This design comes from an exercise in tuning for small area on the open sky130 flow, not from production work.
Only simulation tests tie the RTL to the original design; equivalence was not proved.
Not every run is shown, and edits may drop behaviour that the tests do not exercise.
Power is estimated from default activity; no workload was simulated.

**Run 1: signal wires on met3**

Bar = 200 um.
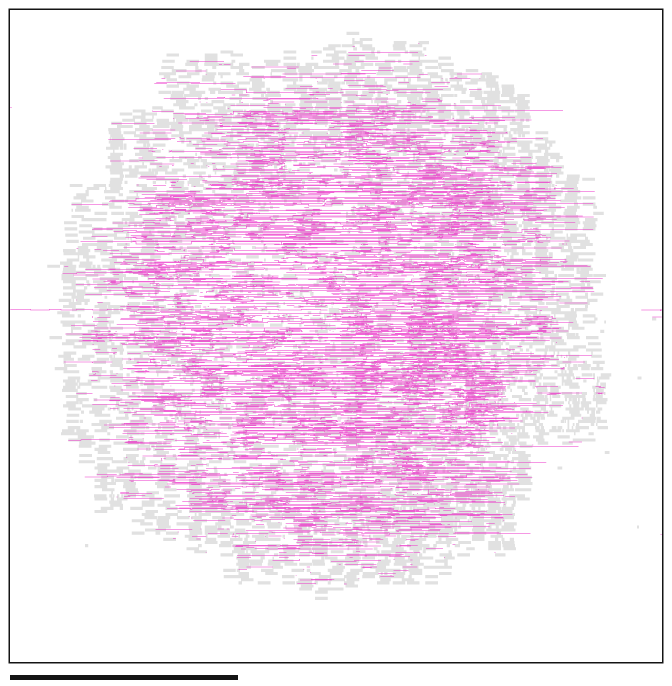
**Run 1: gate-type map**

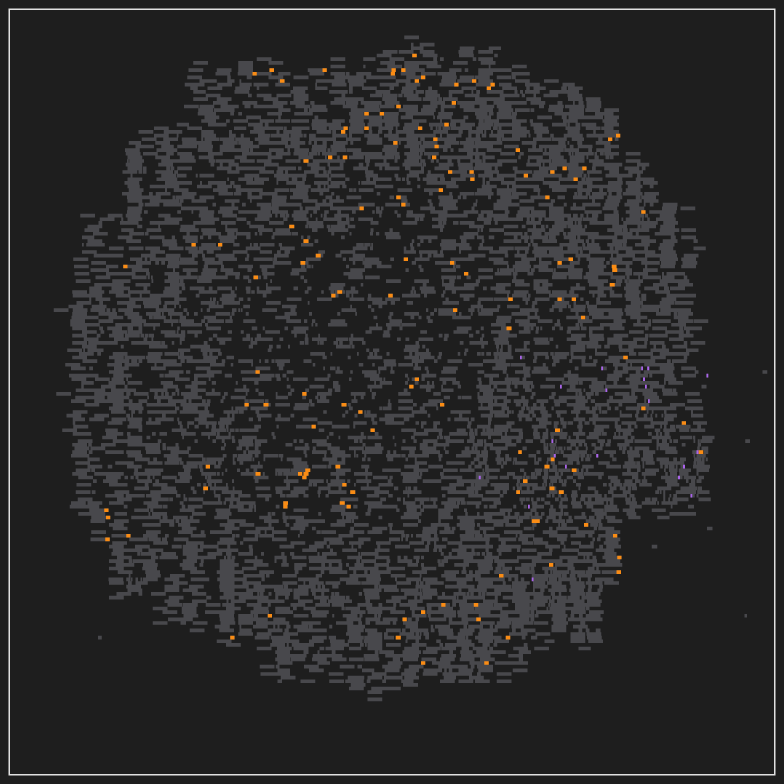
**Run 1: cell density map**

29 x 29 tiles, from black (low) to pale yellow (high), 0 to 100% covered.
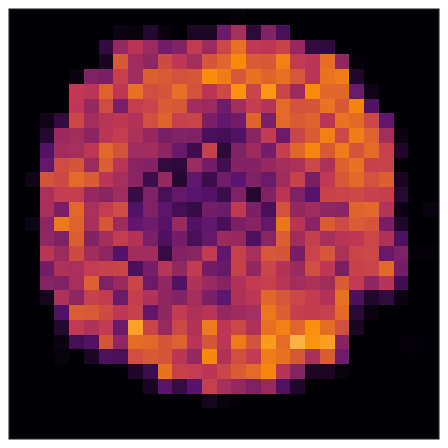
<file path="config.mk">
export PLATFORM = sky130hd
export DESIGN_NAME = SPI_Wrapper
export DESIGN_NICKNAME = SPI_Wrapper
export VERILOG_FILES = /design/flow/design.v
export SDC_FILE = /design/flow/constraint.sdc
export NUM_CORES = 4
export LEC_CHECK = 0
export CAP_MARGIN = 30
export CORE_MARGIN = 2
export CORE_UTILIZATION = 25
export SLEW_MARGIN = 40
</file>
<file path="constraint.sdc">
create_clock -name core_clock -period 10.0 [get_ports {clk}]
set_input_delay 2.0000 -clock core_clock [delete_from_list [all_inputs] [get_ports {clk}]]
set_output_delay 2.0000 -clock core_clock [all_outputs]
set_load 0.01 [all_outputs]
</file>
<file path="design.v">
module Single_port_Async_RAM #( parameter MEM_DEPTH=256,parameter ADDR_SIZE=8)
(input clk,rst_n,
 input  [ADDR_SIZE+1:0] din,  
 input rx_valid,
 output logic  [ADDR_SIZE-1:0] dout,
 output logic tx_valid
);
logic [ADDR_SIZE-1:0] RAM [0:MEM_DEPTH-1]; 
logic [1:0] Operation_Type;
assign Operation_Type = din[ADDR_SIZE+1:ADDR_SIZE];
logic [ADDR_SIZE-1:0]Write_Address,Read_Address;
logic [$clog2(ADDR_SIZE + 2):0] counter;
always @(posedge clk, negedge rst_n) 
begin
    if(rst_n == 0)
    begin
        dout <= 0;
        Read_Address <= 0;
        Write_Address <= 0;  
        tx_valid <= 0;
        counter <= 0;
    end
    else 
    begin
        if(tx_valid && counter < 8) begin
            counter <= counter + 1;
        end
        else if(tx_valid && counter >= 8) begin
            tx_valid <= 0;
            counter <= 0;
        end
        if(rx_valid) 
        begin
            case(Operation_Type)
                2'b00:
                begin
                    Write_Address <= din[ADDR_SIZE-1:0];  
                    dout <= 0;
                    tx_valid <= 0;
                    counter <= 0;
                end
                2'b01:
                begin
                    RAM[Write_Address] <= din[ADDR_SIZE-1:0];  
                    dout <= 0;
                    tx_valid <= 0;
                    counter <= 0;
                end
                2'b10:
                begin
                    Read_Address <= din[ADDR_SIZE-1:0];  
                    dout <= 0;
                    tx_valid <= 0;
                    counter <= 0;
                end
                2'b11: 
                begin
                    dout <= RAM[Read_Address];  
                    tx_valid <= 1;
                    counter <= 0;
                end
                default:
                begin
                    dout <= 0;
                    tx_valid <= 0;
                    counter <= 0;
                end  
            endcase
        end
    end
end
endmodule
module SPI_Slave_Interface #(parameter ADDR_SIZE =8)
  ( input MOSI,
    input SS_N,
    input tx_valid,
    input [ADDR_SIZE-1:0]tx_data,
    input clk,rst_n,
    output logic MISO,
    output logic rx_valid,
    output logic [ADDR_SIZE+1:0] rx_data
);
    logic [ADDR_SIZE+1:0] shift_reg ;
    logic [ADDR_SIZE-1:0] shift_reg_MISO;
    logic Has_Read_Address;
    logic [$clog2(ADDR_SIZE + 2):0] counter;
    assign rx_data = shift_reg;
    logic tx_valid_d;
     typedef enum  logic[2:0]
    { IDLE,
      CHK_CMD,
      WRITE,
      READ_DATA1,
      READ_DATA2,
      READ_ADD
    } state_t;
    state_t current_state,next_state;
  always_ff @(posedge clk , negedge rst_n) 
  begin
        if (!rst_n)
            current_state <= IDLE;
        else
            current_state <= next_state;           
    end
 always_ff @(posedge clk, negedge rst_n)
begin
    if (!rst_n)
    begin
        shift_reg <= 0;
        counter <= 0;
        shift_reg_MISO <= 0;
        tx_valid_d <= 0;
        Has_Read_Address <= 0;
    end
    else 
    begin
        tx_valid_d <= tx_valid;
        if(!SS_N && current_state !== IDLE)
        begin
            counter <= counter + 1;
            shift_reg <= {shift_reg[ADDR_SIZE:0], MOSI};  
            shift_reg_MISO <= {shift_reg_MISO[ADDR_SIZE-2:0], 1'b0};
        end  
        else
        begin
            counter <= 0;
        end
        if(~tx_valid_d && tx_valid)
            shift_reg_MISO <= tx_data;
        if(current_state == READ_ADD && next_state==IDLE)begin
            Has_Read_Address <= 1;
        end
        else begin
            Has_Read_Address<=Has_Read_Address;
        end
    end
end
always_comb
begin
    next_state = IDLE;
    rx_valid = 0;
    MISO = 0;
    case (current_state)
        IDLE:
        begin
            if (!SS_N)  
            begin
                next_state = CHK_CMD;
            end
            else
            begin
                next_state = IDLE;
            end
        end
        CHK_CMD:
        begin
            if (!MOSI)
            begin
                next_state = WRITE;
            end
            else
            begin
                if(Has_Read_Address)
                    next_state = READ_DATA1;
                else
                    next_state = READ_ADD;
            end
        end
        WRITE:
        begin
            if(counter == 10)
            begin
                next_state = IDLE;
                rx_valid = 1;
            end
            else
            begin
                next_state = WRITE;
            end
        end
        READ_ADD:
        begin
            if(counter == 10)
            begin
                rx_valid = 1;
                next_state = IDLE;
            end
            else
            begin
                next_state = READ_ADD;
            end
        end
        READ_DATA1:
        begin
            if(counter == 10)
            begin
                rx_valid = 1;
                next_state = READ_DATA2;
            end
            else
            begin
                next_state = READ_DATA1;
            end
        end
        READ_DATA2:
        begin
            if(tx_valid)
            begin
                next_state = READ_DATA2;
                MISO = shift_reg_MISO[ADDR_SIZE-1];
            end
            else
            begin
                next_state = IDLE;
            end
        end
        default:
        begin
            next_state = IDLE;
        end
    endcase
end
endmodule
module SPI_Wrapper #(parameter MEM_DEPTH=256,parameter ADDR_SIZE=8)
(   input clk,rst_n,
    input MOSI,
    output MISO,
    input SS_N
);
    logic [ADDR_SIZE-1:0] din;         
    logic [ADDR_SIZE-1:0] dout;        
    logic [ADDR_SIZE+1:0] rx_data;  
    logic rx_valid;     
    logic tx_valid;     
Single_port_Async_RAM #(
    .MEM_DEPTH (MEM_DEPTH ),
    .ADDR_SIZE (ADDR_SIZE )
)u_Single_port_Async_RAM(
    .clk      (clk      ),
    .rst_n    (rst_n    ),
    .din      (rx_data  ),
    .rx_valid (rx_valid ),
    .dout     (dout     ),
    .tx_valid (tx_valid )
);
SPI_Slave_Interface #(.ADDR_SIZE(ADDR_SIZE)
) u_SPI_Slave_Interface(
    .MOSI     (MOSI     ),
    .SS_N     (SS_N     ),
    .tx_valid (tx_valid ),
    .tx_data  (dout ),
    .clk      (clk      ),
    .rst_n    (rst_n    ),
    .MISO     (MISO     ),
    .rx_valid (rx_valid ),
    .rx_data  (rx_data  )
);
endmodule
</file>
<file path="run.sh">
#!/bin/bash
# synth_recipe.tcl (not shown) runs the flow's synth.tcl, then flattens the netlist and writes it again
# the make line also repeats each setting of config.mk as NAME=value (left out here)
make -C /OpenROAD-flow-scripts/flow DESIGN_CONFIG=/design/flow/config.mk WORK_HOME=/design/flow/orfs CLKGATE_MAP_FILE= SYNTH_SCRIPT=/design/flow/synth_recipe.tcl finish
</file>
==> impl_metrics.ini, run 1 <==
[hold_path]
hp-class = flop to flop
holdPathEnd = u_SPI_Slave_Interface.counter[0]
hold_start = u_SPI_Slave_Interface.counter[0]
hold_depth = 1

[detailed_routing]
firstDrtPassIters = 9
via_per_inst = 6.34
drtAntennaViolNets = 0
wl_per_cell_um = 52.1
top_layer_used = met5
wirelength_um = 501000
dr_wl_met3_um = 81600
drtIter0Drc = 14156

[worst_setup_path]
startpoint = u_Single_port_Async_RAM.Read_Address[6]
worst-setup-path-type = flop to flop
slowest_delay_ns = 0.94
r2r_end = u_Single_port_Async_RAM.dout[7]
worst_ep_arrival_time_ns = 7.17
cp-endpoint = u_Single_port_Async_RAM.dout[7]
critPathMaxFanout = 31
cp_cell_sequence = buf_4 > buf_4 > or4_1 > buf_4 > nor2_1 > a2111oi_1 > nand4_1 > nor4_1 > buf_4 > nand4_1 > or4_1 > nor2_1 > a211o_1
cpMostUsedCell = buf_4
cpMaxStageDelayCell = or4_1
regToRegSetupSlack_ns = 3.71

[final_layout]
largest_cell_class = flip-flops and latches
fin_area_um2 = 96700
fin_util = 0.301
n_all_buffers = 306
multi_input_cells = 2423
regArea_um2 = 63000
seq_cells = 2106
area_delta_synth_final_pct = 20.1
num-nonclk-inverters = 21
layout.nonclk_buf_frac = 0.0282
drive_gt1_frac = 0.200
diodes = 46
seq-cell-share = 0.652
final_cell_mix = edfxtp_1, a22oi_1, buf_4, clkbuf_16, nor2_2
fin_cells = 9629
largest_reg_flops = 2048

[flow_run]
timing.max_cap.violations = 0

[pwr]
p_seq_frac = 0.511
power.internal_mw = 15.8
power.share.switching = 0.258
top_power_group = sequential cells
pg_seq_mw = 10.9
p_comb_mw = 1.57
clock_power_mw = 8.86
leakagePower_nw = 28.6
power_density_nw_per_um2 = 221
p_sw_mw = 5.51

[global_routing]
grtUsageTotal = 0.299
grt_start_max_net_pins = 130
busiest_layer = met2
grt_first_pass_wirelength_um = 623000
antenna_found_initial = 73
grt-ovfl-total = 0
grt_pass1_vias = 53933

[synth]
synth_top_area_frac = 0.765
synthTopCellsByCount = edfxtp_1, a22oi_1, nor2_1, o22ai_1, clkbuf_1
syn_avg_cell_area_um2 = 16.4
synthDistinctLibCells = 76
synth_top_family_by_area = compound AO/OA/AOI/OAI gates
synthSimpleGateAreaFrac = 0.0608
yosysTopAreaCell = edfxtp_1
synth_enable_flop_cells = 2048
synth_area_leaders = edfxtp_1, a22oi_1, nor2_1
synth-seq-cells = 2106
async_reset_ff_frac = 0.0275
synthMuxAreaShare = 0.00345
synth_fa_ha_area_frac = 0.000622
seq_area_frac_synth = 0.783

[sta]
setup_violations = 0
skew_ns = 0.0623
fin_crit_sh = 0.629
rsz0062_at_grt = false
slew_headroom = 0.287
setup_slack_ns = 3.71
min_period_ns = 6.29

[clock_tree]
htreeDepth = 4
cts_setup_buffers = 0
clock_path_buffers = 3
numCtsBuffers = 228
clk_pin_slew_worst_paths_ns = 0.06
clkSinkCount = 2106
cts_root_buf = clkbuf_16

[placed_design]
numPlacedInstances = 9148
gp_congestion = 1.15
hpwl_um = 349000
dpl-instance-area_um2 = 88300

[floorplan]
design.die.area_um2 = 326000
fp.dieH_um = 571
ioPinCount = 5
std_cell_rows = 208
start_util = 0.251

[status]
outcome = finished clean
About 'signal wires on met3':
The layer holds 16% of the routed length. The longest straight run is 267 um. The layer carries 81.6 mm of wire. 1,552 nets have wire on it. The wires run mostly horizontal.
Vias: 61,058
met3 Use GR: 0.166

About 'gate-type map':
Key: orange = AND-OR and OR-AND gates [cells 133, most used a22o_1]; purple = inverters [cells 21, most used inv_1, where right middle]
commonest non-fill, non-tap cell in the layout: edfxtp_1
fraction of area in multi-input gates: 0.183

About 'cell density map':
The fullest tile reaches 84%. 36% of the tiles are nearly empty. The emptiest ninth of the die: bottom right. 1.1% of the tiles are over 75% full.

## Run 2: files that changed since run 1, shown whole
==> design.v <==
module Single_port_Async_RAM #( parameter MEM_DEPTH=256,parameter ADDR_SIZE=8)
(input clk,rst_n,
 input  [ADDR_SIZE+1:0] din,       
 input rx_valid,
 output logic [ADDR_SIZE-1:0] rd_word,   
 output logic tx_valid,
 output logic tx_load
);
localparam RINGS = MEM_DEPTH / 8;
logic [1:0] Operation_Type;
assign Operation_Type = din[ADDR_SIZE+1:ADDR_SIZE];
logic [ADDR_SIZE-1:0] Write_Address, Read_Address;
logic [ADDR_SIZE-1:0] pend_addr, pend_data;
logic [ADDR_SIZE-1:0] rd_buf;
logic [2:0] head;             
logic [3:0] tcnt;             
logic [8*ADDR_SIZE-1:0] ring [0:RINGS-1];
logic [ADDR_SIZE-1:0] ring_in [0:RINGS-1];
wire commit = (head == pend_addr[2:0]);
genvar r;
generate
    for (r = 0; r < RINGS; r = r + 1) begin : g_ring
        assign ring_in[r] = (commit && pend_addr[ADDR_SIZE-1:3] == r)
                          ? pend_data : ring[r][8*ADDR_SIZE-1 -: ADDR_SIZE];
        always_ff @(posedge clk)
            ring[r] <= {ring[r][7*ADDR_SIZE-1:0], ring_in[r]};
    end
endgenerate
wire hit = (head == Read_Address[2:0]);
assign rd_word = hit ? ring_in[Read_Address[ADDR_SIZE-1:3]] : rd_buf;
always_ff @(posedge clk)
begin
    head <= head - 3'd1;
    rd_buf <= rd_word;
    if (rx_valid && Operation_Type == 2'b01)
    begin
        pend_addr <= Write_Address;
        pend_data <= din[ADDR_SIZE-1:0];
    end
end
assign tx_valid = (tcnt != 4'd0);
assign tx_load  = (tcnt == 4'd1);
always_ff @(posedge clk, negedge rst_n)
begin
    if (!rst_n)
    begin
        Read_Address <= 0;
        Write_Address <= 0;
        tcnt <= 0;
    end
    else
    begin
        if (rx_valid && Operation_Type == 2'b00)
            Write_Address <= din[ADDR_SIZE-1:0];
        if (rx_valid && Operation_Type == 2'b10)
            Read_Address <= din[ADDR_SIZE-1:0];
        if (rx_valid)
            tcnt <= (Operation_Type == 2'b11) ? 4'd1 : 4'd0;
        else if (tcnt == 4'd9)
            tcnt <= 0;
        else if (tcnt != 4'd0)
            tcnt <= tcnt + 4'd1;
    end
end
endmodule
module SPI_Slave_Interface #(parameter ADDR_SIZE =8)
  ( input MOSI,
    input SS_N,
    input tx_valid,
    input tx_load,
    input [ADDR_SIZE-1:0] tx_data,
    input clk,rst_n,
    output logic MISO,
    output logic rx_valid,
    output logic [ADDR_SIZE+1:0] rx_data
);
    logic [ADDR_SIZE+1:0] shift_reg;
    logic [ADDR_SIZE-1:0] shift_reg_MISO;
    logic Has_Read_Address;
    logic [3:0] counter;
    assign rx_data = shift_reg;
    localparam logic [2:0] IDLE = 3'd0, CHK_CMD = 3'd1, WRITE = 3'd2,
                           READ_DATA1 = 3'd3, READ_DATA2 = 3'd4, READ_ADD = 3'd5;
    logic [2:0] current_state, next_state;
    wire active = !SS_N && (current_state != IDLE);
    wire cnt10  = (counter == 4'd10);
    always_ff @(posedge clk)
        shift_reg <= {shift_reg[ADDR_SIZE:0], MOSI};
    always_ff @(posedge clk, negedge rst_n)
    begin
        if (!rst_n)
        begin
            current_state <= IDLE;
            counter <= 0;
            shift_reg_MISO <= 0;
            Has_Read_Address <= 0;
        end
        else
        begin
            current_state <= next_state;
            counter <= active ? counter + 4'd1 : 4'd0;
            if (tx_load)
                shift_reg_MISO <= tx_data;
            else if (active)
                shift_reg_MISO <= {shift_reg_MISO[ADDR_SIZE-2:0], 1'b0};
            if (current_state == READ_ADD && cnt10)
                Has_Read_Address <= 1;
        end
    end
    always_comb
    begin
        next_state = IDLE;
        rx_valid = 0;
        MISO = 0;
        case (current_state)
            IDLE:       next_state = !SS_N ? CHK_CMD : IDLE;
            CHK_CMD:    next_state = !MOSI ? WRITE : (Has_Read_Address ? READ_DATA1 : READ_ADD);
            WRITE:      begin rx_valid = cnt10; next_state = cnt10 ? IDLE : WRITE; end
            READ_ADD:   begin rx_valid = cnt10; next_state = cnt10 ? IDLE : READ_ADD; end
            READ_DATA1: begin rx_valid = cnt10; next_state = cnt10 ? READ_DATA2 : READ_DATA1; end
            READ_DATA2: begin
                            next_state = tx_valid ? READ_DATA2 : IDLE;
                            MISO = tx_valid & shift_reg_MISO[ADDR_SIZE-1];
                        end
            default:    next_state = IDLE;
        endcase
    end
endmodule
module SPI_Wrapper #(parameter MEM_DEPTH=256,parameter ADDR_SIZE=8)
(   input clk,rst_n,
    input MOSI,
    output MISO,
    input SS_N
);
    logic [ADDR_SIZE+1:0] rx_data;    
    logic rx_valid;                   
    logic tx_valid;                   
    logic tx_load;                    
    logic [ADDR_SIZE-1:0] rd_word;    
Single_port_Async_RAM #(
    .MEM_DEPTH (MEM_DEPTH ),
    .ADDR_SIZE (ADDR_SIZE )
) u_Single_port_Async_RAM (
    .clk      (clk      ),
    .rst_n    (rst_n    ),
    .din      (rx_data  ),
    .rx_valid (rx_valid ),
    .rd_word  (rd_word  ),
    .tx_valid (tx_valid ),
    .tx_load  (tx_load  )
);
SPI_Slave_Interface #(.ADDR_SIZE(ADDR_SIZE)
) u_SPI_Slave_Interface (
    .MOSI     (MOSI     ),
    .SS_N     (SS_N     ),
    .tx_valid (tx_valid ),
    .tx_load  (tx_load  ),
    .tx_data  (rd_word  ),
    .clk      (clk      ),
    .rst_n    (rst_n    ),
    .MISO     (MISO     ),
    .rx_valid (rx_valid ),
    .rx_data  (rx_data  )
);
endmodule
==> config.mk <==
export PLATFORM = sky130hd
export DESIGN_NAME = SPI_Wrapper
export DESIGN_NICKNAME = SPI_Wrapper
export VERILOG_FILES = /design/flow/design.v
export SDC_FILE = /design/flow/constraint.sdc
export NUM_CORES = 4
export LEC_CHECK = 0
export CAP_MARGIN = 30
export CORE_MARGIN = 2
export CORE_UTILIZATION = 50
export CTS_BUF_LIST = sky130_fd_sc_hd__clkbuf_4 sky130_fd_sc_hd__clkbuf_8
export CTS_CLUSTER_DIAMETER = 50
export CTS_CLUSTER_SIZE = 20
export SLEW_MARGIN = 40
**Run 2: cell classes on the final placement**

Bar = 100 um.
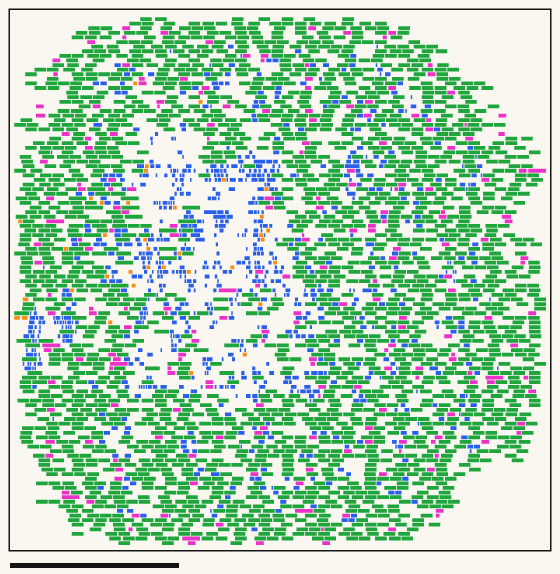
Key: orange = other buffers and delay cells [cells 36]; green = flops [cells 2,121]; magenta = clock drivers and dummy loads [cells 217]; blue = all other logic [cells 844]

**Run 2: signal wires on met3**

Bar = 100 um.
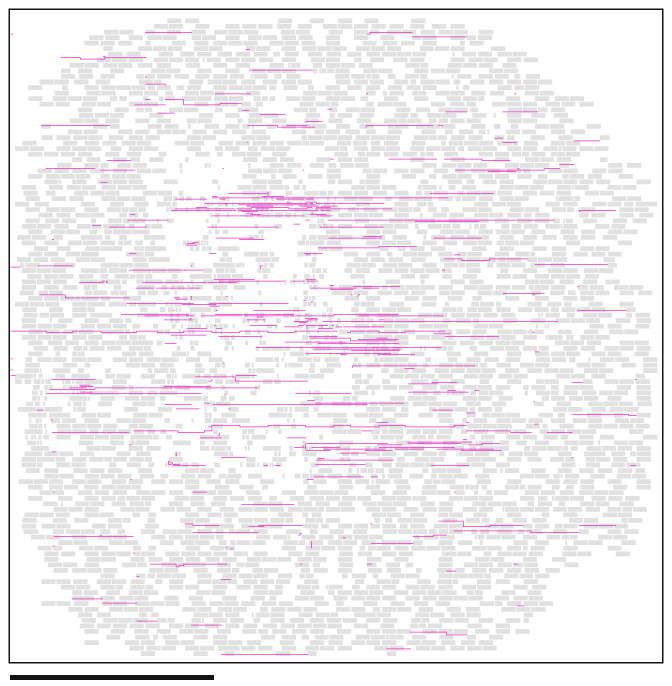
The layer carries 5,400 um of wire. 176 nets have wire on it.

==> run 2 against run 1 <==
Compared with the run above:
- sequential power down 22%
- worst setup slack better by 1.7 ns
- synthesized cell count fell by 38%
- area after synthesis decreased by 38%
- clock power down 52%
- clock skew is 0.028 ns lower
- largest power group unchanged
- sequential share of layout area is 14 points higher
- wire length is 79% lower
- global-route usage fell by 9.1 points
==> impl_metrics.ini, run 2 <==
[placed_design]
numPlacedInstances = 4288
dpl-instance-area_um2 = 51400

[detailed_routing]
wirelength_um = 105000
top_layer_used = met4
wl_per_cell_um = 23.3
firstDrtPassIters = 6
drtAntennaViolNets = 0
drtIter0Drc = 1636
via_count = 21589

[hold_path]
hp-class = flop to flop
hold_depth = 0
holdPathEnd = u_Single_port_Async_RAM.ring[8][39]
hold_start = u_Single_port_Async_RAM.ring[8][31]

[synth]
synth_enable_flop_cells = 16
synth_top_area_frac = 0.832
seq_area_frac_synth = 0.860
syn_avg_cell_area_um2 = 16.4
synth_fa_ha_area_frac = 0.00151
synth-seq-cells = 2121
synthMuxAreaShare = 0.0598
synth_top_family_by_area = multiplexers
synthTopCellsByCount = dfxtp_1, mux2_2, clkbuf_1, a22o_1, nand2_1
async_reset_ff_frac = 0.0170
synthDistinctLibCells = 68

[pwr]
power.internal_mw = 10.2
power.share.switching = 0.206
power_density_nw_per_um2 = 238
p_sw_mw = 2.66
leakagePower_nw = 22.1
p_comb_mw = 0.117
clock_power_mw = 4.28
top_power_group = sequential cells
p_seq_frac = 0.659

[status]
outcome = finished clean

[worst_setup_path]
regToRegSetupSlack_ns = 5.72
worst_ep_arrival_time_ns = 2.55
critPathMaxFanout = 6
worst-setup-path-type = flop to output pin
cp_cell_sequence = inv_1 > ha_1 > nand2_1 > and4_1 > clkdlybuf4s50_1
startpoint = u_Single_port_Async_RAM.tcnt[0]

[clock_tree]
clk_pin_slew_worst_paths_ns = 0.11
clock_path_buffers = 3
htreeDepth = 4
numCtsBuffers = 141
cts_root_buf = clkbuf_8

[final_layout]
seq-cell-share = 0.788
multi_input_cells = 788
layout.nonclk_buf_frac = 0.00512
largest_reg_flops = 2048
final_cell_mix = dfxtp_1, mux2_2, clkbuf_8, a22o_1, nand2_1
num-nonclk-inverters = 56
drive_gt1_frac = 0.160
diodes = 3
final_common_cell = dfxtp_1
multi_input_area_share = 0.121

[floorplan]
fp.dieH_um = 320

[sta]
slew_headroom = 0.431
skew_ns = 0.0347
fin_crit_sh = 0.455
min_period_ns = 4.55

[global_routing]
use_met3 = 0.0390
grt_pass1_vias = 21814
grtUsageTotal = 0.209
**Run 2: cell density map**

32 x 32 tiles, from black (low) to pale yellow (high), 0 to 100% covered.
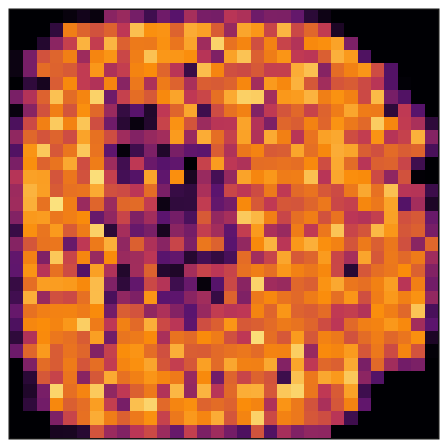
Starting Density: 0.505
CORE AREA: 98,600 um^2
final core occ: 0.551

==> run 3, diff against run 2 <==
==> config.mk (replaced) <==
export PLATFORM = sky130hd
export DESIGN_NAME = SPI_Wrapper
export DESIGN_NICKNAME = SPI_Wrapper
export VERILOG_FILES = /design/flow/design.v
export SDC_FILE = /design/flow/constraint.sdc
export NUM_CORES = 4
export LEC_CHECK = 0
export CAP_MARGIN = 30
export CORE_MARGIN = 2
export CORE_UTILIZATION = 25
export SLEW_MARGIN = 40
**Run 3: cell density map**

23 x 23 tiles, from black (low) to pale yellow (high), 0 to 100% covered.
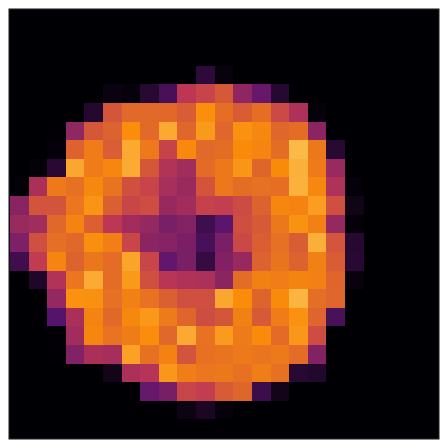
The fullest tile reaches 85%. The emptiest ninth of the die: top right. The mean over all tiles is 28%. 6.0% of the tiles are over 75% full. 51% of the tiles are nearly empty.

**Run 3: finished layout with every layer on**

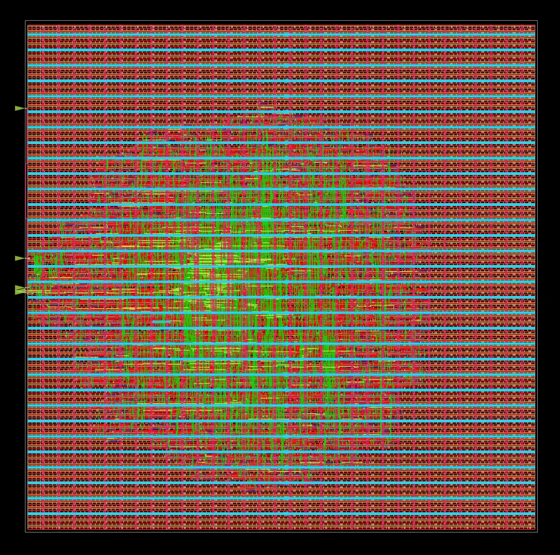
post-route insts no fill: 5,990
Boundary Pins: 5
final core occ: 0.301

==> run 3 against run 2 <==
Compared with the run above:
- non-clock buffer count up 5
- core utilization down 25 points
- cell count up 33%
- clock skew up 0.0033 ns
- first-iteration DRC count up 2.7%
- area after synthesis unchanged
- wire length up 0.36%
- die area up 99%
- critical endpoint unchanged
- largest cell class unchanged
- highest routed layer is now met5
==> impl_metrics.ini, run 3 <==
[final_layout]
n_all_buffers = 41
final_common_cell = dfxtp_1
multi_input_area_share = 0.109
final_cell_mix = dfxtp_1, mux2_2, clkbuf_16, a22o_1, nand2_1
area_delta_synth_final_pct = 19.3
seq_cells = 2121
layout.nonclk_buf_frac = 0.00543
seq-cell-share = 0.721
multi_input_cells = 788
largest_reg_flops = 2048
num-nonclk-inverters = 56
regArea_um2 = 42800

[synth]
synthMuxAreaShare = 0.0598
synth_top_area_frac = 0.832
synth_fa_ha_area_frac = 0.00151
synth_enable_flop_cells = 16
yosysTopAreaCell = dfxtp_1
synthDistinctLibCells = 68
seq_area_frac_synth = 0.860
synth_area_leaders = dfxtp_1, mux2_2, dfrtp_1
synth-seq-cells = 2121

[global_routing]
grt_first_pass_wirelength_um = 151000
grtUsageTotal = 0.102
grt_start_max_net_pins = 41
grt_pass1_vias = 21836
busiest_layer = met2
antenna_found_initial = 7

[flow_run]
timing.max_cap.violations = 0

[pwr]
power.internal_mw = 12.6
top_power_group = sequential cells
clock_power_mw = 7.09
leakagePower_nw = 23.7
p_sw_mw = 3.14
pg_seq_mw = 8.51
power.share.switching = 0.200
p_comb_mw = 0.124

[placed_design]
hpwl_um = 69600
gp_congestion = 0.937

[clock_tree]
numCtsBuffers = 186
clock_path_buffers = 3
cts_root_buf = clkbuf_16
htreeDepth = 4

[worst_setup_path]
startpoint = u_Single_port_Async_RAM.tcnt[0]
slowest_delay_ns = 0.56
regToRegSetupSlack_ns = 5.86
cp_cell_sequence = inv_1 > ha_1 > nand2_1 > and4_1 > clkdlybuf4s50_1
cpMaxStageDelayCell = clkdlybuf4s50_1
cp-endpoint = MISO
worst_ep_arrival_time_ns = 2.44

[sta]
fin_crit_sh = 0.444
skew_ns = 0.0380
slew_headroom = 0.382
rsz0062_at_grt = false

[floorplan]
fp.dieH_um = 450
design.die.area_um2 = 203000
start_util = 0.252

[detailed_routing]
firstDrtPassIters = 5

[hold_path]
hold_depth = 0
holdPathEnd = u_Single_port_Async_RAM.ring[19][50]

[status]
outcome = finished clean
**Run 3: signal wires on met3**

Bar = 100 um.
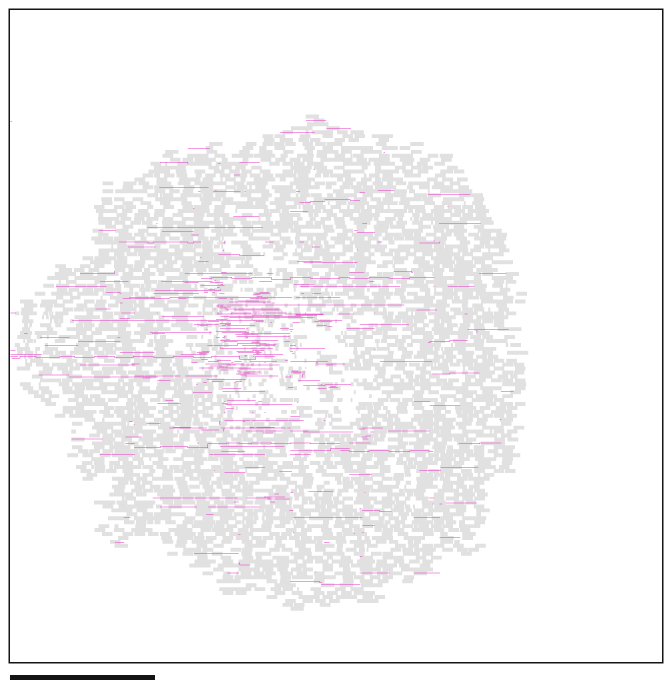
total wire length: 106,000 um
met3 Use GR: 0.0225
Vias: 22,107

==> run 4, diff against run 3 <==
--- a/design.v
+++ b/design.v
@@ -6,37 +6,50 @@
  output logic tx_valid,
  output logic tx_load
 );
-localparam RINGS = MEM_DEPTH / 8;
+localparam RINGS = MEM_DEPTH / 16;
+localparam W = ADDR_SIZE;
 logic [1:0] Operation_Type;
-assign Operation_Type = din[ADDR_SIZE+1:ADDR_SIZE];
-logic [ADDR_SIZE-1:0] Write_Address, Read_Address;
-logic [ADDR_SIZE-1:0] pend_addr, pend_data;
-logic [ADDR_SIZE-1:0] rd_buf;
-logic [2:0] head;             
+assign Operation_Type = din[W+1:W];
+logic [W-1:0] Write_Address, Read_Address;
+logic [W-1:0] pend_addr, pend_data;
+logic [W-1:0] word0;
+logic [W-1:0] rd_buf;
+logic [3:0] head;             
 logic [3:0] tcnt;             
-logic [8*ADDR_SIZE-1:0] ring [0:RINGS-1];
-logic [ADDR_SIZE-1:0] ring_in [0:RINGS-1];
-wire commit = (head == pend_addr[2:0]);
+logic [16*W-1:0] ring [0:RINGS-1];
+logic [W-1:0] tap_hi [0:RINGS-1];    
+logic [W-1:0] tap_lo [0:RINGS-1];    
+wire commit = (head == pend_addr[3:0]);
 genvar r;
 generate
     for (r = 0; r < RINGS; r = r + 1) begin : g_ring
-        assign ring_in[r] = (commit && pend_addr[ADDR_SIZE-1:3] == r)
-                          ? pend_data : ring[r][8*ADDR_SIZE-1 -: ADDR_SIZE];
+        assign tap_hi[r] = ring[r][16*W-1 -: W];
+        assign tap_lo[r] = ring[r][8*W-1 -: W];
         always_ff @(posedge clk)
-            ring[r] <= {ring[r][7*ADDR_SIZE-1:0], ring_in[r]};
+            ring[r] <= {ring[r][15*W-1:0],
+                        (commit && pend_addr[W-1:4] == r) ? pend_data : tap_hi[r]};
     end
 endgenerate
-wire hit = (head == Read_Address[2:0]);
-assign rd_word = hit ? ring_in[Read_Address[ADDR_SIZE-1:3]] : rd_buf;
+wire wa_zero = (Write_Address == 0);
+wire ra_zero = (Read_Address == 0);
+wire hit = (head[2:0] == Read_Address[2:0]);
+wire [W-1:0] tap = (head[3] == Read_Address[3]) ? tap_hi[Read_Address[W-1:4]]
+                                                 : tap_lo[Read_Address[W-1:4]];
+assign rd_word = ra_zero ? word0 :
+                 (pend_addr == Read_Address) ? pend_data :
+                 hit ? tap : rd_buf;
+wire wr = rx_valid && Operation_Type == 2'b01;
 always_ff @(posedge clk)
 begin
-    head <= head - 3'd1;
+    head <= head - 4'd1;
     rd_buf <= rd_word;
-    if (rx_valid && Operation_Type == 2'b01)
+    if (wr && !wa_zero)
     begin
         pend_addr <= Write_Address;
-        pend_data <= din[ADDR_SIZE-1:0];
+        pend_data <= din[W-1:0];
     end
+    if (wr && wa_zero)
+        word0 <= din[W-1:0];
 end
 assign tx_valid = (tcnt != 4'd0);
 assign tx_load  = (tcnt == 4'd1);
@@ -51,9 +64,9 @@
     else
     begin
         if (rx_valid && Operation_Type == 2'b00)
-            Write_Address <= din[ADDR_SIZE-1:0];
+            Write_Address <= din[W-1:0];
         if (rx_valid && Operation_Type == 2'b10)
-            Read_Address <= din[ADDR_SIZE-1:0];
+            Read_Address <= din[W-1:0];
         if (rx_valid)
             tcnt <= (Operation_Type == 2'b11) ? 4'd1 : 4'd0;
         else if (tcnt == 4'd9)
--- a/config.mk
+++ b/config.mk
@@ -5,7 +5,10 @@
 export SDC_FILE = /design/flow/constraint.sdc
 export NUM_CORES = 4
 export LEC_CHECK = 0
-export CAP_MARGIN = 30
+export CAP_MARGIN = 10
 export CORE_MARGIN = 2
-export CORE_UTILIZATION = 25
-export SLEW_MARGIN = 40
+export CORE_UTILIZATION = 60
+export CTS_BUF_LIST = sky130_fd_sc_hd__clkbuf_16
+export CTS_CLUSTER_DIAMETER = 50
+export CTS_CLUSTER_SIZE = 40
+export SLEW_MARGIN = 10
**Run 4: cell density map**

29 x 29 tiles, from black (low) to pale yellow (high), 0 to 100% covered.
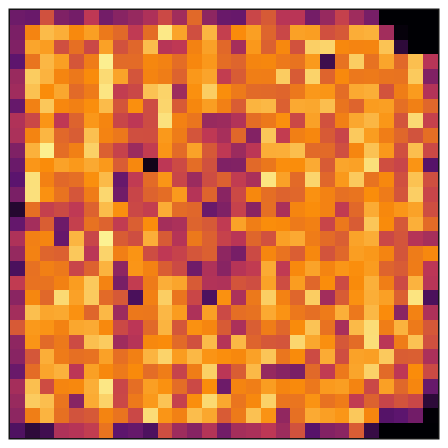
The fullest tile reaches 97%. 30% of the tiles are over 75% full. 1.7% of the tiles are nearly empty. The mean over all tiles is 64%.
CORE AREA: 80,400 um^2
final core occ: 0.678
Starting Density: 0.604

**Run 4: cell classes on the final placement**

Bar = 100 um.
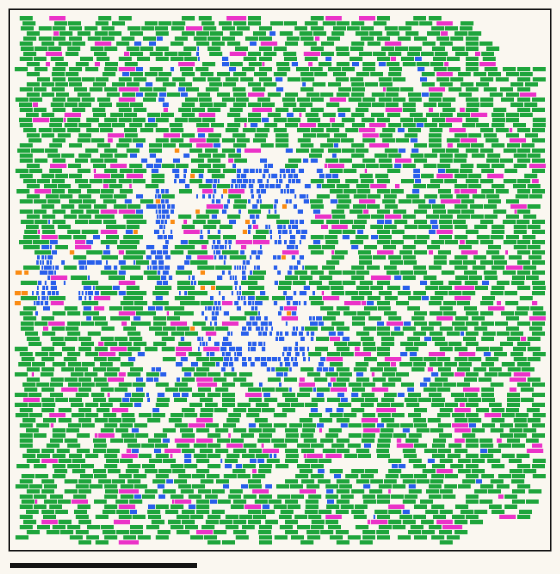
Key: green = flops [cells 2,130]; blue = all other logic [cells 682]; magenta = clock drivers and dummy loads [cells 249]; orange = other buffers and delay cells [cells 22]
Rows: 104
final instance area: 54,500 um^2
Seq/total area: 0.790

==> run 4 against run 3 <==
Compared with the run above:
- sequential power up 0.6%
- worst hold slack lost 0.00089 ns
- synthesized cell count down 5.6%
- global-route usage grew 11 points
- sequential share of layout area increased by 6.9 points
==> impl_metrics.ini, run 4 <==
[status]
outcome = finished clean

[placed_design]
gp_congestion = 0.895
dpl_worst_slack_ns = 6.27
numPlacedInstances = 3893
hpwl_um = 58000
dpl-instance-area_um2 = 49800

[flow_run]
timing.max_cap.violations = 0

[detailed_routing]
via_per_inst = 4.91
drtIter0Drc = 1864
wirelength_um = 88200
dr_wl_met3_um = 5030
firstDrtPassIters = 6
drtAntennaViolNets = 0
via_count = 20360
top_layer_used = met4

[final_layout]
drive_gt1_frac = 0.145
fin_cells = 4146
multi_input_area_share = 0.0945
final_common_cell = dfxtp_1
multi_input_cells = 663
layout.nonclk_buf_frac = 0.00321
regArea_um2 = 43100
largest_cell_class = flip-flops and latches
area_delta_synth_final_pct = 12.2
largest_reg_flops = 2048
n_all_buffers = 22
final_cell_mix = dfxtp_1, mux2_2, clkbuf_16, nand2_1, o21ai_0
diodes = 3
seq_cells = 2130
num-nonclk-inverters = 19

[clock_tree]
clkSinkCount = 2130
clk_pin_slew_worst_paths_ns = 0.10
clock_path_buffers = 3
cts_setup_buffers = 0
numCtsBuffers = 137
cts_root_buf = clkbuf_16

[pwr]
power.internal_mw = 11.6
leakagePower_nw = 21.8
p_seq_frac = 0.586
clock_power_mw = 5.90
power_density_nw_per_um2 = 268
p_comb_mw = 0.155
power.share.switching = 0.204
pg_seq_mw = 8.56
top_power_group = sequential cells
fin_total_pwr_mw = 14.6
p_sw_mw = 2.98

[floorplan]
fp.dieH_um = 289
ioPinCount = 5
design.die.area_um2 = 83300

[worst_setup_path]
regToRegSetupSlack_ns = 6.41
worst-setup-path-type = flop to output pin
cp-endpoint = MISO
slowest_delay_ns = 0.60
cp_cell_sequence = inv_1 > ha_1 > and2_1 > nor4_1 > clkdlybuf4s50_1
startpoint = u_Single_port_Async_RAM.tcnt[0]

[sta]
fin_crit_sh = 0.447
setup_slack_ns = 5.53
skew_ns = 0.0401
min_period_ns = 4.47
slew_headroom = 0.236

[hold_path]
hp-class = flop to flop
holdPathEnd = u_Single_port_Async_RAM.ring[2][9]
hold_depth = 0
hold_start = u_Single_port_Async_RAM.ring[2][1]

[synth]
yosysTopAreaCell = dfxtp_1
synth-seq-cells = 2130
synth_fa_ha_area_frac = 0.00154
synth_area_leaders = dfxtp_1, mux2_2, dfrtp_1
synth_top_area_frac = 0.852
seq_area_frac_synth = 0.886
synthDistinctLibCells = 76
syn_avg_cell_area_um2 = 16.9

[global_routing]
grtUsageTotal = 0.214
grt-ovfl-total = 0
grt_start_max_net_pins = 54
busiest_layer = met1
grt_first_pass_wirelength_um = 127000
use_met3 = 0.0438
antenna_found_initial = 5
**Run 4: signal wires on met3**

Bar = 100 um.
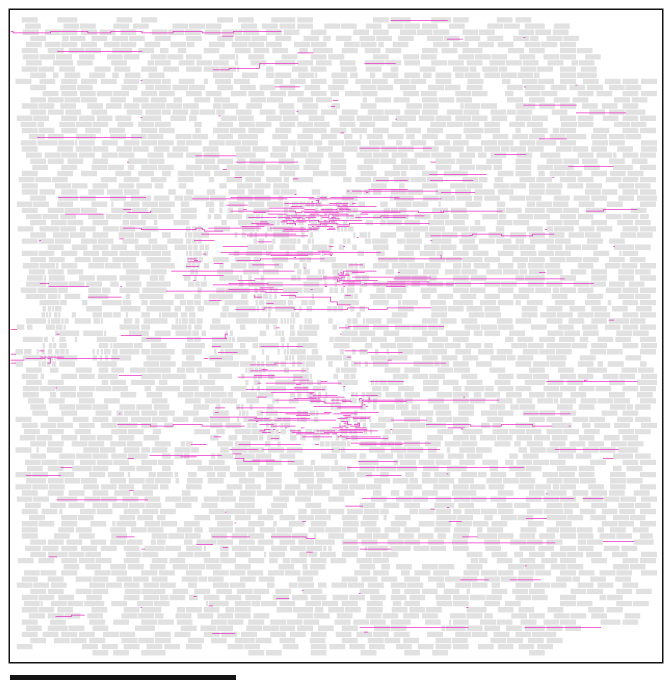
191 nets have wire on it. The layer carries 5,030 um of wire. The wires run mostly horizontal.

==> run 5, diff against run 4 <==
==> config.mk (replaced) <==
export PLATFORM = sky130hd
export DESIGN_NAME = SPI_Wrapper
export DESIGN_NICKNAME = SPI_Wrapper
export VERILOG_FILES = /design/flow/design.v
export SDC_FILE = /design/flow/constraint.sdc
export NUM_CORES = 4
export LEC_CHECK = 0
export CAP_MARGIN = 30
export CORE_MARGIN = 2
export CORE_UTILIZATION = 50
export CTS_BUF_LIST = sky130_fd_sc_hd__clkbuf_4 sky130_fd_sc_hd__clkbuf_8
export CTS_CLUSTER_DIAMETER = 50
export CTS_CLUSTER_SIZE = 20
export SLEW_MARGIN = 40
**Run 5: cell density map**

32 x 32 tiles, from black (low) to pale yellow (high), 0 to 100% covered.
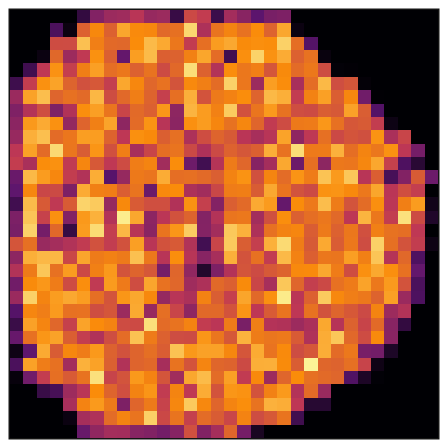
The fullest tile reaches 98%. 20% of the tiles are over 75% full. The emptiest ninth of the die: top right. The mean over all tiles is 51%. 16% of the tiles are nearly empty.
CORE AREA: 96,600 um^2
Starting Density: 0.503
final core occ: 0.548

**Run 5: gate-type map**

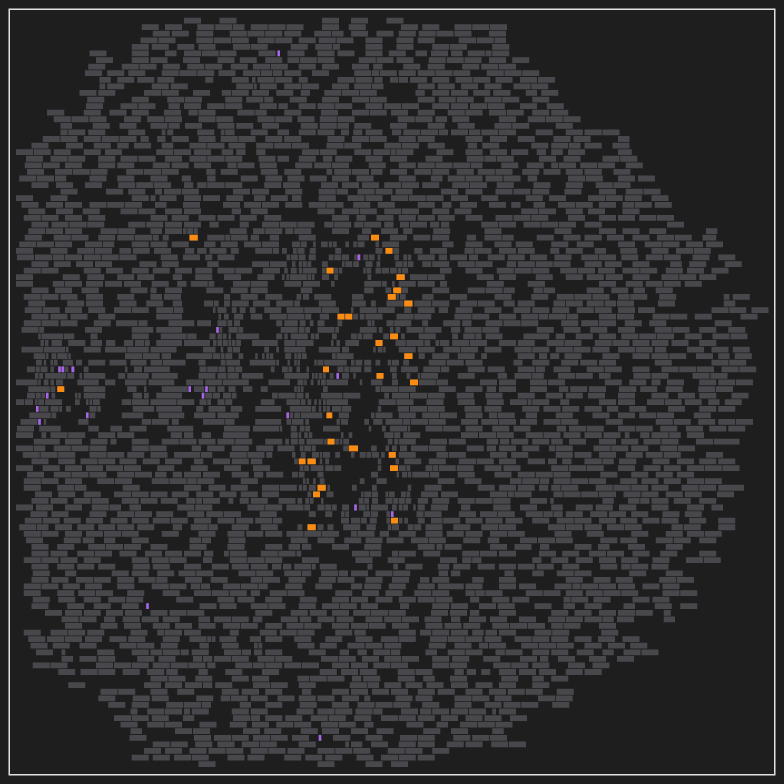
commonest non-fill, non-tap cell in the layout: dfxtp_1
post-route insts no fill: 4,323
fraction of area in multi-input gates: 0.0984

==> run 5 against run 4 <==
Compared with the run above:
- via count is 0.41% lower
- cell count is 4.3% higher
- clock-buffer cell count is 15 higher
- global-route usage is 3.7 points lower
- clock skew is 0.0077 ns lower
- non-clock buffer count is 3 higher
- synthesized cell count stayed put
- first-iteration DRC count is 15% lower
- critical path type unchanged
==> impl_metrics.ini, run 5 <==
[clock_tree]
clk_latency_ns = 0.84
hold_buffers = 0
cts_root_buf = clkbuf_8
post_cts_resized = 0
clkSinkCount = 2130
cts_setup_buffers = 0
clock_path_buffers = 3
clk_pin_slew_worst_paths_ns = 0.11
numCtsBuffers = 138
htreeDepth = 4

[synth]
synthSimpleGateAreaFrac = 0.0259
seq_area_frac_synth = 0.886
yosysWarningCount = 5
yosysTopAreaCell = dfxtp_1
syn_nets = 2883
synth_enable_flop_cells = 24
synthMostInstantiatedCell = dfxtp_1
synth-seq-cells = 2130
synthTopCellsByCount = dfxtp_1, mux2_2, nand2_1, o21ai_0, dfrtp_1
async_reset_ff_frac = 0.0169
syn_avg_cell_area_um2 = 16.9
synth_fa_ha_area_frac = 0.00154
synth_top_family_by_area = multiplexers
synth_area_leaders = dfxtp_1, mux2_2, dfrtp_1
synthDistinctLibCells = 76
synth_top_area_frac = 0.852
synth_cells = 2873
synthMuxAreaShare = 0.0429

[final_layout]
drive_gt1_frac = 0.142
multiInputGateArea_um2 = 5200
largest_reg_flops = 2048
layout.nonclk_buf_frac = 0.00416
final_nets = 2987
final_cell_mix = dfxtp_1, mux2_2, clkbuf_8, nand2_1, o21ai_0
multi_input_cells = 663
diodes = 5
clockBufferCount = 158
largest_cell_class = flip-flops and latches
clock_area_frac = 0.0512
num-nonclk-inverters = 19
nFillCells = 7591
area_delta_synth_final_pct = 8.78
seq_cells = 2130
n_all_buffers = 25
regArea_um2 = 43100

[hold_path]
hold_depth = 0
hold_start = u_Single_port_Async_RAM.ring[1][20]
hp-class = flop to flop
holdPathEnd = u_Single_port_Async_RAM.ring[1][28]

[detailed_routing]
via_count = 20277
top_layer_used = met4
wl_per_cell_um = 20.3
via_per_inst = 4.69
drtAntennaViolNets = 0
wl_met2_um = 35500
wl_met1_um = 43700
dr_wl_met3_um = 4820
drtIter0Drc = 1587
wirelength_um = 87600
firstDrtPassIters = 5

[placed_design]
numPlacedInstances = 4113
dpl-instance-area_um2 = 50100
io_buffer_count = 4
gp_congestion = 0.915
dpl_worst_slack_ns = 6.26
hpwl_um = 57500

[worst_setup_path]
crit_path_start_kind = flop
cp_cell_sequence = inv_1 > ha_1 > and2_1 > nor4_1 > clkdlybuf4s50_1
regToRegSetupSlack_ns = 6.45
path_buf_inv = 2
worst_ep_arrival_time_ns = 2.59
worst-setup-path-type = flop to output pin
reg2regPathDepth = 8
cp-endpoint = MISO
startpoint = u_Single_port_Async_RAM.tcnt[0]
rr_startpoint = u_Single_port_Async_RAM.Read_Address[5]
critPathMaxFanout = 6
cp_data_required_time_ns = 8.00
crit_cells = 5
r2r_end = u_SPI_Slave_Interface.shift_reg_MISO[6]
slowest_delay_ns = 0.60
cpMaxStageDelayCell = clkdlybuf4s50_1

[floorplan]
tap_cells = 1276
fp.dieH_um = 316
die_w_um = 316
ioPinCount = 5
design.die.area_um2 = 99700

[pwr]
power.share.switching = 0.206
p_comb_mw = 0.158
power.internal_mw = 10.2
top_power_group = sequential cells
clockPowerShare = 0.323
p_sw_mw = 2.66
pg_seq_mw = 8.57
fin_total_pwr_mw = 12.9
clock_power_mw = 4.17
leakagePower_nw = 20.8
p_seq_frac = 0.664
power_density_nw_per_um2 = 244

[sta]
min_period_ns = 4.59
skew_ns = 0.0323
final_max_slew_viol_count = 0
setup_violations = 0
slew_headroom = 0.410
max_freq_mhz = 218
fin_crit_sh = 0.459
setup_slack_ns = 5.41
worst_pin_slew_ns = 0.884
holdWs_ns = 0.311
rsz0062_at_grt = false
fin_setup_tns_ns = 0

[global_routing]
grt-ovfl-total = 0
antenna_found_initial = 6
use_met3 = 0.0380
grt_first_pass_wirelength_um = 128000
grtUsageTotal = 0.177
grt_start_max_net_pins = 56
grt_pass1_vias = 20048
busiest_layer = met1
use_met2 = 0.249
met1_usage = 0.262

[status]
outcome = finished clean

[flow_run]
timing.max_cap.violations = 0
**Run 5: cell classes on the final placement**

Bar = 100 um.
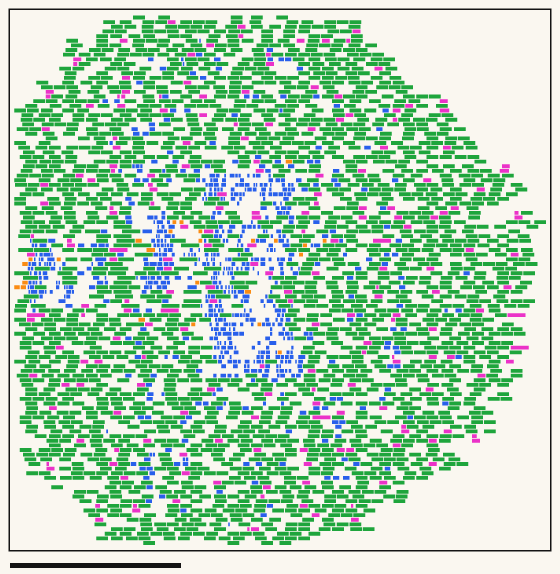
final instance area: 52,900 um^2
Seq/total area: 0.814
Rows: 114

==> run 6, diff against run 5 <==
==> flow/run.sh (new file) <==
#!/bin/bash
set -euo pipefail
export CTS_ARGS="-sink_clustering_enable -repair_clock_nets -dont_use_dummy_load -buf_list sky130_fd_sc_hd__clkbuf_8 -sink_clustering_size 20 -sink_clustering_max_diameter 50"
bash standard.sh finish > standard_flow.log 2>&1
==> standard.sh (new file) <==
#!/bin/bash
# synth_recipe.tcl (not shown) runs the flow's synth.tcl, then flattens the netlist and writes it again
# the make line also repeats each setting of config.mk as NAME=value (left out here)
make -C /OpenROAD-flow-scripts/flow DESIGN_CONFIG=/design/flow/config.mk WORK_HOME=/design/flow/orfs CLKGATE_MAP_FILE= SYNTH_SCRIPT=/design/flow/synth_recipe.tcl "${@:-finish}"
removed: run.sh
**Run 6: finished layout with every layer on**

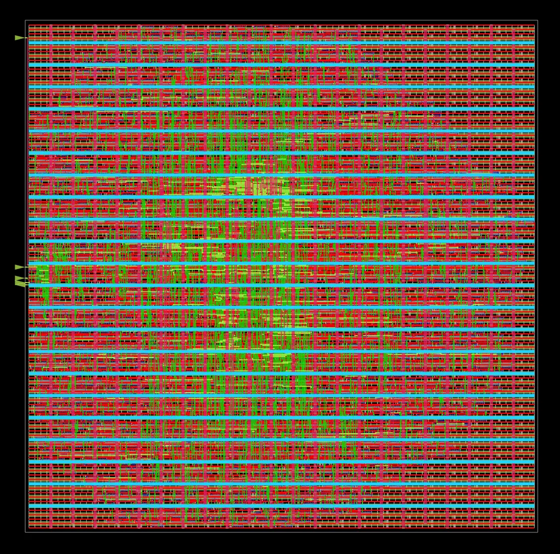
Die ar.: 99,700 um^2
post-route insts no fill: 4,253
total wire length: 87,000 um

**Run 6: signal wires on met3**

Bar = 100 um.
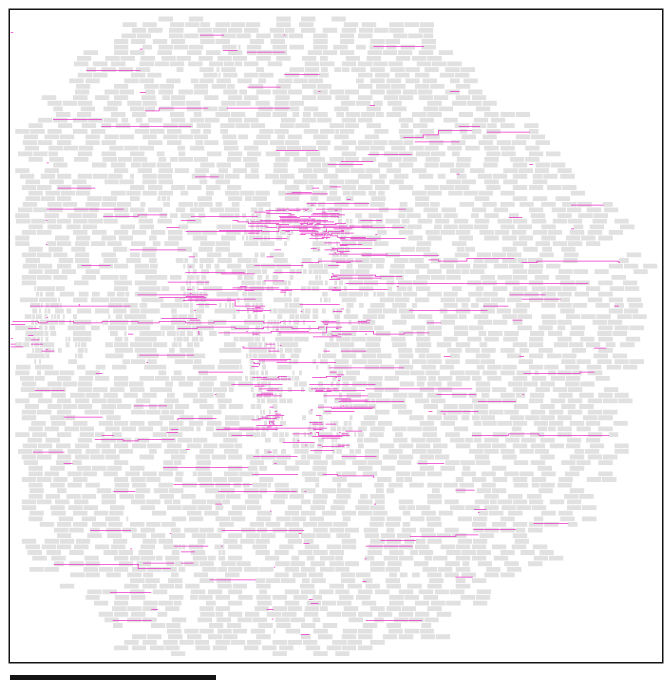
met3 Use GR: 0.0379
Vias: 20,130

==> run 6 against run 5 <==
Compared with the run above:
- largest power group unchanged
- non-clock buffer count did not move
- critical endpoint unchanged
- highest routed layer unchanged
- register-to-register slack barely moved
- clock skew rose by 0.034 ns
- still clean
- core utilization fell by 0.85 points
- clock power fell by 15%
- largest cell class unchanged
- power fell by 4.9%
==> impl_metrics.ini, run 6 <==
[final_layout]
n_all_buffers = 25
clockBufferCount = 138
seq_cells = 2130
multiInputGateArea_um2 = 5200
regArea_um2 = 43100
multi_input_cells = 663
clock_area_frac = 0.0365
final_nets = 2987
area_delta_synth_final_pct = 7.10
seq-cell-share = 0.827
fin_area_um2 = 52100
largest_cell_class = flip-flops and latches
layout.nonclk_buf_frac = 0.00423
final_cell_mix = dfxtp_1, mux2_2, clkbuf_8, nand2_1, o21ai_0
num-nonclk-inverters = 19
nFillCells = 7683
diodes = 2
multi_input_area_share = 0.0999
largest_reg_flops = 2048
drive_gt1_frac = 0.122
final_common_cell = dfxtp_1

[placed_design]
gp_congestion = 0.915
io_buffer_count = 4
numPlacedInstances = 4113
hpwl_um = 57500
dpl_worst_slack_ns = 6.26
dpl-instance-area_um2 = 50100

[global_routing]
grt_pass1_vias = 19805
met1_usage = 0.261
grt_first_pass_wirelength_um = 127000
busiest_layer = met1
grt-ovfl-total = 0
grt_start_max_net_pins = 56
use_met2 = 0.249
grtUsageTotal = 0.176
antenna_found_initial = 7

[hold_path]
holdPathEnd = u_Single_port_Async_RAM.ring[7][91]
hp-class = flop to flop
hold_depth = 0
hold_start = u_Single_port_Async_RAM.ring[7][83]

[clock_tree]
cts_tree = done
htreeDepth = 4
clkSinkCount = 2130
cts_setup_buffers = 0
clock_path_buffers = 3
hold_buffers = 0
clk_pin_slew_worst_paths_ns = 0.10
numCtsBuffers = 138
cts_root_buf = clkbuf_8
post_cts_resized = 0
clk_latency_ns = 0.82

[synth]
syn_area_um2 = 48600
synth_fa_ha_area_frac = 0.00154
synthMuxAreaShare = 0.0429
synth_ff_type = dfxtp_1
yosysTopAreaCell = dfxtp_1
syn_avg_cell_area_um2 = 16.9
synth_top_family_by_area = multiplexers
synthMostInstantiatedCell = dfxtp_1
synth_area_leaders = dfxtp_1, mux2_2, dfrtp_1
synth_cells = 2873
synth-seq-cells = 2130
yosysWarningCount = 5
async_reset_ff_frac = 0.0169
synth_enable_flop_cells = 24
synthDistinctLibCells = 76
seq_area_frac_synth = 0.886
synth_xor_area_frac = 0.00414
synthSimpleGateAreaFrac = 0.0259
syn_nets = 2883
synthTopCellsByCount = dfxtp_1, mux2_2, nand2_1, o21ai_0, dfrtp_1
synth_compound_area_frac = 0.0311
synth_top_area_frac = 0.852

[pwr]
p_sw_mw = 2.43
clock_power_mw = 3.54
power.internal_mw = 9.84
power.share.switching = 0.198
leakagePower_nw = 20.5
irDropWorstVdd_uv = 171
p_seq_frac = 0.698
clockPowerShare = 0.289
power_density_nw_per_um2 = 236
fin_total_pwr_mw = 12.3
pg_seq_mw = 8.57
top_power_group = sequential cells
p_comb_mw = 0.158
power_frac_comb = 0.013

[sta]
min_period_ns = 4.56
setup_violations = 0
skew_ns = 0.0663
worst_pin_slew_ns = 0.861
rsz0062_at_grt = false
max_freq_mhz = 219
holdWs_ns = 0.271
final_max_slew_viol_count = 0
setup_slack_ns = 5.44
fin_setup_tns_ns = 0
slew_headroom = 0.424
fin_crit_sh = 0.456

[worst_setup_path]
rr_startpoint = u_Single_port_Async_RAM.Read_Address[4]
worst-setup-path-type = flop to output pin
cp-endpoint = MISO
startpoint = u_Single_port_Async_RAM.tcnt[0]
critPathMaxFanout = 6
crit_path_start_kind = flop
reg2regPathDepth = 8
regToRegSetupSlack_ns = 6.44
r2r_end = u_SPI_Slave_Interface.shift_reg_MISO[6]
cp_data_required_time_ns = 8.00
cp_top_family = buffers and inverters
cpMaxStageDelayCell = clkdlybuf4s50_1
slowest_delay_ns = 0.60
path_buf_inv = 2
cp_cell_sequence = inv_1 > ha_1 > and2_1 > nor4_1 > clkdlybuf4s50_1
crit_cells = 5
end_kind = output pin
worst_ep_arrival_time_ns = 2.56

[detailed_routing]
wl_met1_um = 43400
drtIter0Drc = 1610
firstDrtPassIters = 5
dr_wl_met3_um = 4730
drtAntennaViolNets = 0
wl_per_cell_um = 20.5
via_per_inst = 4.73
wl_met2_um = 35500
top_layer_used = met4

[floorplan]
die_w_um = 316
coreArea_um2 = 96600
tap_cells = 1276
fp.dieH_um = 316
ioPinCount = 5
start_util = 0.503
std_cell_rows = 114

[flow_run]
timing.max_cap.violations = 0

[status]
outcome = finished clean
**Run 6: cell density map**

32 x 32 tiles, from black (low) to pale yellow (high), 0 to 100% covered.
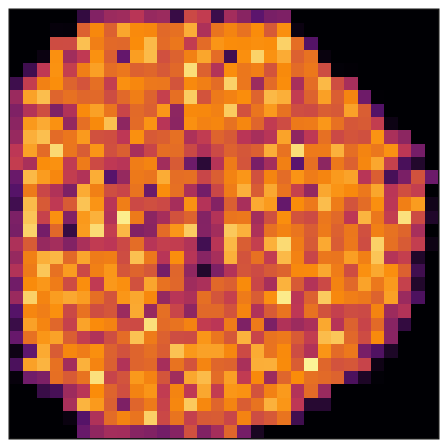
The fullest tile reaches 98%. The emptiest ninth of the die: top right. 19% of the tiles are over 75% full. The mean over all tiles is 51%. 16% of the tiles are nearly empty.
final core occ: 0.539

==> run 7, diff against run 6 <==
==> flow/run.sh (replaced) <==
#!/bin/bash
set -euo pipefail
export CTS_ARGS="-sink_clustering_enable -repair_clock_nets -dont_use_dummy_load -buf_list sky130_fd_sc_hd__clkbuf_16 -sink_clustering_size 35 -sink_clustering_max_diameter 60"
bash standard.sh finish > standard_flow.log 2>&1
==> config.mk (replaced) <==
export PLATFORM = sky130hd
export DESIGN_NAME = SPI_Wrapper
export DESIGN_NICKNAME = SPI_Wrapper
export VERILOG_FILES = /design/flow/design.v
export SDC_FILE = /design/flow/constraint.sdc
export NUM_CORES = 4
export LEC_CHECK = 0
export CAP_MARGIN = 30
export CORE_MARGIN = 2
export CORE_UTILIZATION = 60
export SLEW_MARGIN = 40
**Run 7: cell classes on the final placement**

Bar = 100 um.
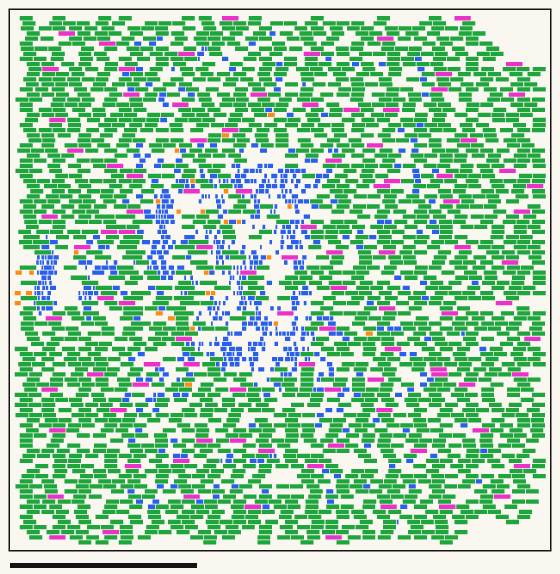
Key: green = flops [cells 2,130]; blue = all other logic [cells 682]; orange = other buffers and delay cells [cells 27]; magenta = cells driving clock nets [cells 97]

**Run 7: signal wires on met3**

Bar = 100 um.
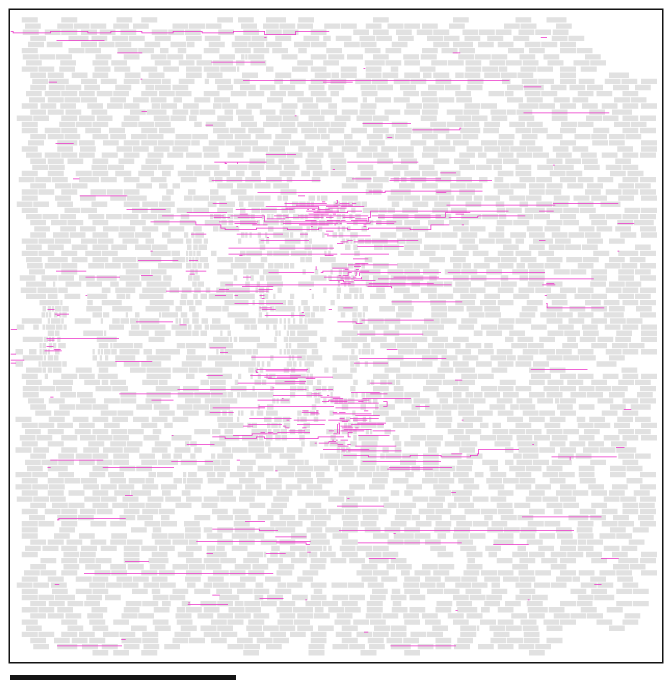
total wire length: 87,200 um
met3 Use GR: 0.0374
Vias: 20,032

==> run 7 against run 6 <==
Compared with the run above:
- critical path depth is the same
- wire length grew 0.21%
- combinational power is essentially flat
- fmax grew 2.3%
- first-iteration DRC count grew 1.7%
- sequential share of layout area shrank 0.44 points
- clock-buffer cell count shrank 41
==> impl_metrics.ini, run 7 <==
[final_layout]
final_common_cell = dfxtp_1
largest_cell_class = flip-flops and latches
seq_cells = 2130
layout.nonclk_buf_frac = 0.00449
fin_util = 0.651
num-nonclk-inverters = 19
multiInputGateArea_um2 = 5210
fin_area_um2 = 52300
clockBufferCount = 97
fin_cells = 3998
n_all_buffers = 27
final_cell_mix = dfxtp_1, mux2_2, clkbuf_16, nand2_1, o21ai_0
diodes = 2
area_delta_synth_final_pct = 7.66
final_nets = 2948
multi_input_area_share = 0.0995
nFillCells = 5691
largest_reg_flops = 2048
clock_area_frac = 0.0464
seq-cell-share = 0.823

[floorplan]
coreArea_um2 = 80400
start_util = 0.604
tap_cells = 1060
fp.dieH_um = 289
ioPinCount = 5
std_cell_rows = 104
die_w_um = 289

[flow_run]
timing.max_cap.violations = 0

[placed_design]
numPlacedInstances = 3898
gp_congestion = 0.895
dpl_worst_slack_ns = 6.28
io_buffer_count = 4
dpl-instance-area_um2 = 49900

[clock_tree]
htreeDepth = 3
clock_path_buffers = 3
cts_root_buf = clkbuf_16
cts_setup_buffers = 0
hold_buffers = 0
clk_latency_ns = 0.69
cts_tree = done
clkSinkCount = 2130
clk_pin_slew_worst_paths_ns = 0.12
numCtsBuffers = 97

[synth]
synthDistinctLibCells = 76
seq_area_frac_synth = 0.886
synth_enable_flop_cells = 24
syn_avg_cell_area_um2 = 16.9
synth_area_leaders = dfxtp_1, mux2_2, dfrtp_1
yosysWarningCount = 5
yosysTopAreaCell = dfxtp_1
synthSimpleGateAreaFrac = 0.0259
synth_cells = 2873
syn_area_um2 = 48600
synthTopCellsByCount = dfxtp_1, mux2_2, nand2_1, o21ai_0, dfrtp_1
synth_top_family_by_area = multiplexers
synth_compound_area_frac = 0.0311
synth_ff_type = dfxtp_1
async_reset_ff_frac = 0.0169
synth_xor_area_frac = 0.00414

[sta]
fin_crit_sh = 0.446
skew_ns = 0.0990
max_freq_mhz = 224
worst_pin_slew_ns = 0.895
fin_setup_tns_ns = 0
setup_slack_ns = 5.54
slew_headroom = 0.402
rsz0062_at_grt = false
setup_violations = 0
final_max_slew_viol_count = 0
min_period_ns = 4.46

[pwr]
power_frac_comb = 0.012
top_power_group = sequential cells
p_sw_mw = 2.45
fin_total_pwr_mw = 12.8
clock_power_mw = 4.05
power_density_nw_per_um2 = 244
clockPowerShare = 0.317
pg_seq_mw = 8.57
power.internal_mw = 10.3

[worst_setup_path]
critPathMaxFanout = 6
cpMaxStageDelayCell = clkdlybuf4s50_1
cp_top_family = buffers and inverters
path_buf_inv = 2
crit_path_start_kind = flop
cp-endpoint = MISO
worst-setup-path-type = flop to output pin
rr_startpoint = u_Single_port_Async_RAM.Read_Address[7]
startpoint = u_Single_port_Async_RAM.tcnt[0]
regToRegSetupSlack_ns = 6.58
cp_data_required_time_ns = 8.00
end_kind = output pin
worst_ep_arrival_time_ns = 2.46
cp_cell_sequence = inv_1 > ha_1 > and2_1 > nor4_1 > clkdlybuf4s50_1
slowest_delay_ns = 0.60
reg2regPathDepth = 8

[hold_path]
hold_depth = 0
hp-class = flop to flop
hold_start = u_Single_port_Async_RAM.ring[14][93]
holdPathEnd = u_Single_port_Async_RAM.ring[14][101]

[global_routing]
grtUsageTotal = 0.209
grt_start_max_net_pins = 54
antenna_found_initial = 0
use_met2 = 0.300
grt_first_pass_wirelength_um = 125000
busiest_layer = met1
grt-ovfl-total = 0
grt_pass1_vias = 19047
met1_usage = 0.322

[detailed_routing]
wl_met2_um = 35800
wl_per_cell_um = 21.8
wl_met1_um = 43500
firstDrtPassIters = 8
top_layer_used = met4
via_per_inst = 5.01

[status]
outcome = finished clean
**Run 7: gate-type map**

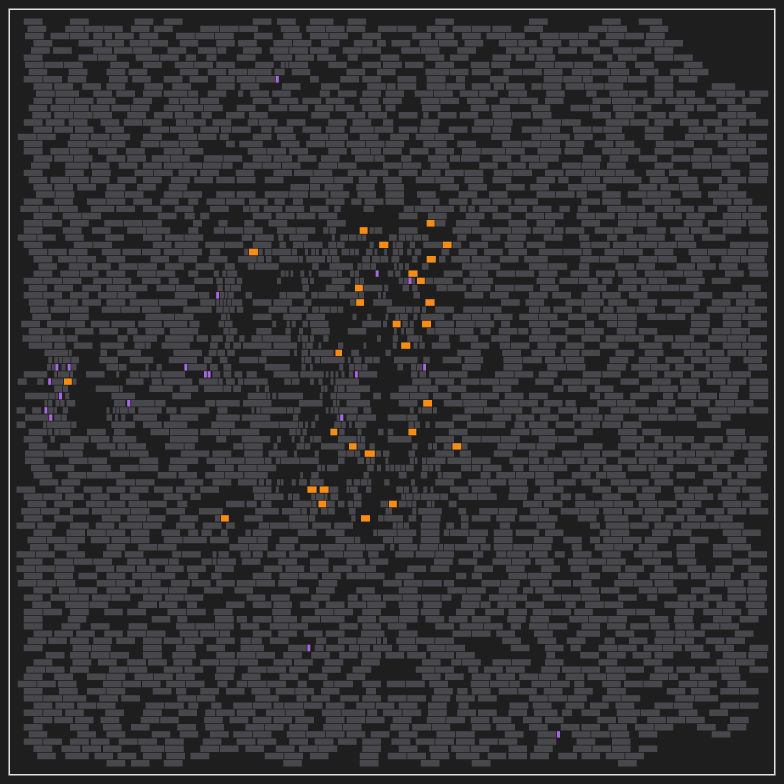
Key: purple = inverters [cells 19, most used inv_1]; orange = AND-OR and OR-AND gates [cells 28, most used a32o_1, where middle]

==> run 8, diff against run 7 <==
--- a/design.v
+++ b/design.v
@@ -88,7 +88,7 @@
     output logic [ADDR_SIZE+1:0] rx_data
 );
     logic [ADDR_SIZE+1:0] shift_reg;
-    logic [ADDR_SIZE-1:0] shift_reg_MISO;
+    logic [2:0] bit_cnt;
     logic Has_Read_Address;
     logic [3:0] counter;
     assign rx_data = shift_reg;
@@ -98,24 +98,25 @@
     wire active = !SS_N && (current_state != IDLE);
     wire cnt10  = (counter == 4'd10);
     always_ff @(posedge clk)
+    begin
         shift_reg <= {shift_reg[ADDR_SIZE:0], MOSI};
+        if (tx_load)
+            bit_cnt <= 0;
+        else if (!SS_N)
+            bit_cnt <= bit_cnt + 3'd1;
+    end
     always_ff @(posedge clk, negedge rst_n)
     begin
         if (!rst_n)
         begin
             current_state <= IDLE;
             counter <= 0;
-            shift_reg_MISO <= 0;
             Has_Read_Address <= 0;
         end
         else
         begin
             current_state <= next_state;
             counter <= active ? counter + 4'd1 : 4'd0;
-            if (tx_load)
-                shift_reg_MISO <= tx_data;
-            else if (active)
-                shift_reg_MISO <= {shift_reg_MISO[ADDR_SIZE-2:0], 1'b0};
             if (current_state == READ_ADD && cnt10)
                 Has_Read_Address <= 1;
         end
@@ -133,7 +134,7 @@
             READ_DATA1: begin rx_valid = cnt10; next_state = cnt10 ? READ_DATA2 : READ_DATA1; end
             READ_DATA2: begin
                             next_state = tx_valid ? READ_DATA2 : IDLE;
-                            MISO = tx_valid & shift_reg_MISO[ADDR_SIZE-1];
+                            MISO = tx_valid & !tx_load & tx_data[~bit_cnt];
                         end
             default:    next_state = IDLE;
         endcase
==> flow/run.sh (replaced) <==
#!/bin/bash
set -euo pipefail
export CTS_ARGS="-sink_clustering_enable -repair_clock_nets -dont_use_dummy_load -buf_list sky130_fd_sc_hd__clkbuf_8 -sink_clustering_size 20 -sink_clustering_max_diameter 50"
bash standard.sh finish > standard_flow.log 2>&1
--- a/config.mk
+++ b/config.mk
@@ -5,7 +5,8 @@
 export SDC_FILE = /design/flow/constraint.sdc
 export NUM_CORES = 4
 export LEC_CHECK = 0
+export ABC_AREA = 1
 export CAP_MARGIN = 30
 export CORE_MARGIN = 2
-export CORE_UTILIZATION = 60
+export CORE_UTILIZATION = 50
 export SLEW_MARGIN = 40
**Run 8: gate-type map**

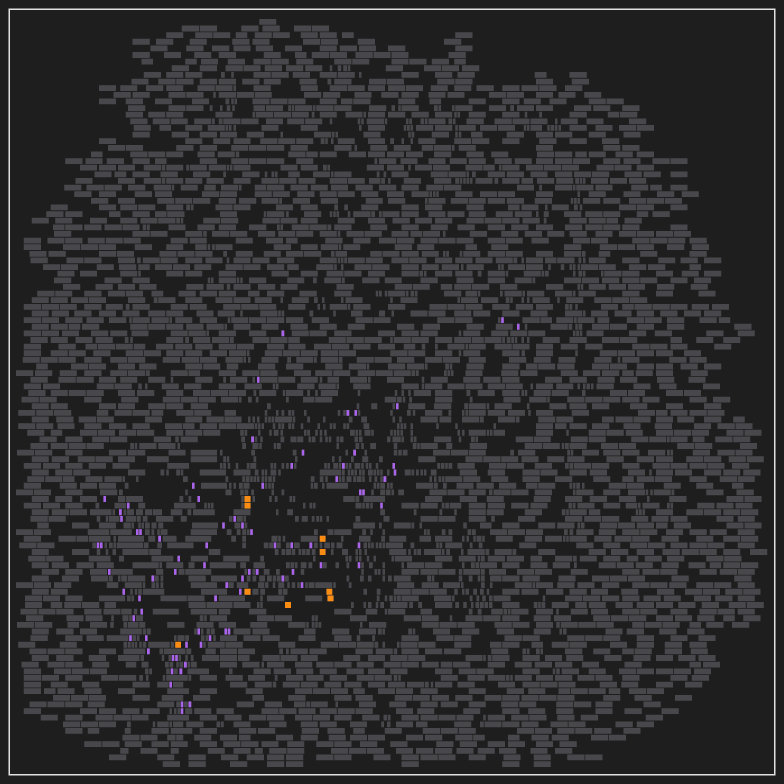
Key: purple = inverters [cells 78, most used inv_1]; orange = AND-OR and OR-AND gates [cells 9, most used o21a_1]
fraction of area in multi-input gates: 0.0881
post-route insts no fill: 4,655

**Run 8: cell density map**

31 x 31 tiles, from black (low) to pale yellow (high), 0 to 100% covered.
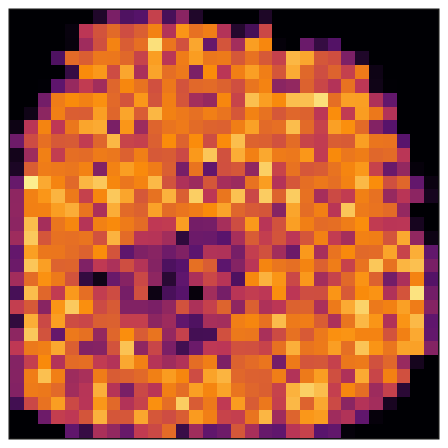
The fullest tile reaches 96%. 16% of the tiles are over 75% full. The emptiest ninth of the die: top right. The mean over all tiles is 51%.

==> run 8 against run 7 <==
Compared with the run above:
- wire length grew 2.8%
- area after synthesis shrank 1.4%
- clock power shrank 12%
- highest routed layer unchanged
- largest power group unchanged
- sequential share of layout area grew 1.1 points
- sequential power shrank 0.5%
==> impl_metrics.ini, run 8 <==
[synth]
synthDistinctLibCells = 33
syn_avg_cell_area_um2 = 14.6
async_reset_ff_frac = 0.0132
synthSimpleGateAreaFrac = 0.0659
synth_area_leaders = dfxtp_1, nand2_1, o21ai_0
synth_top_family_by_area = simple AND/OR/NAND/NOR gates
synth-seq-cells = 2125
synth_xor_area_frac = 0.00238
yosysWarningCount = 5
synth_top_area_frac = 0.866
synthMuxAreaShare = 0
synthTopCellsByCount = dfxtp_1, nand2_1, o21ai_0, nor2_1, nand3_1
synth_fa_ha_area_frac = 0.00183
yosysTopAreaCell = dfxtp_1
syn_nets = 3283
synth_cells = 3272
syn_area_um2 = 47900
seq_area_frac_synth = 0.896
synth_compound_area_frac = 0.0238

[placed_design]
io_buffer_count = 4
dpl-instance-area_um2 = 49500
hpwl_um = 59400
gp_congestion = 0.891

[final_layout]
nFillCells = 7808
regArea_um2 = 42900
layout.nonclk_buf_frac = 0.00443
diodes = 4
seq_cells = 2125
clockBufferCount = 137
final_common_cell = dfxtp_1
multiInputGateArea_um2 = 4530
final_cell_mix = dfxtp_1, nand2_1, o21ai_0, clkbuf_8, nor2_1
multi_input_cells = 1017
seq-cell-share = 0.834
n_all_buffers = 29
drive_gt1_frac = 0.0561
num-nonclk-inverters = 78
final_nets = 3399
clock_area_frac = 0.0366
area_delta_synth_final_pct = 7.35
largest_cell_class = flip-flops and latches

[worst_setup_path]
end_kind = output pin
critPathMaxFanout = 8
regToRegSetupSlack_ns = 6.92
path_buf_inv = 3
startpoint = u_Single_port_Async_RAM.Read_Address[5]
slowest_delay_ns = 0.58
crit_path_start_kind = flop
r2r_end = u_Single_port_Async_RAM.ring[11][6]
cp_cell_sequence = inv_1 > nand2_1 > nor2_1 > buf_4 > nand2_1 > nand2_1 > nor2_1 > nand2_1 > o21bai_1 > nand3_1 > nand2_1 > nand2_1 > nand3_1 > nand3_1 > nand2_1 > nand2_1 > nand2_1 > nor2_1 > clkdlybuf4s50_1
reg2regPathDepth = 5
rr_startpoint = u_Single_port_Async_RAM.pend_addr[3]
worst-setup-path-type = flop to output pin
crit_cells = 19
worst_ep_arrival_time_ns = 4.19
cp_data_required_time_ns = 8.00
cp-endpoint = MISO
cpMaxStageDelayCell = clkdlybuf4s50_1

[pwr]
fin_total_pwr_mw = 12.2
irDropWorstVdd_uv = 144
clockPowerShare = 0.291
leakagePower_nw = 20.8
clock_power_mw = 3.55
top_power_group = sequential cells
power_frac_comb = 0.010
p_seq_frac = 0.699
p_comb_mw = 0.126
pg_seq_mw = 8.53
power.internal_mw = 9.78

[global_routing]
grt_first_pass_wirelength_um = 132000
use_met3 = 0.0388
antenna_found_initial = 7
grt-ovfl-total = 0
grtUsageTotal = 0.184
grt_start_max_net_pins = 34
met1_usage = 0.268
grt_pass1_vias = 20795
use_met2 = 0.275

[detailed_routing]
dr_wl_met3_um = 4370
drtAntennaViolNets = 0
via_count = 21121
wl_met1_um = 44300
top_layer_used = met4
wl_met2_um = 38500
wirelength_um = 89600
wl_per_cell_um = 19.2
via_per_inst = 4.54
firstDrtPassIters = 5

[floorplan]
fp.dieH_um = 314
design.die.area_um2 = 98300
std_cell_rows = 113
die_w_um = 314

[sta]
slew_headroom = 0.421
rsz0062_at_grt = false
skew_ns = 0.110
setup_slack_ns = 3.81
min_period_ns = 6.19
max_freq_mhz = 162
fin_setup_tns_ns = 0
final_max_slew_viol_count = 0
fin_crit_sh = 0.619
worst_pin_slew_ns = 0.866

[clock_tree]
cts_root_buf = clkbuf_8
cts_tree = done
hold_buffers = 0
clk_latency_ns = 0.86
htreeDepth = 4
post_cts_resized = 0
numCtsBuffers = 137

[status]
outcome = finished clean

[hold_path]
hold_start = u_Single_port_Async_RAM.ring[5][27]
holdPathEnd = u_Single_port_Async_RAM.ring[5][35]
**Run 8: cell classes on the final placement**

Bar = 100 um.
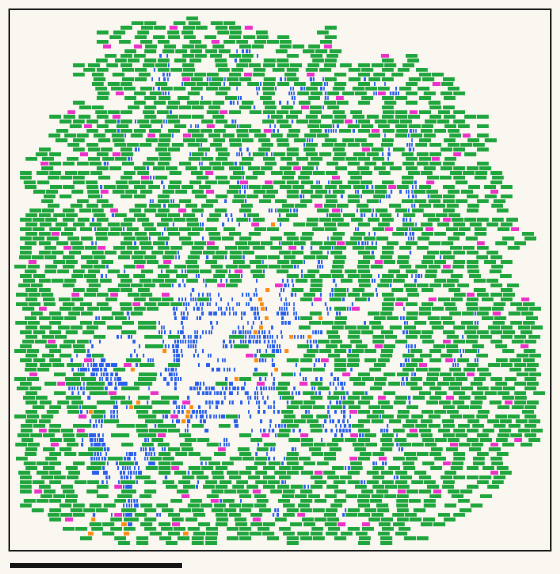
final instance area: 51,500 um^2
CORE AREA: 95,000 um^2
final core occ: 0.542

==> run 9, diff against run 8 <==
==> run.sh (new file) <==
#!/bin/bash
# synth_recipe.tcl (not shown) runs the flow's synth.tcl, then flattens the netlist and writes it again
# the make line also repeats each setting of config.mk as NAME=value (left out here)
make -C /OpenROAD-flow-scripts/flow DESIGN_CONFIG=/design/flow/config.mk WORK_HOME=/design/flow/orfs CLKGATE_MAP_FILE= SYNTH_SCRIPT=/design/flow/synth_recipe.tcl finish
--- a/config.mk
+++ b/config.mk
@@ -9,4 +9,7 @@
 export CAP_MARGIN = 30
 export CORE_MARGIN = 2
 export CORE_UTILIZATION = 50
+export CTS_BUF_LIST = sky130_fd_sc_hd__clkbuf_4 sky130_fd_sc_hd__clkbuf_8
+export CTS_CLUSTER_DIAMETER = 50
+export CTS_CLUSTER_SIZE = 20
 export SLEW_MARGIN = 40
removed: flow/run.sh
removed: standard.sh
**Run 9: signal wires on met3**

Bar = 100 um.
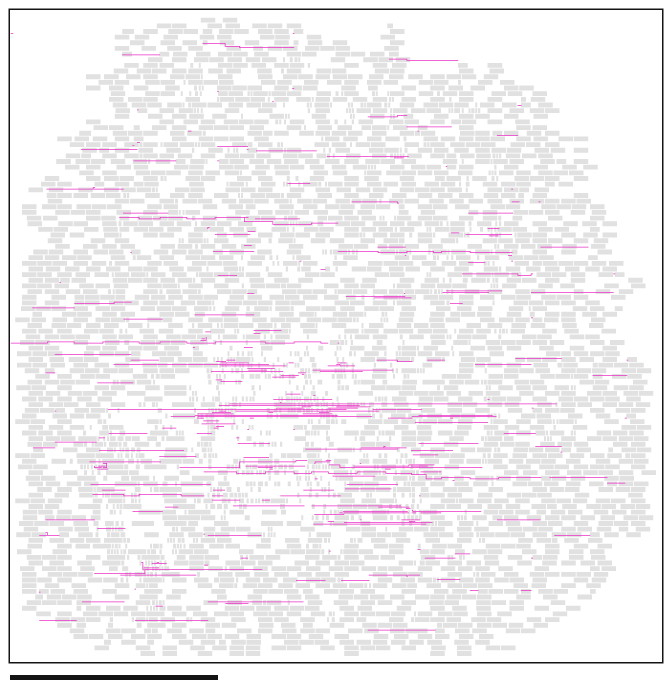
met3 Use GR: 0.0396
Vias: 21,169
total wire length: 89,500 um

**Run 9: gate-type map**

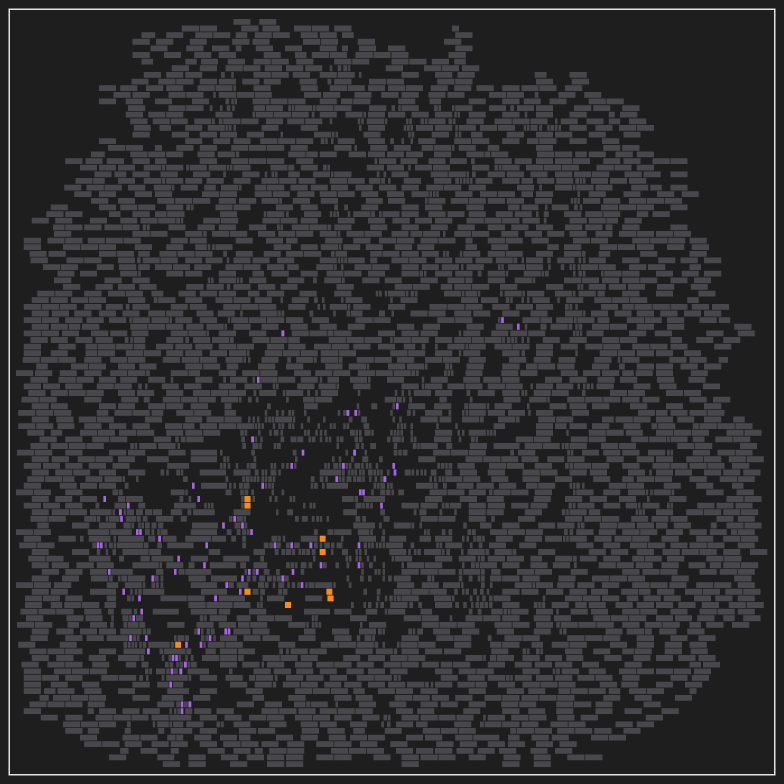
Key: orange = AND-OR and OR-AND gates [cells 9, most used o21a_1]; purple = inverters [cells 78, most used inv_1]

==> run 9 against run 8 <==
Compared with the run above:
- still clean
- critical path depth did not move
- sequential power hardly changed
- sequential share of layout area down 1.2 points
- clock-buffer cell count rose by 24
- final area rose by 1.4%
- critical path type unchanged
==> impl_metrics.ini, run 9 <==
[synth]
synth_top_family_by_area = simple AND/OR/NAND/NOR gates
synth_xor_area_frac = 0.00238
synthMuxAreaShare = 0
syn_area_um2 = 47900
synthMostInstantiatedCell = dfxtp_1
seq_area_frac_synth = 0.896
synth_enable_flop_cells = 24
synth_compound_area_frac = 0.0238
synthTopCellsByCount = dfxtp_1, nand2_1, o21ai_0, nor2_1, nand3_1
yosysTopAreaCell = dfxtp_1
syn_nets = 3283
yosysWarningCount = 5

[sta]
setup_slack_ns = 3.75
setup_violations = 0
final_max_slew_viol_count = 0
skew_ns = 0.0459
rsz0062_at_grt = false
slew_headroom = 0.431
min_period_ns = 6.25
holdWs_ns = 0.309
max_freq_mhz = 160

[pwr]
power.share.switching = 0.208
irDropWorstVdd_uv = 144
power_density_nw_per_um2 = 244
p_sw_mw = 2.64
pg_seq_mw = 8.53
top_power_group = sequential cells

[final_layout]
multi_input_area_share = 0.0869
area_delta_synth_final_pct = 8.86
seq_cells = 2125
clockBufferCount = 161
layout.nonclk_buf_frac = 0.00436
multiInputGateArea_um2 = 4530
regArea_um2 = 42900
drive_gt1_frac = 0.0747
n_all_buffers = 29
final_nets = 3399
final_cell_mix = dfxtp_1, nand2_1, o21ai_0, clkbuf_8, nor2_1
clock_area_frac = 0.0502
largest_reg_flops = 2048

[placed_design]
dpl-instance-area_um2 = 49500
hpwl_um = 59400

[clock_tree]
post_cts_resized = 0
htreeDepth = 4
clk_pin_slew_worst_paths_ns = 0.11
clk_latency_ns = 0.85
clock_path_buffers = 3
cts_tree = done

[floorplan]
coreArea_um2 = 95000
fp.dieH_um = 314
design.die.area_um2 = 98300
tap_cells = 1265

[worst_setup_path]
rr_startpoint = u_Single_port_Async_RAM.pend_addr[3]
cp_data_required_time_ns = 8.00
regToRegSetupSlack_ns = 6.90
crit_cells = 19
reg2regPathDepth = 5
startpoint = u_Single_port_Async_RAM.Read_Address[5]
cpMostUsedCell = nand2_1
cp_top_family = simple AND/OR/NAND/NOR gates

[global_routing]
use_met2 = 0.276
met1_usage = 0.269
grt_pass1_vias = 20987

[status]
outcome = finished clean

[detailed_routing]
via_per_inst = 4.48
wl_met2_um = 38600

[hold_path]
hold_start = u_Single_port_Async_RAM.ring[5][27]

[flow_run]
timing.max_cap.violations = 0
**Run 9: cell classes on the final placement**

Bar = 100 um.
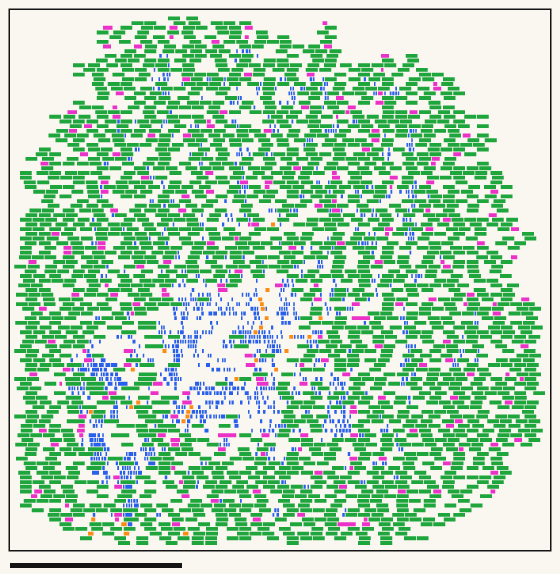
final instance area: 52,200 um^2
Seq/total area: 0.823

## Run 10: files that changed since run 9, shown whole
removed: run.sh
==> design.v <==
module Single_port_Async_RAM #( parameter MEM_DEPTH=256,parameter ADDR_SIZE=8)
(input clk,rst_n,
 input  [ADDR_SIZE+1:0] din,        
 input rx_valid,
 input  [ADDR_SIZE+1:0] din_next,   
 input rx_next,
 output logic [ADDR_SIZE-1:0] rd_word    
);
localparam RINGS = MEM_DEPTH / 16;
localparam W = ADDR_SIZE;
logic [1:0] Operation_Type;
assign Operation_Type = din[W+1:W];
logic [W-1:0] Write_Address, Read_Address;
logic [W-1:0] pend_addr, pend_data;
logic [W-1:0] word0;
logic [W-1:0] rd_buf;
logic [3:0] head;             
logic [16*W-1:0] ring [0:RINGS-1];
logic [W-1:0] tap [0:RINGS-1];
wire commit = (head == pend_addr[3:0]);
genvar r;
generate
    for (r = 0; r < RINGS; r = r + 1) begin : g_ring
        assign tap[r] = ring[r][16*W-1 -: W];
        always_ff @(posedge clk)
            ring[r] <= {ring[r][15*W-1:0],
                        (commit && pend_addr[W-1:4] == r) ? pend_data : tap[r]};
    end
endgenerate
wire [W-1:0] ra = (rx_next && din_next[W+1:W] == 2'b10) ? din_next[W-1:0] : Read_Address;
wire wa_zero = (Write_Address == 0);
assign rd_word = (ra == 0) ? word0 :
                 (pend_addr == ra) ? pend_data :
                 (head == ra[3:0]) ? tap[ra[W-1:4]] : rd_buf;
wire wr = rx_valid && Operation_Type == 2'b01;
always_ff @(posedge clk)
begin
    head <= head - 4'd1;
    rd_buf <= rd_word;
    if (wr && !wa_zero)
    begin
        pend_addr <= Write_Address;
        pend_data <= din[W-1:0];
    end
    if (wr && wa_zero)
        word0 <= din[W-1:0];
end
always_ff @(posedge clk, negedge rst_n)
begin
    if (!rst_n)
    begin
        Read_Address <= 0;
        Write_Address <= 0;
    end
    else
    begin
        Read_Address <= ra;
        if (rx_valid && Operation_Type == 2'b00)
            Write_Address <= din[W-1:0];
    end
end
endmodule
module SPI_Slave_Interface #(parameter ADDR_SIZE =8)
  ( input MOSI,
    input SS_N,
    input [ADDR_SIZE-1:0] tx_data,    
    input clk,rst_n,
    output logic MISO,
    output logic rx_valid,
    output logic [ADDR_SIZE+1:0] rx_data,
    output logic rx_next,                     
    output logic [ADDR_SIZE+1:0] rx_data_next   
);
    logic [ADDR_SIZE+1:0] shift_reg;
    logic [2:0] bit_cnt;
    logic Has_Read_Address;
    logic [3:0] counter;
    assign rx_data = shift_reg;
    assign rx_data_next = {shift_reg[ADDR_SIZE:0], MOSI};
    localparam logic [2:0] IDLE = 3'd0, CHK_CMD = 3'd1, WRITE = 3'd2,
                           READ_DATA1 = 3'd3, READ_DATA2 = 3'd4, READ_ADD = 3'd5,
                           READ_NONE = 3'd6;
    logic [2:0] current_state, next_state;
    wire active = !SS_N && (current_state != IDLE);
    wire cnt10  = (counter == 4'd10);
    wire rd2    = (current_state == READ_DATA2);
    assign rx_next = active && (counter == 4'd9) &&
                     (current_state == WRITE || current_state == READ_ADD || current_state == READ_DATA1);
    always_ff @(posedge clk)
    begin
        shift_reg <= {shift_reg[ADDR_SIZE:0], MOSI};
        if (counter == 4'd0)
            bit_cnt <= 0;
        else if (!SS_N)
            bit_cnt <= bit_cnt + 3'd1;
    end
    always_ff @(posedge clk, negedge rst_n)
    begin
        if (!rst_n)
        begin
            current_state <= IDLE;
            counter <= 0;
            Has_Read_Address <= 0;
        end
        else
        begin
            current_state <= next_state;
            if (rd2)
                counter <= counter + 4'd1;
            else if (current_state == READ_DATA1 && cnt10)
                counter <= 4'd0;
            else
                counter <= active ? counter + 4'd1 : 4'd0;
            if (current_state == READ_ADD && cnt10)
                Has_Read_Address <= 1;
        end
    end
    always_comb
    begin
        next_state = IDLE;
        rx_valid = 0;
        MISO = 0;
        case (current_state)
            IDLE:       next_state = !SS_N ? CHK_CMD : IDLE;
            CHK_CMD:    next_state = !MOSI ? WRITE : (Has_Read_Address ? READ_DATA1 : READ_ADD);
            WRITE:      begin rx_valid = cnt10; next_state = cnt10 ? IDLE : WRITE; end
            READ_ADD:   begin rx_valid = cnt10; next_state = cnt10 ? IDLE : READ_ADD; end
            READ_DATA1: begin
                            rx_valid = cnt10;
                            next_state = !cnt10 ? READ_DATA1 :
                                         (shift_reg[ADDR_SIZE+1:ADDR_SIZE] == 2'b11) ? READ_DATA2 : READ_NONE;
                        end
            READ_DATA2: begin
                            next_state = (counter == 4'd9) ? IDLE : READ_DATA2;
                            MISO = (counter != 4'd0) && (counter != 4'd9) && tx_data[~bit_cnt];
                        end
            default:    next_state = IDLE;
        endcase
    end
endmodule
module SPI_Wrapper #(parameter MEM_DEPTH=256,parameter ADDR_SIZE=8)
(   input clk,rst_n,
    input MOSI,
    output MISO,
    input SS_N
);
    logic [ADDR_SIZE+1:0] rx_data;        
    logic rx_valid;                       
    logic [ADDR_SIZE+1:0] rx_data_next;   
    logic rx_next;                        
    logic [ADDR_SIZE-1:0] rd_word;        
Single_port_Async_RAM #(
    .MEM_DEPTH (MEM_DEPTH ),
    .ADDR_SIZE (ADDR_SIZE )
) u_Single_port_Async_RAM (
    .clk      (clk      ),
    .rst_n    (rst_n    ),
    .din      (rx_data  ),
    .rx_valid (rx_valid ),
    .din_next (rx_data_next),
    .rx_next  (rx_next  ),
    .rd_word  (rd_word  )
);
SPI_Slave_Interface #(.ADDR_SIZE(ADDR_SIZE)
) u_SPI_Slave_Interface (
    .MOSI     (MOSI     ),
    .SS_N     (SS_N     ),
    .tx_data  (rd_word  ),
    .clk      (clk      ),
    .rst_n    (rst_n    ),
    .MISO     (MISO     ),
    .rx_valid (rx_valid ),
    .rx_data  (rx_data  ),
    .rx_next  (rx_next  ),
    .rx_data_next (rx_data_next)
);
endmodule
==> flow/run.sh <==
#!/bin/bash
set -euo pipefail
export CTS_ARGS="-sink_clustering_enable -repair_clock_nets -dont_use_dummy_load -buf_list sky130_fd_sc_hd__clkbuf_4 -sink_clustering_size 13 -sink_clustering_max_diameter 40"
bash standard.sh finish > standard_flow.log 2>&1
==> standard.sh <==
#!/bin/bash
# synth_recipe.tcl (not shown) runs the flow's synth.tcl, then flattens the netlist and writes it again
# the make line also repeats each setting of config.mk as NAME=value (left out here)
make -C /OpenROAD-flow-scripts/flow DESIGN_CONFIG=/design/flow/config.mk WORK_HOME=/design/flow/orfs CLKGATE_MAP_FILE= SYNTH_SCRIPT=/design/flow/synth_recipe.tcl "${@:-finish}"
==> config.mk <==
export PLATFORM = sky130hd
export DESIGN_NAME = SPI_Wrapper
export DESIGN_NICKNAME = SPI_Wrapper
export VERILOG_FILES = /design/flow/design.v
export SDC_FILE = /design/flow/constraint.sdc
export NUM_CORES = 4
export LEC_CHECK = 0
export ABC_AREA = 1
export CAP_MARGIN = 30
export CORE_MARGIN = 2
export CORE_UTILIZATION = 50
export SLEW_MARGIN = 40
**Run 10: cell density map**

31 x 31 tiles, from black (low) to pale yellow (high), 0 to 100% covered.
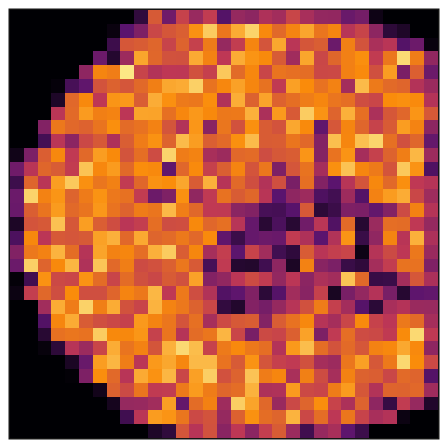
Starting Density: 0.503
CORE AREA: 93,000 um^2
final core occ: 0.535

**Run 10: finished layout with every layer on**

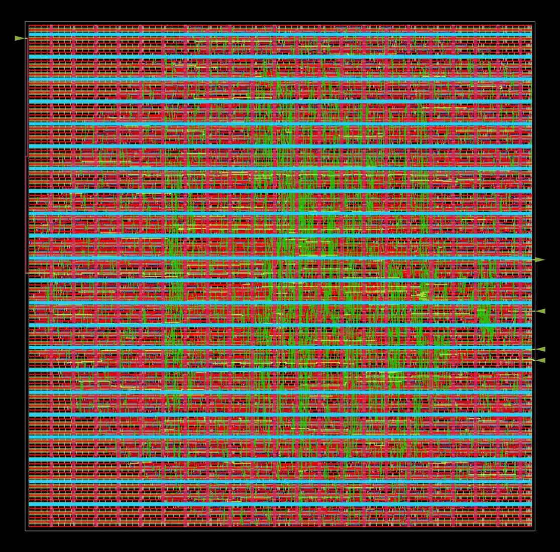
Die ar.: 96,000 um^2
Die H: 310 um

==> run 10 against run 9 <==
Compared with the run above:
- wire length fell by 20%
- area after synthesis fell by 2.4%
- sequential share of layout area rose by 3.7 points
- power fell by 7.7%
- worst setup slack got worse by 1.5 ns
- clock skew rose by 0.10 ns
- cell count fell by 6.2%
- critical path depth rose by 5
- non-clock buffer count fell by 15
- clock-buffer cell count rose by 39
- still clean
==> impl_metrics.ini, run 10 <==
[hold_path]
holdPathEnd = u_Single_port_Async_RAM.ring[9][33]
hold_start = u_Single_port_Async_RAM.ring[9][25]
hold_depth = 0
hp-class = flop to flop

[synth]
synth_top_area_frac = 0.888
seq_area_frac_synth = 0.916
yosysTopAreaCell = dfxtp_1
synthDistinctLibCells = 38
synthMostInstantiatedCell = dfxtp_1
synth_cells = 2984
syn_area_um2 = 46800
syn_nets = 2994
synth_compound_area_frac = 0.0196
synth_enable_flop_cells = 24
synthTopCellsByCount = dfxtp_1, nand2_1, o21ai_0, nor2_1, inv_1
synth_fa_ha_area_frac = 0.00161
synthSimpleGateAreaFrac = 0.0507
synth_area_leaders = dfxtp_1, nand2_1, edfxtp_1
synth_ff_type = dfxtp_1
synth_top_family_by_area = simple AND/OR/NAND/NOR gates
yosysWarningCount = 4
synthMuxAreaShare = 0.000963
synth_xor_area_frac = 0.00337
synth-seq-cells = 2121
syn_avg_cell_area_um2 = 15.7
async_reset_ff_frac = 0.0113

[pwr]
p_comb_mw = 0.0850
power.internal_mw = 9.42
top_power_group = sequential cells
power_frac_comb = 0.007
power_density_nw_per_um2 = 236
pg_seq_mw = 8.49
clockPowerShare = 0.270
p_sw_mw = 2.33
clock_power_mw = 3.18
fin_total_pwr_mw = 11.8
power.share.switching = 0.199
leakagePower_nw = 20.0
p_seq_frac = 0.723
irDropWorstVdd_uv = 110

[clock_tree]
htreeDepth = 4
numCtsBuffers = 200
post_cts_resized = 0
cts_root_buf = clkbuf_4
cts_setup_buffers = 0
hold_buffers = 0
clk_pin_slew_worst_paths_ns = 0.11
clkSinkCount = 2121
clk_latency_ns = 1.08
clock_path_buffers = 3
cts_tree = done

[final_layout]
seq-cell-share = 0.860
regArea_um2 = 42800
final_nets = 3179
final_cell_mix = dfxtp_1, nand2_1, clkbuf_4, o21ai_0, nor2_1
nFillCells = 7720
fin_area_um2 = 49800
n_all_buffers = 14
seq_cells = 2121
multiInputGateArea_um2 = 3570
largest_cell_class = flip-flops and latches
drive_gt1_frac = 0.0802
diodes = 6
area_delta_synth_final_pct = 6.54
multi_input_area_share = 0.0717
num-nonclk-inverters = 59
final_common_cell = dfxtp_1
clockBufferCount = 200
clock_area_frac = 0.0301
multi_input_cells = 773
fin_cells = 4427
largest_reg_flops = 2048
layout.nonclk_buf_frac = 0.00231

[detailed_routing]
via_per_inst = 4.36
wl_met1_um = 36100
drc = 0
wirelength_um = 71600
drtAntennaViolNets = 0
dr_wl_met3_um = 3280
wl_met2_um = 30200
wl_per_cell_um = 16.2
top_layer_used = met4
via_count = 19296
drtIter0Drc = 1030
firstDrtPassIters = 5

[placed_design]
hpwl_um = 45300
dpl_worst_slack_ns = 2.33
dpl-instance-area_um2 = 48300
gp_congestion = 0.843
numPlacedInstances = 4221
io_buffer_count = 4

[sta]
skew_ns = 0.150
worst_pin_slew_ns = 0.809
slew_headroom = 0.459
min_period_ns = 7.71
setup_violations = 0
fin_setup_tns_ns = 0
rsz0062_at_grt = false
hold_viol_final = 0
final_max_slew_viol_count = 0
setup_slack_ns = 2.29
holdWs_ns = 0.206
fin_crit_sh = 0.771
max_freq_mhz = 130

[worst_setup_path]
crit_cells = 24
r2r_end = u_Single_port_Async_RAM.ring[11][2]
regToRegSetupSlack_ns = 6.72
cp_top_family = simple AND/OR/NAND/NOR gates
slowest_delay_ns = 0.58
cpMaxStageDelayCell = clkdlybuf4s50_1
reg2regPathDepth = 5
critPathMaxFanout = 16
path_buf_inv = 2
crit_path_start_kind = input port
end_kind = output pin
cp-endpoint = MISO
cpMostUsedCell = nand2_1
startpoint = SS_N
worst-setup-path-type = input port to output pin
rr_startpoint = u_Single_port_Async_RAM.pend_addr[1]
cp_data_required_time_ns = 8.00
worst_ep_arrival_time_ns = 5.71
cp_cell_sequence = clkdlybuf4s50_1 > nor2_1 > nand2_1 > nor2_8 > nand2_4 > nand2_1 > nand2_1 > nand2_1 > nor2_2 > nand2_1 > nand2_1 > nor2_1 > nand2_1 > o21ai_1 > nand2_1 > nand2_1 > nand2_1 > nand3_1 > nand3_1 > nand2_1 > nand2_1 > nand2_1 > nor2_1 > clkdlybuf4s50_1

[global_routing]
use_met2 = 0.228
busiest_layer = met2
grt_start_max_net_pins = 25
met1_usage = 0.219
grt_pass1_vias = 19059
antenna_found_initial = 8
grtUsageTotal = 0.154
use_met3 = 0.0377
grt-ovfl-total = 0
grt_first_pass_wirelength_um = 110000

[floorplan]
std_cell_rows = 112
ioPinCount = 5
tap_cells = 1254
die_w_um = 310

[flow_run]
timing.max_cap.violations = 0

[status]
outcome = finished clean
**Run 10: gate-type map**

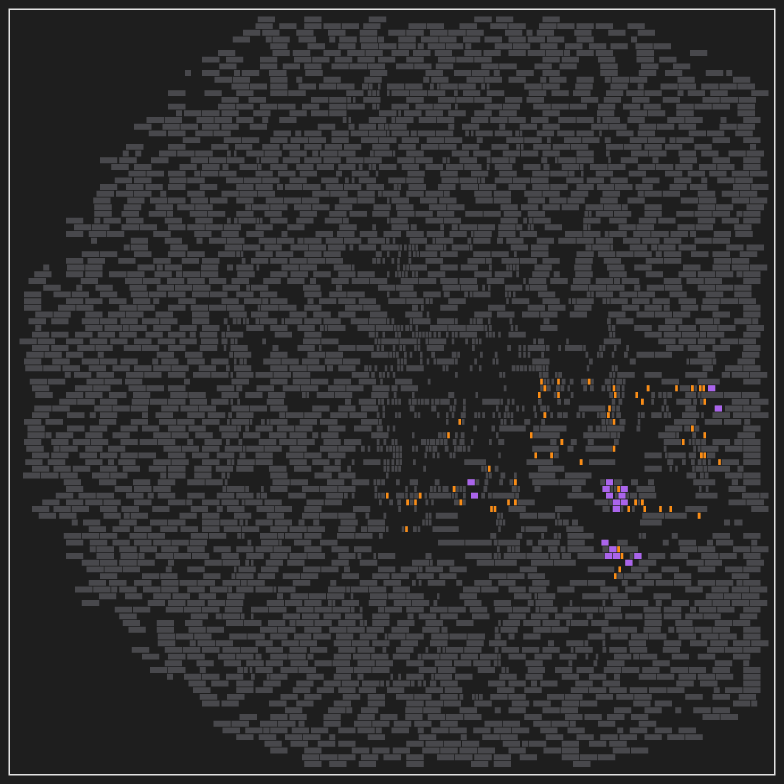
Key: orange = inverters [cells 59, most used inv_1, where right middle]; purple = XOR/XNOR gates [cells 18, most used xor2_1]

==> run 11, diff against run 10 <==
==> flow/run.sh (replaced) <==
#!/bin/bash
set -euo pipefail
export CTS_ARGS="-sink_clustering_enable -repair_clock_nets -dont_use_dummy_load -buf_list sky130_fd_sc_hd__clkbuf_8 -sink_clustering_size 20 -sink_clustering_max_diameter 50"
bash standard.sh finish > standard_flow.log 2>&1
**Run 11: finished layout with every layer on**

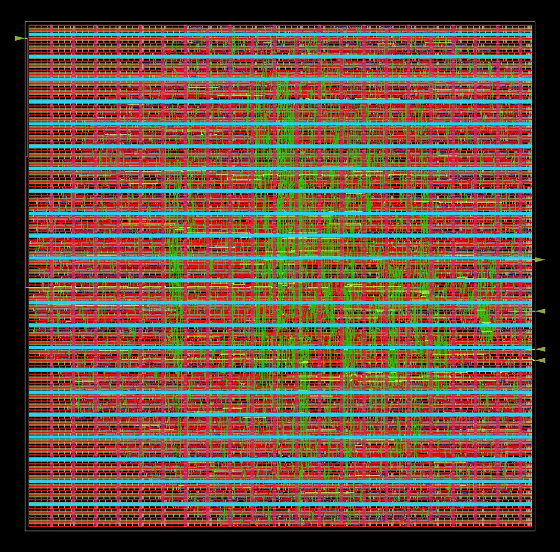
final core occ: 0.540
Die Wd: 310 um
Rows: 112

**Run 11: signal wires on met3**

Bar = 100 um.
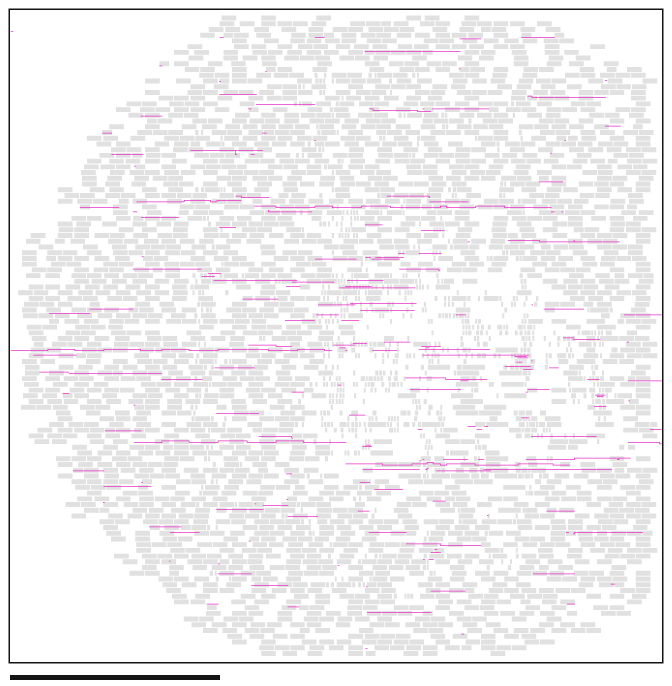
The longest straight run is 60.7 um. The layer holds 3.8% of the routed length. The layer carries 2,680 um of wire.
Vias: 18,873
total wire length: 71,100 um

==> run 11 against run 10 <==
Compared with the run above:
- critical path type unchanged
- still clean on timing, DRC and antenna
- sequential cell count unchanged
- wire length decreased by 0.68%
- final area increased by 0.87%
- die area unchanged
- cell count decreased by 1.4%
==> impl_metrics.ini, run 11 <==
[pwr]
clockPowerShare = 0.292
p_seq_frac = 0.701
top_power_group = sequential cells
pg_seq_mw = 8.49
irDropWorstVdd_uv = 119
p_sw_mw = 2.35
fin_total_pwr_mw = 12.1
clock_power_mw = 3.54
power_frac_comb = 0.007
power.share.switching = 0.194
leakagePower_nw = 20.1
p_comb_mw = 0.0850
power_density_nw_per_um2 = 241
power.internal_mw = 9.77

[clock_tree]
clock_path_buffers = 3
cts_root_buf = clkbuf_8
cts_setup_buffers = 0
clk_pin_slew_worst_paths_ns = 0.10
htreeDepth = 4
hold_buffers = 0
clkSinkCount = 2121
post_cts_resized = 0
cts_tree = done
numCtsBuffers = 141

[worst_setup_path]
slowest_delay_ns = 0.58
cp_top_family = simple AND/OR/NAND/NOR gates
worst_ep_arrival_time_ns = 5.68
cpMaxStageDelayCell = clkdlybuf4s50_1
cpMostUsedCell = nand2_1
critPathMaxFanout = 16
startpoint = SS_N
cp_cell_sequence = clkdlybuf4s50_1 > nor2_1 > nand2_1 > nor2_8 > nand2_4 > nand2_1 > nand2_1 > xor2_1 > nor3_1 > nand2_2 > nand2_1 > inv_1 > nand2_1 > nand2_1 > nand2_1 > nand2_1 > nand3_1 > nand2_1 > nand2_1 > nand2_1 > nor2_1 > clkdlybuf4s50_1
reg2regPathDepth = 5
cp_data_required_time_ns = 8.00
r2r_end = u_Single_port_Async_RAM.ring[11][7]
path_buf_inv = 3
crit_path_start_kind = input port
worst-setup-path-type = input port to output pin
crit_cells = 22
end_kind = output pin
regToRegSetupSlack_ns = 6.70
rr_startpoint = u_Single_port_Async_RAM.pend_addr[1]

[global_routing]
grtUsageTotal = 0.152
grt_pass1_vias = 18525
busiest_layer = met2
grt_start_max_net_pins = 25
met1_usage = 0.219
use_met3 = 0.0323
use_met2 = 0.227
grt-ovfl-total = 0
grt_first_pass_wirelength_um = 108000
antenna_found_initial = 7

[placed_design]
dpl_worst_slack_ns = 2.33
hpwl_um = 45300
dpl-instance-area_um2 = 48300
numPlacedInstances = 4221
gp_congestion = 0.843
io_buffer_count = 4

[synth]
yosysWarningCount = 4
synth_area_leaders = dfxtp_1, nand2_1, edfxtp_1
synthMuxAreaShare = 0.000963
async_reset_ff_frac = 0.0113
synthMostInstantiatedCell = dfxtp_1
synthTopCellsByCount = dfxtp_1, nand2_1, o21ai_0, nor2_1, inv_1
synth_compound_area_frac = 0.0196
synthSimpleGateAreaFrac = 0.0507
yosysTopAreaCell = dfxtp_1
synth_cells = 2984
synth_ff_type = dfxtp_1
synth_enable_flop_cells = 24
syn_avg_cell_area_um2 = 15.7
syn_area_um2 = 46800
synth_fa_ha_area_frac = 0.00161
synthDistinctLibCells = 38
synth_top_family_by_area = simple AND/OR/NAND/NOR gates
synth_top_area_frac = 0.888
seq_area_frac_synth = 0.916
syn_nets = 2994
synth_xor_area_frac = 0.00337

[final_layout]
regArea_um2 = 42800
final_common_cell = dfxtp_1
multi_input_area_share = 0.0711
nFillCells = 7591
fin_cells = 4366
largest_reg_flops = 2048
seq_cells = 2121
diodes = 4
num-nonclk-inverters = 59
layout.nonclk_buf_frac = 0.00229
largest_cell_class = flip-flops and latches
clockBufferCount = 141
final_cell_mix = dfxtp_1, nand2_1, o21ai_0, clkbuf_8, nor2_1
multiInputGateArea_um2 = 3570
multi_input_cells = 773
n_all_buffers = 14
seq-cell-share = 0.852
fin_area_um2 = 50200
drive_gt1_frac = 0.0627
final_nets = 3120
clock_area_frac = 0.0386
area_delta_synth_final_pct = 7.47

[sta]
rsz0062_at_grt = false
holdWs_ns = 0.214
max_freq_mhz = 130
slew_headroom = 0.455
worst_pin_slew_ns = 0.815
fin_setup_tns_ns = 0
hold_viol_final = 0
min_period_ns = 7.68
fin_crit_sh = 0.768
skew_ns = 0.107
final_max_slew_viol_count = 0
setup_violations = 0

[status]
outcome = finished clean

[detailed_routing]
wl_per_cell_um = 16.3
wl_met1_um = 36300
wl_met2_um = 30100
via_per_inst = 4.32
firstDrtPassIters = 5
drc = 0
drtAntennaViolNets = 0
dr_wl_met3_um = 2680
top_layer_used = met4
drtIter0Drc = 1213

[flow_run]
timing.max_cap.violations = 0

[floorplan]
ioPinCount = 5
tap_cells = 1254
coreArea_um2 = 93000
design.die.area_um2 = 96000
start_util = 0.503

[hold_path]
hp-class = flop to flop
hold_depth = 0
hold_start = u_Single_port_Async_RAM.ring[9][25]
holdPathEnd = u_Single_port_Async_RAM.ring[9][33]
**Run 11: cell density map**

31 x 31 tiles, from black (low) to pale yellow (high), 0 to 100% covered.
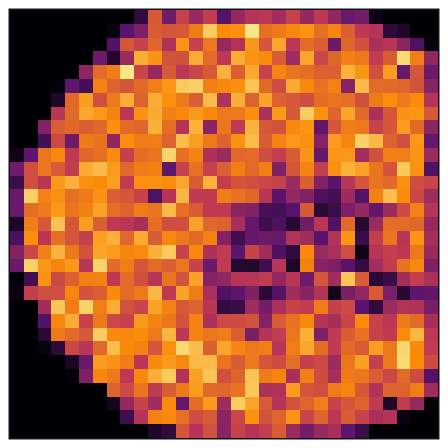
The fullest tile reaches 95%. 12% of the tiles are nearly empty. The mean over all tiles is 51%. 16% of the tiles are over 75% full.

==> run 12, diff against run 11 <==
==> flow/run.sh (replaced) <==
#!/bin/bash
set -euo pipefail
export CTS_ARGS="-sink_clustering_enable -repair_clock_nets -dont_use_dummy_load -buf_list sky130_fd_sc_hd__clkbuf_4 -sink_clustering_size 12 -sink_clustering_max_diameter 40"
bash standard.sh finish > standard_flow.log 2>&1
**Run 12: cell density map**

31 x 31 tiles, from black (low) to pale yellow (high), 0 to 100% covered.
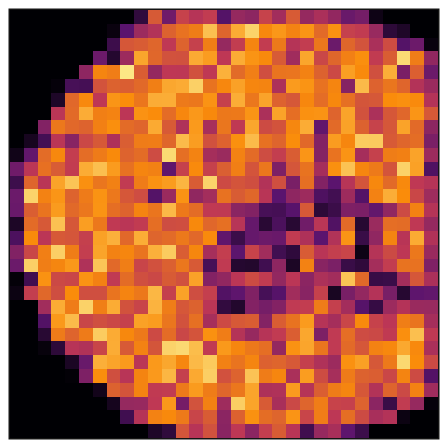
final core occ: 0.536

**Run 12: signal wires on met3**

Bar = 100 um.
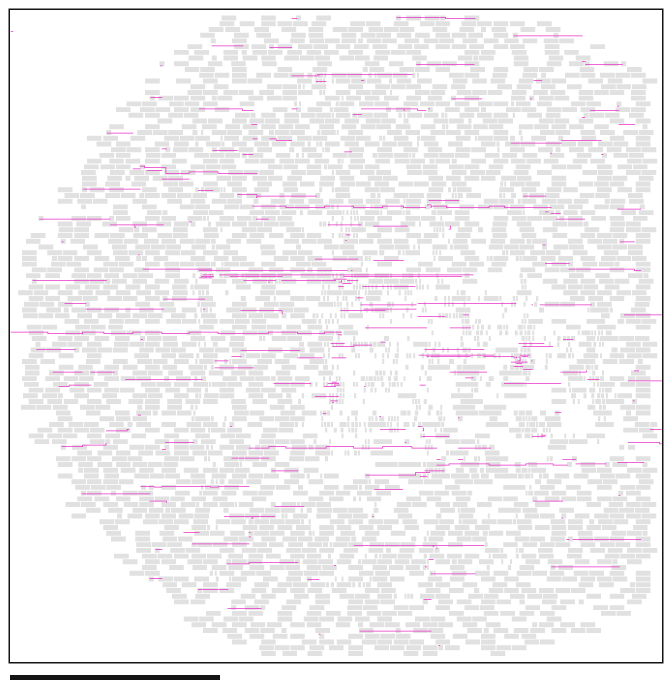
The layer holds 4.5% of the routed length. The wires run mostly horizontal. The layer carries 3,240 um of wire. 85 nets have wire on it. The longest straight run is 121 um.

==> run 12 against run 11 <==
Compared with the run above:
- global-route usage is 0.25 points higher
- critical path depth stayed put
- area after synthesis stayed put
- clock skew is 0.028 ns higher
- sequential cell count stayed put
- register-to-register slack better by 0.05 ns
- cell count is 1.8% higher
- final area is 0.67% lower
- wire length is 1.1% higher
- worst setup slack worse by 0.017 ns
- die area stayed put
- synthesized cell count stayed put
==> impl_metrics.ini, run 12 <==
[pwr]
clock_power_mw = 3.25
clockPowerShare = 0.275
power_frac_comb = 0.007
leakagePower_nw = 20.1
pg_seq_mw = 8.49
p_sw_mw = 2.36
power.internal_mw = 9.47
p_seq_frac = 0.718

[global_routing]
antenna_found_initial = 6
use_met3 = 0.0384
grt_pass1_vias = 19193
grt_first_pass_wirelength_um = 110000
met1_usage = 0.218
grtUsageTotal = 0.155
use_met2 = 0.229
grt_start_max_net_pins = 25
grt-ovfl-total = 0

[worst_setup_path]
end_kind = output pin
startpoint = SS_N
regToRegSetupSlack_ns = 6.75
cp_top_family = simple AND/OR/NAND/NOR gates
path_buf_inv = 3
cp_cell_sequence = clkdlybuf4s50_1 > nor2_1 > nand2_1 > nor2_8 > nand2_4 > nand2_1 > nand2_1 > xor2_1 > nor3_1 > nand2_2 > nand2_1 > inv_1 > nand2_1 > nand2_1 > nand2_1 > nand2_1 > nand3_1 > nand2_1 > nand2_1 > nand2_1 > nor2_1 > clkdlybuf4s50_1
cp-endpoint = MISO
r2r_end = u_Single_port_Async_RAM.ring[10][2]
slowest_delay_ns = 0.58
rr_startpoint = u_Single_port_Async_RAM.pend_addr[1]
reg2regPathDepth = 5
worst-setup-path-type = input port to output pin
cpMostUsedCell = nand2_1
critPathMaxFanout = 16

[placed_design]
dpl_worst_slack_ns = 2.33
gp_congestion = 0.843

[detailed_routing]
wl_met1_um = 36100
top_layer_used = met4
drc = 0
wirelength_um = 71900
drtAntennaViolNets = 0
firstDrtPassIters = 5
drtIter0Drc = 1012
wl_per_cell_um = 16.2
dr_wl_met3_um = 3240
wl_met2_um = 30600

[sta]
holdWs_ns = 0.223
setup_violations = 0
rsz0062_at_grt = false
slew_headroom = 0.463
worst_pin_slew_ns = 0.803
fin_crit_sh = 0.770
max_freq_mhz = 130
setup_slack_ns = 2.30
hold_viol_final = 0
fin_setup_tns_ns = 0

[final_layout]
fin_cells = 4443
multi_input_cells = 773
layout.nonclk_buf_frac = 0.00231
multiInputGateArea_um2 = 3570
diodes = 11
seq-cell-share = 0.858
final_nets = 3190
clockBufferCount = 211
multi_input_area_share = 0.0716
nFillCells = 7690

[synth]
synthMuxAreaShare = 0.000963
synth_enable_flop_cells = 24
synthSimpleGateAreaFrac = 0.0507
synthDistinctLibCells = 38
syn_avg_cell_area_um2 = 15.7
synth_area_leaders = dfxtp_1, nand2_1, edfxtp_1
seq_area_frac_synth = 0.916
syn_area_um2 = 46800
async_reset_ff_frac = 0.0113
synth_compound_area_frac = 0.0196
synth_top_family_by_area = simple AND/OR/NAND/NOR gates
yosysWarningCount = 4
synth_ff_type = dfxtp_1
synth_top_area_frac = 0.888
synth-seq-cells = 2121
synth_xor_area_frac = 0.00337
synthTopCellsByCount = dfxtp_1, nand2_1, o21ai_0, nor2_1, inv_1

[floorplan]
start_util = 0.503
design.die.area_um2 = 96000
die_w_um = 310
fp.dieH_um = 310
ioPinCount = 5
coreArea_um2 = 93000

[clock_tree]
htreeDepth = 4
numCtsBuffers = 211
cts_tree = done
clk_latency_ns = 1.11
hold_buffers = 0
post_cts_resized = 0

[status]
outcome = finished clean

[hold_path]
hp-class = flop to flop
hold_depth = 0

[flow_run]
timing.max_cap.violations = 0
**Run 12: gate-type map**

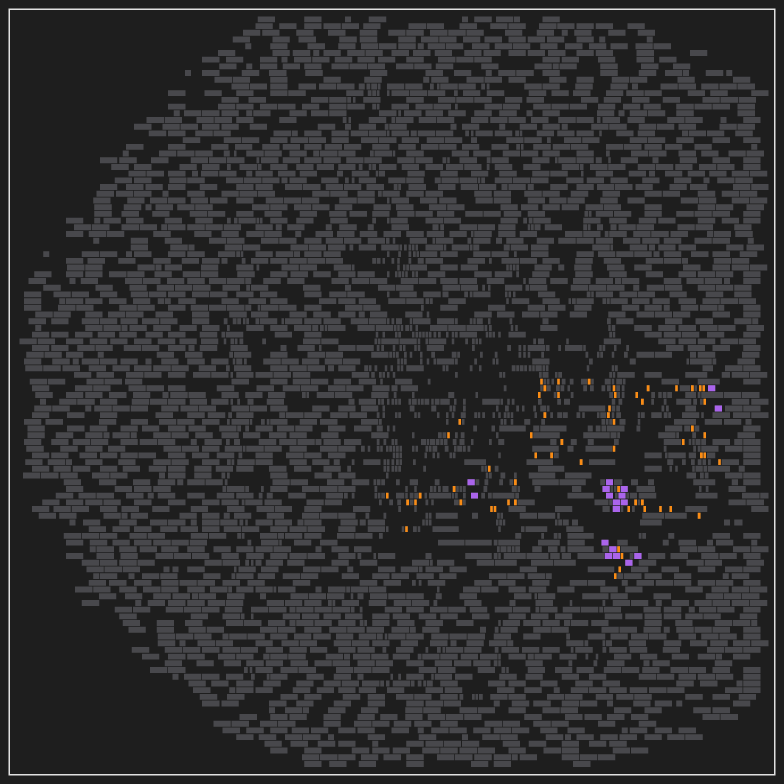
Key: purple = XOR/XNOR gates [cells 18, most used xor2_1]; orange = inverters [cells 59, most used inv_1, where right middle]


## Gallery

Cell classes on the final placement.
picture 1
Bar = 100 um.
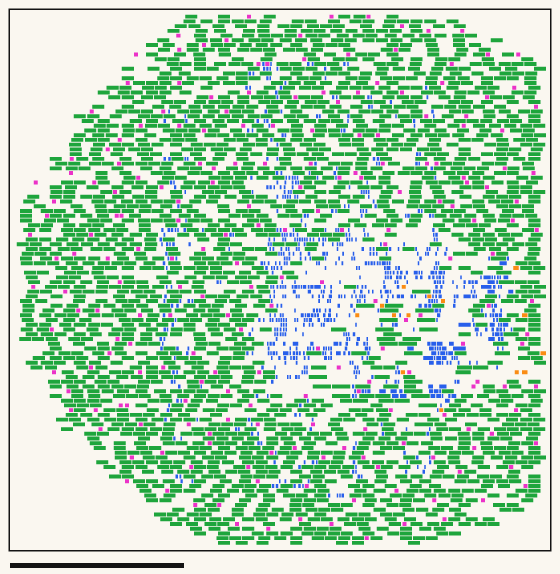
picture 2
Bar = 200 um.
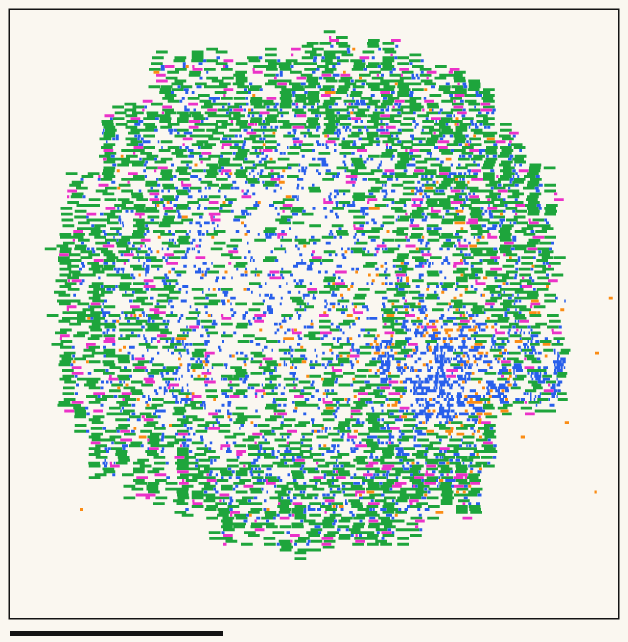
picture 3
Bar = 100 um.
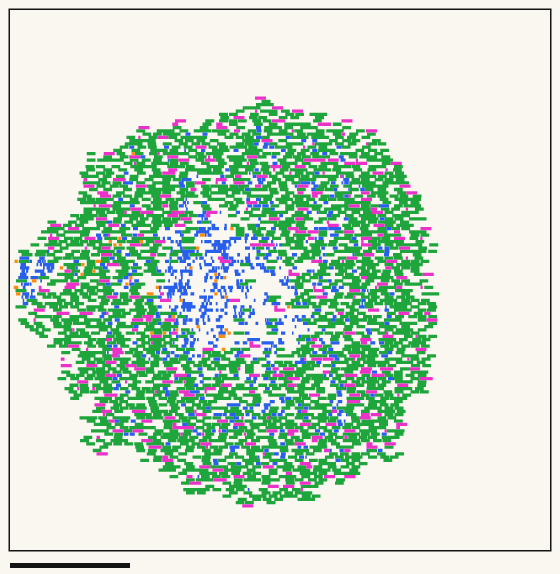
picture 4
Bar = 100 um.
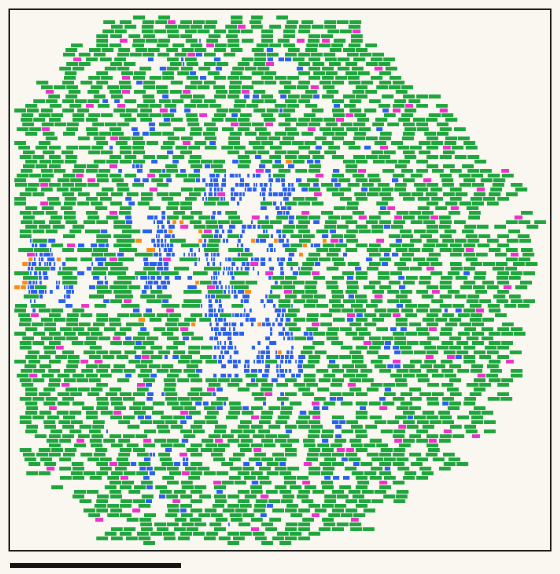
run 12: picture 1
run 1: picture 2
run 3: picture 3
run 6: picture 4
- largest die: picture 2

Key to picture 2:
Key: blue = all other logic [cells 2,444]; green = flops [cells 2,106]; orange = other buffers and delay cells [cells 306]; magenta = clock drivers and dummy loads [cells 422]


==> notes/layouts.md <==
Pictures saved along the way, in no particular order.

Gate-type map.
Plate I
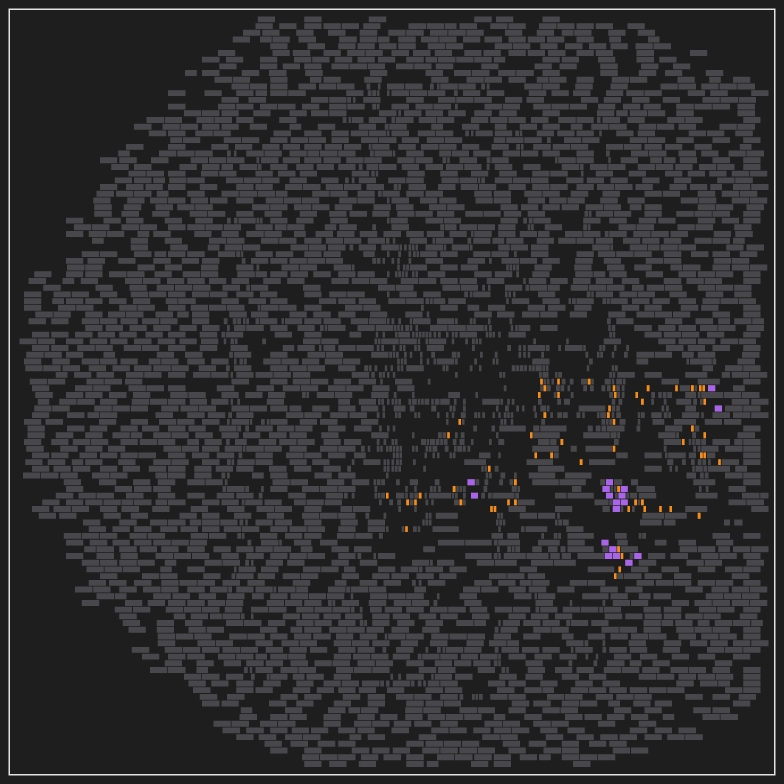
Plate II
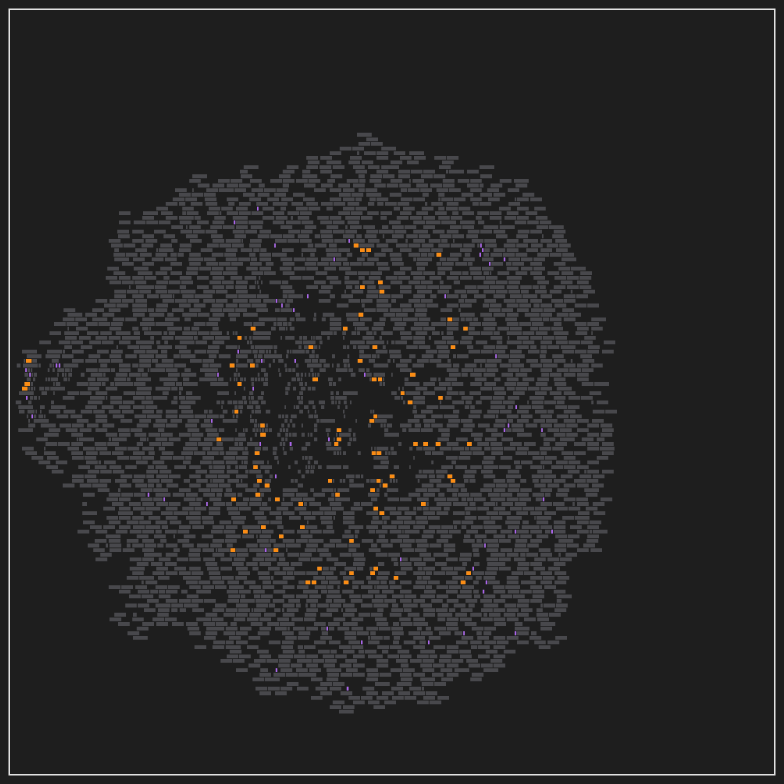
Plate III
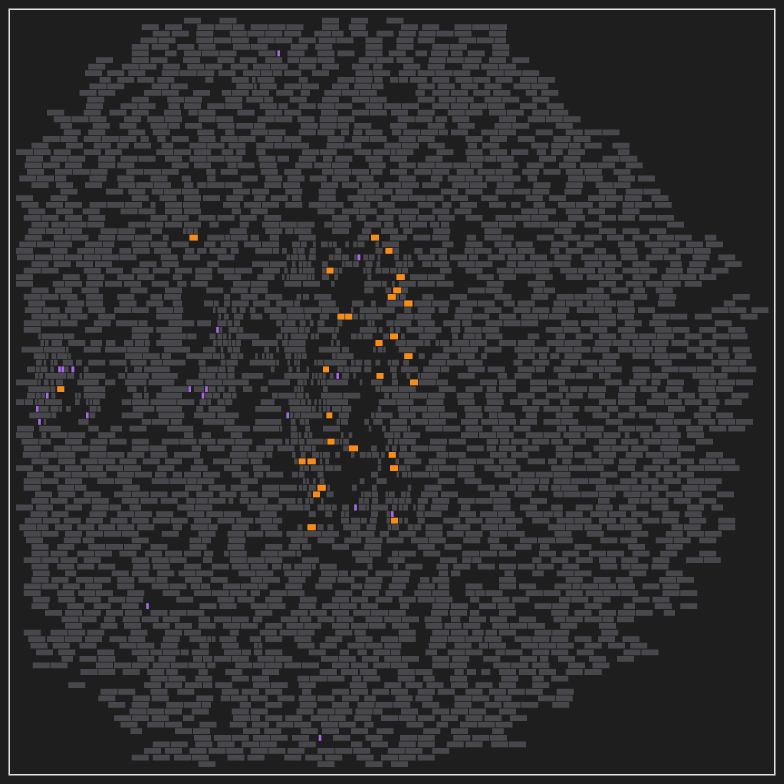
Plate IV
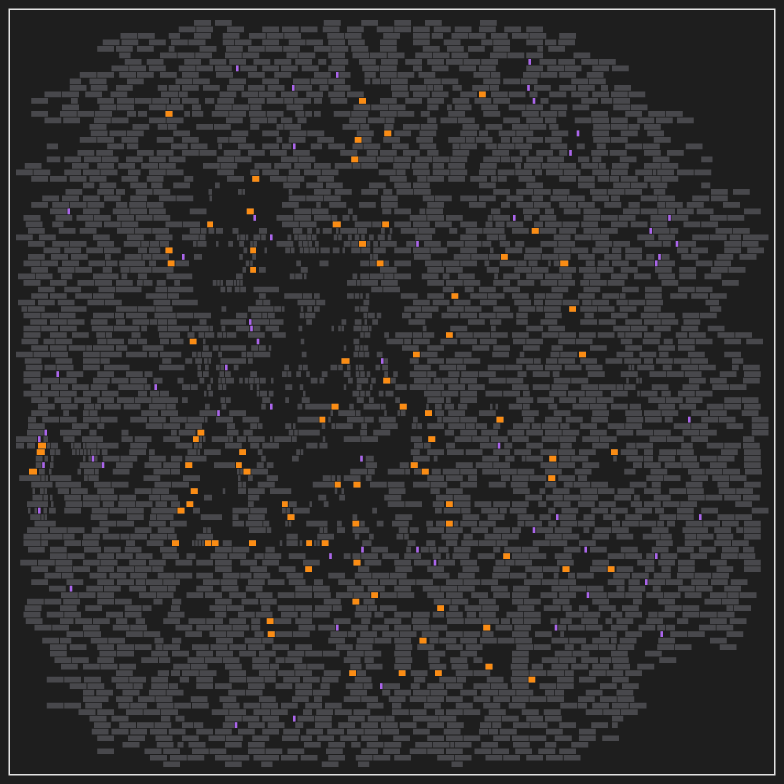
Plate V
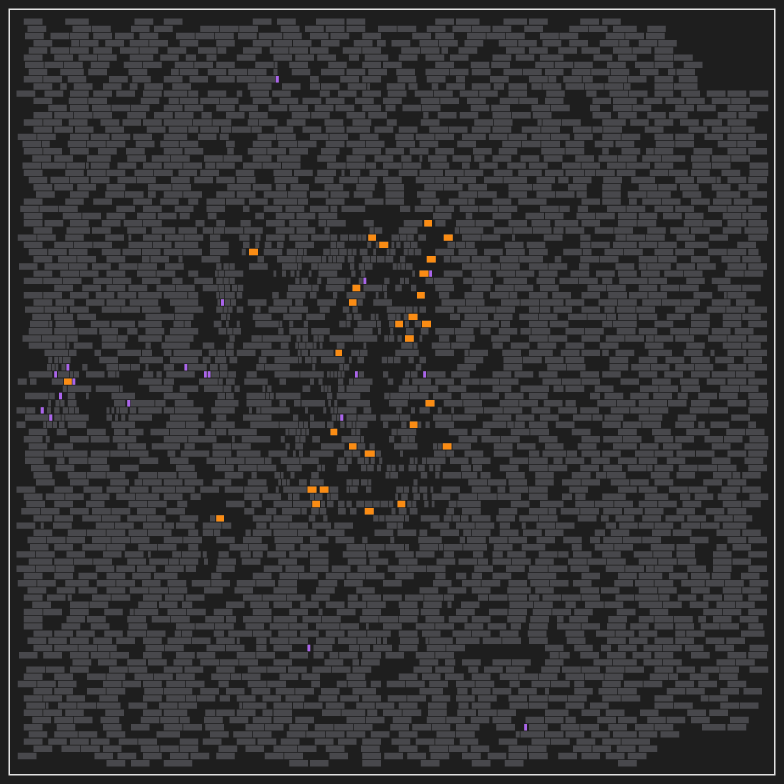
Plate II is run 3.
Plate IV is run 2.
Plate III is run 6.
Plate V is run 4.
Plate I is run 11.
Of these, most cells: Plate II

Key to Plate III:
Key: purple = inverters [cells 19, most used inv_1]; orange = AND-OR and OR-AND gates [cells 28, most used a32o_1, where middle]

-- separate check: timing with driven ports --
The flow's constraints put no driver on any port. The routed layouts listed below were extracted and timed again, unchanged, in two steps.
Step 1, drivers: a clkbuf_16 drives clk and a buf_2 each remaining input, both assumed.
Step 2 times the ports against the registers' clock, not the clock port: input delays grow and output delays shrink by t, the midpoint of the rising clock arrivals with the driver on.
a / b / c = ideal ports / drivers / drivers and shift; a / b = the first two.
run | shift t [ns] | slack for setup (ns) | worst slew at a driven data input, ns
run 1 | 1.022 | 3.706 / 3.706 / 3.706 | 0.06
run 2 | 0.912 | 5.447 / 5.383 / 5.716 | 0.03
run 3 | 0.844 | 5.561 / 5.487 / 5.865 | 0.03
run 4 | 0.780 | 5.533 / 5.463 / 6.243 | 0.03
run 5 | 0.878 | 5.406 / 5.343 / 6.221 | 0.03
run 6 | 0.841 | 5.441 / 5.377 / 6.218 | 0.03
run 7 | 0.709 | 5.544 / 5.476 / 6.184 | 0.03
run 8 | 0.864 | 3.809 / 3.748 / 4.612 | 0.03
run 9 | 0.883 | 3.754 / 3.692 / 4.575 | 0.03
run 10 | 1.059 | 2.293 / 2.261 / 2.261 | 0.03
run 11 | 0.820 | 2.318 / 2.289 / 2.289 | 0.03
run 12 | 1.104 | 2.301 / 2.272 / 2.272 | 0.03
After both steps setup and hold are still met in every run listed. For run 10, which loses most, drivers alone change the setup slack by -0.032 ns; drivers and shift together by -0.032 ns.
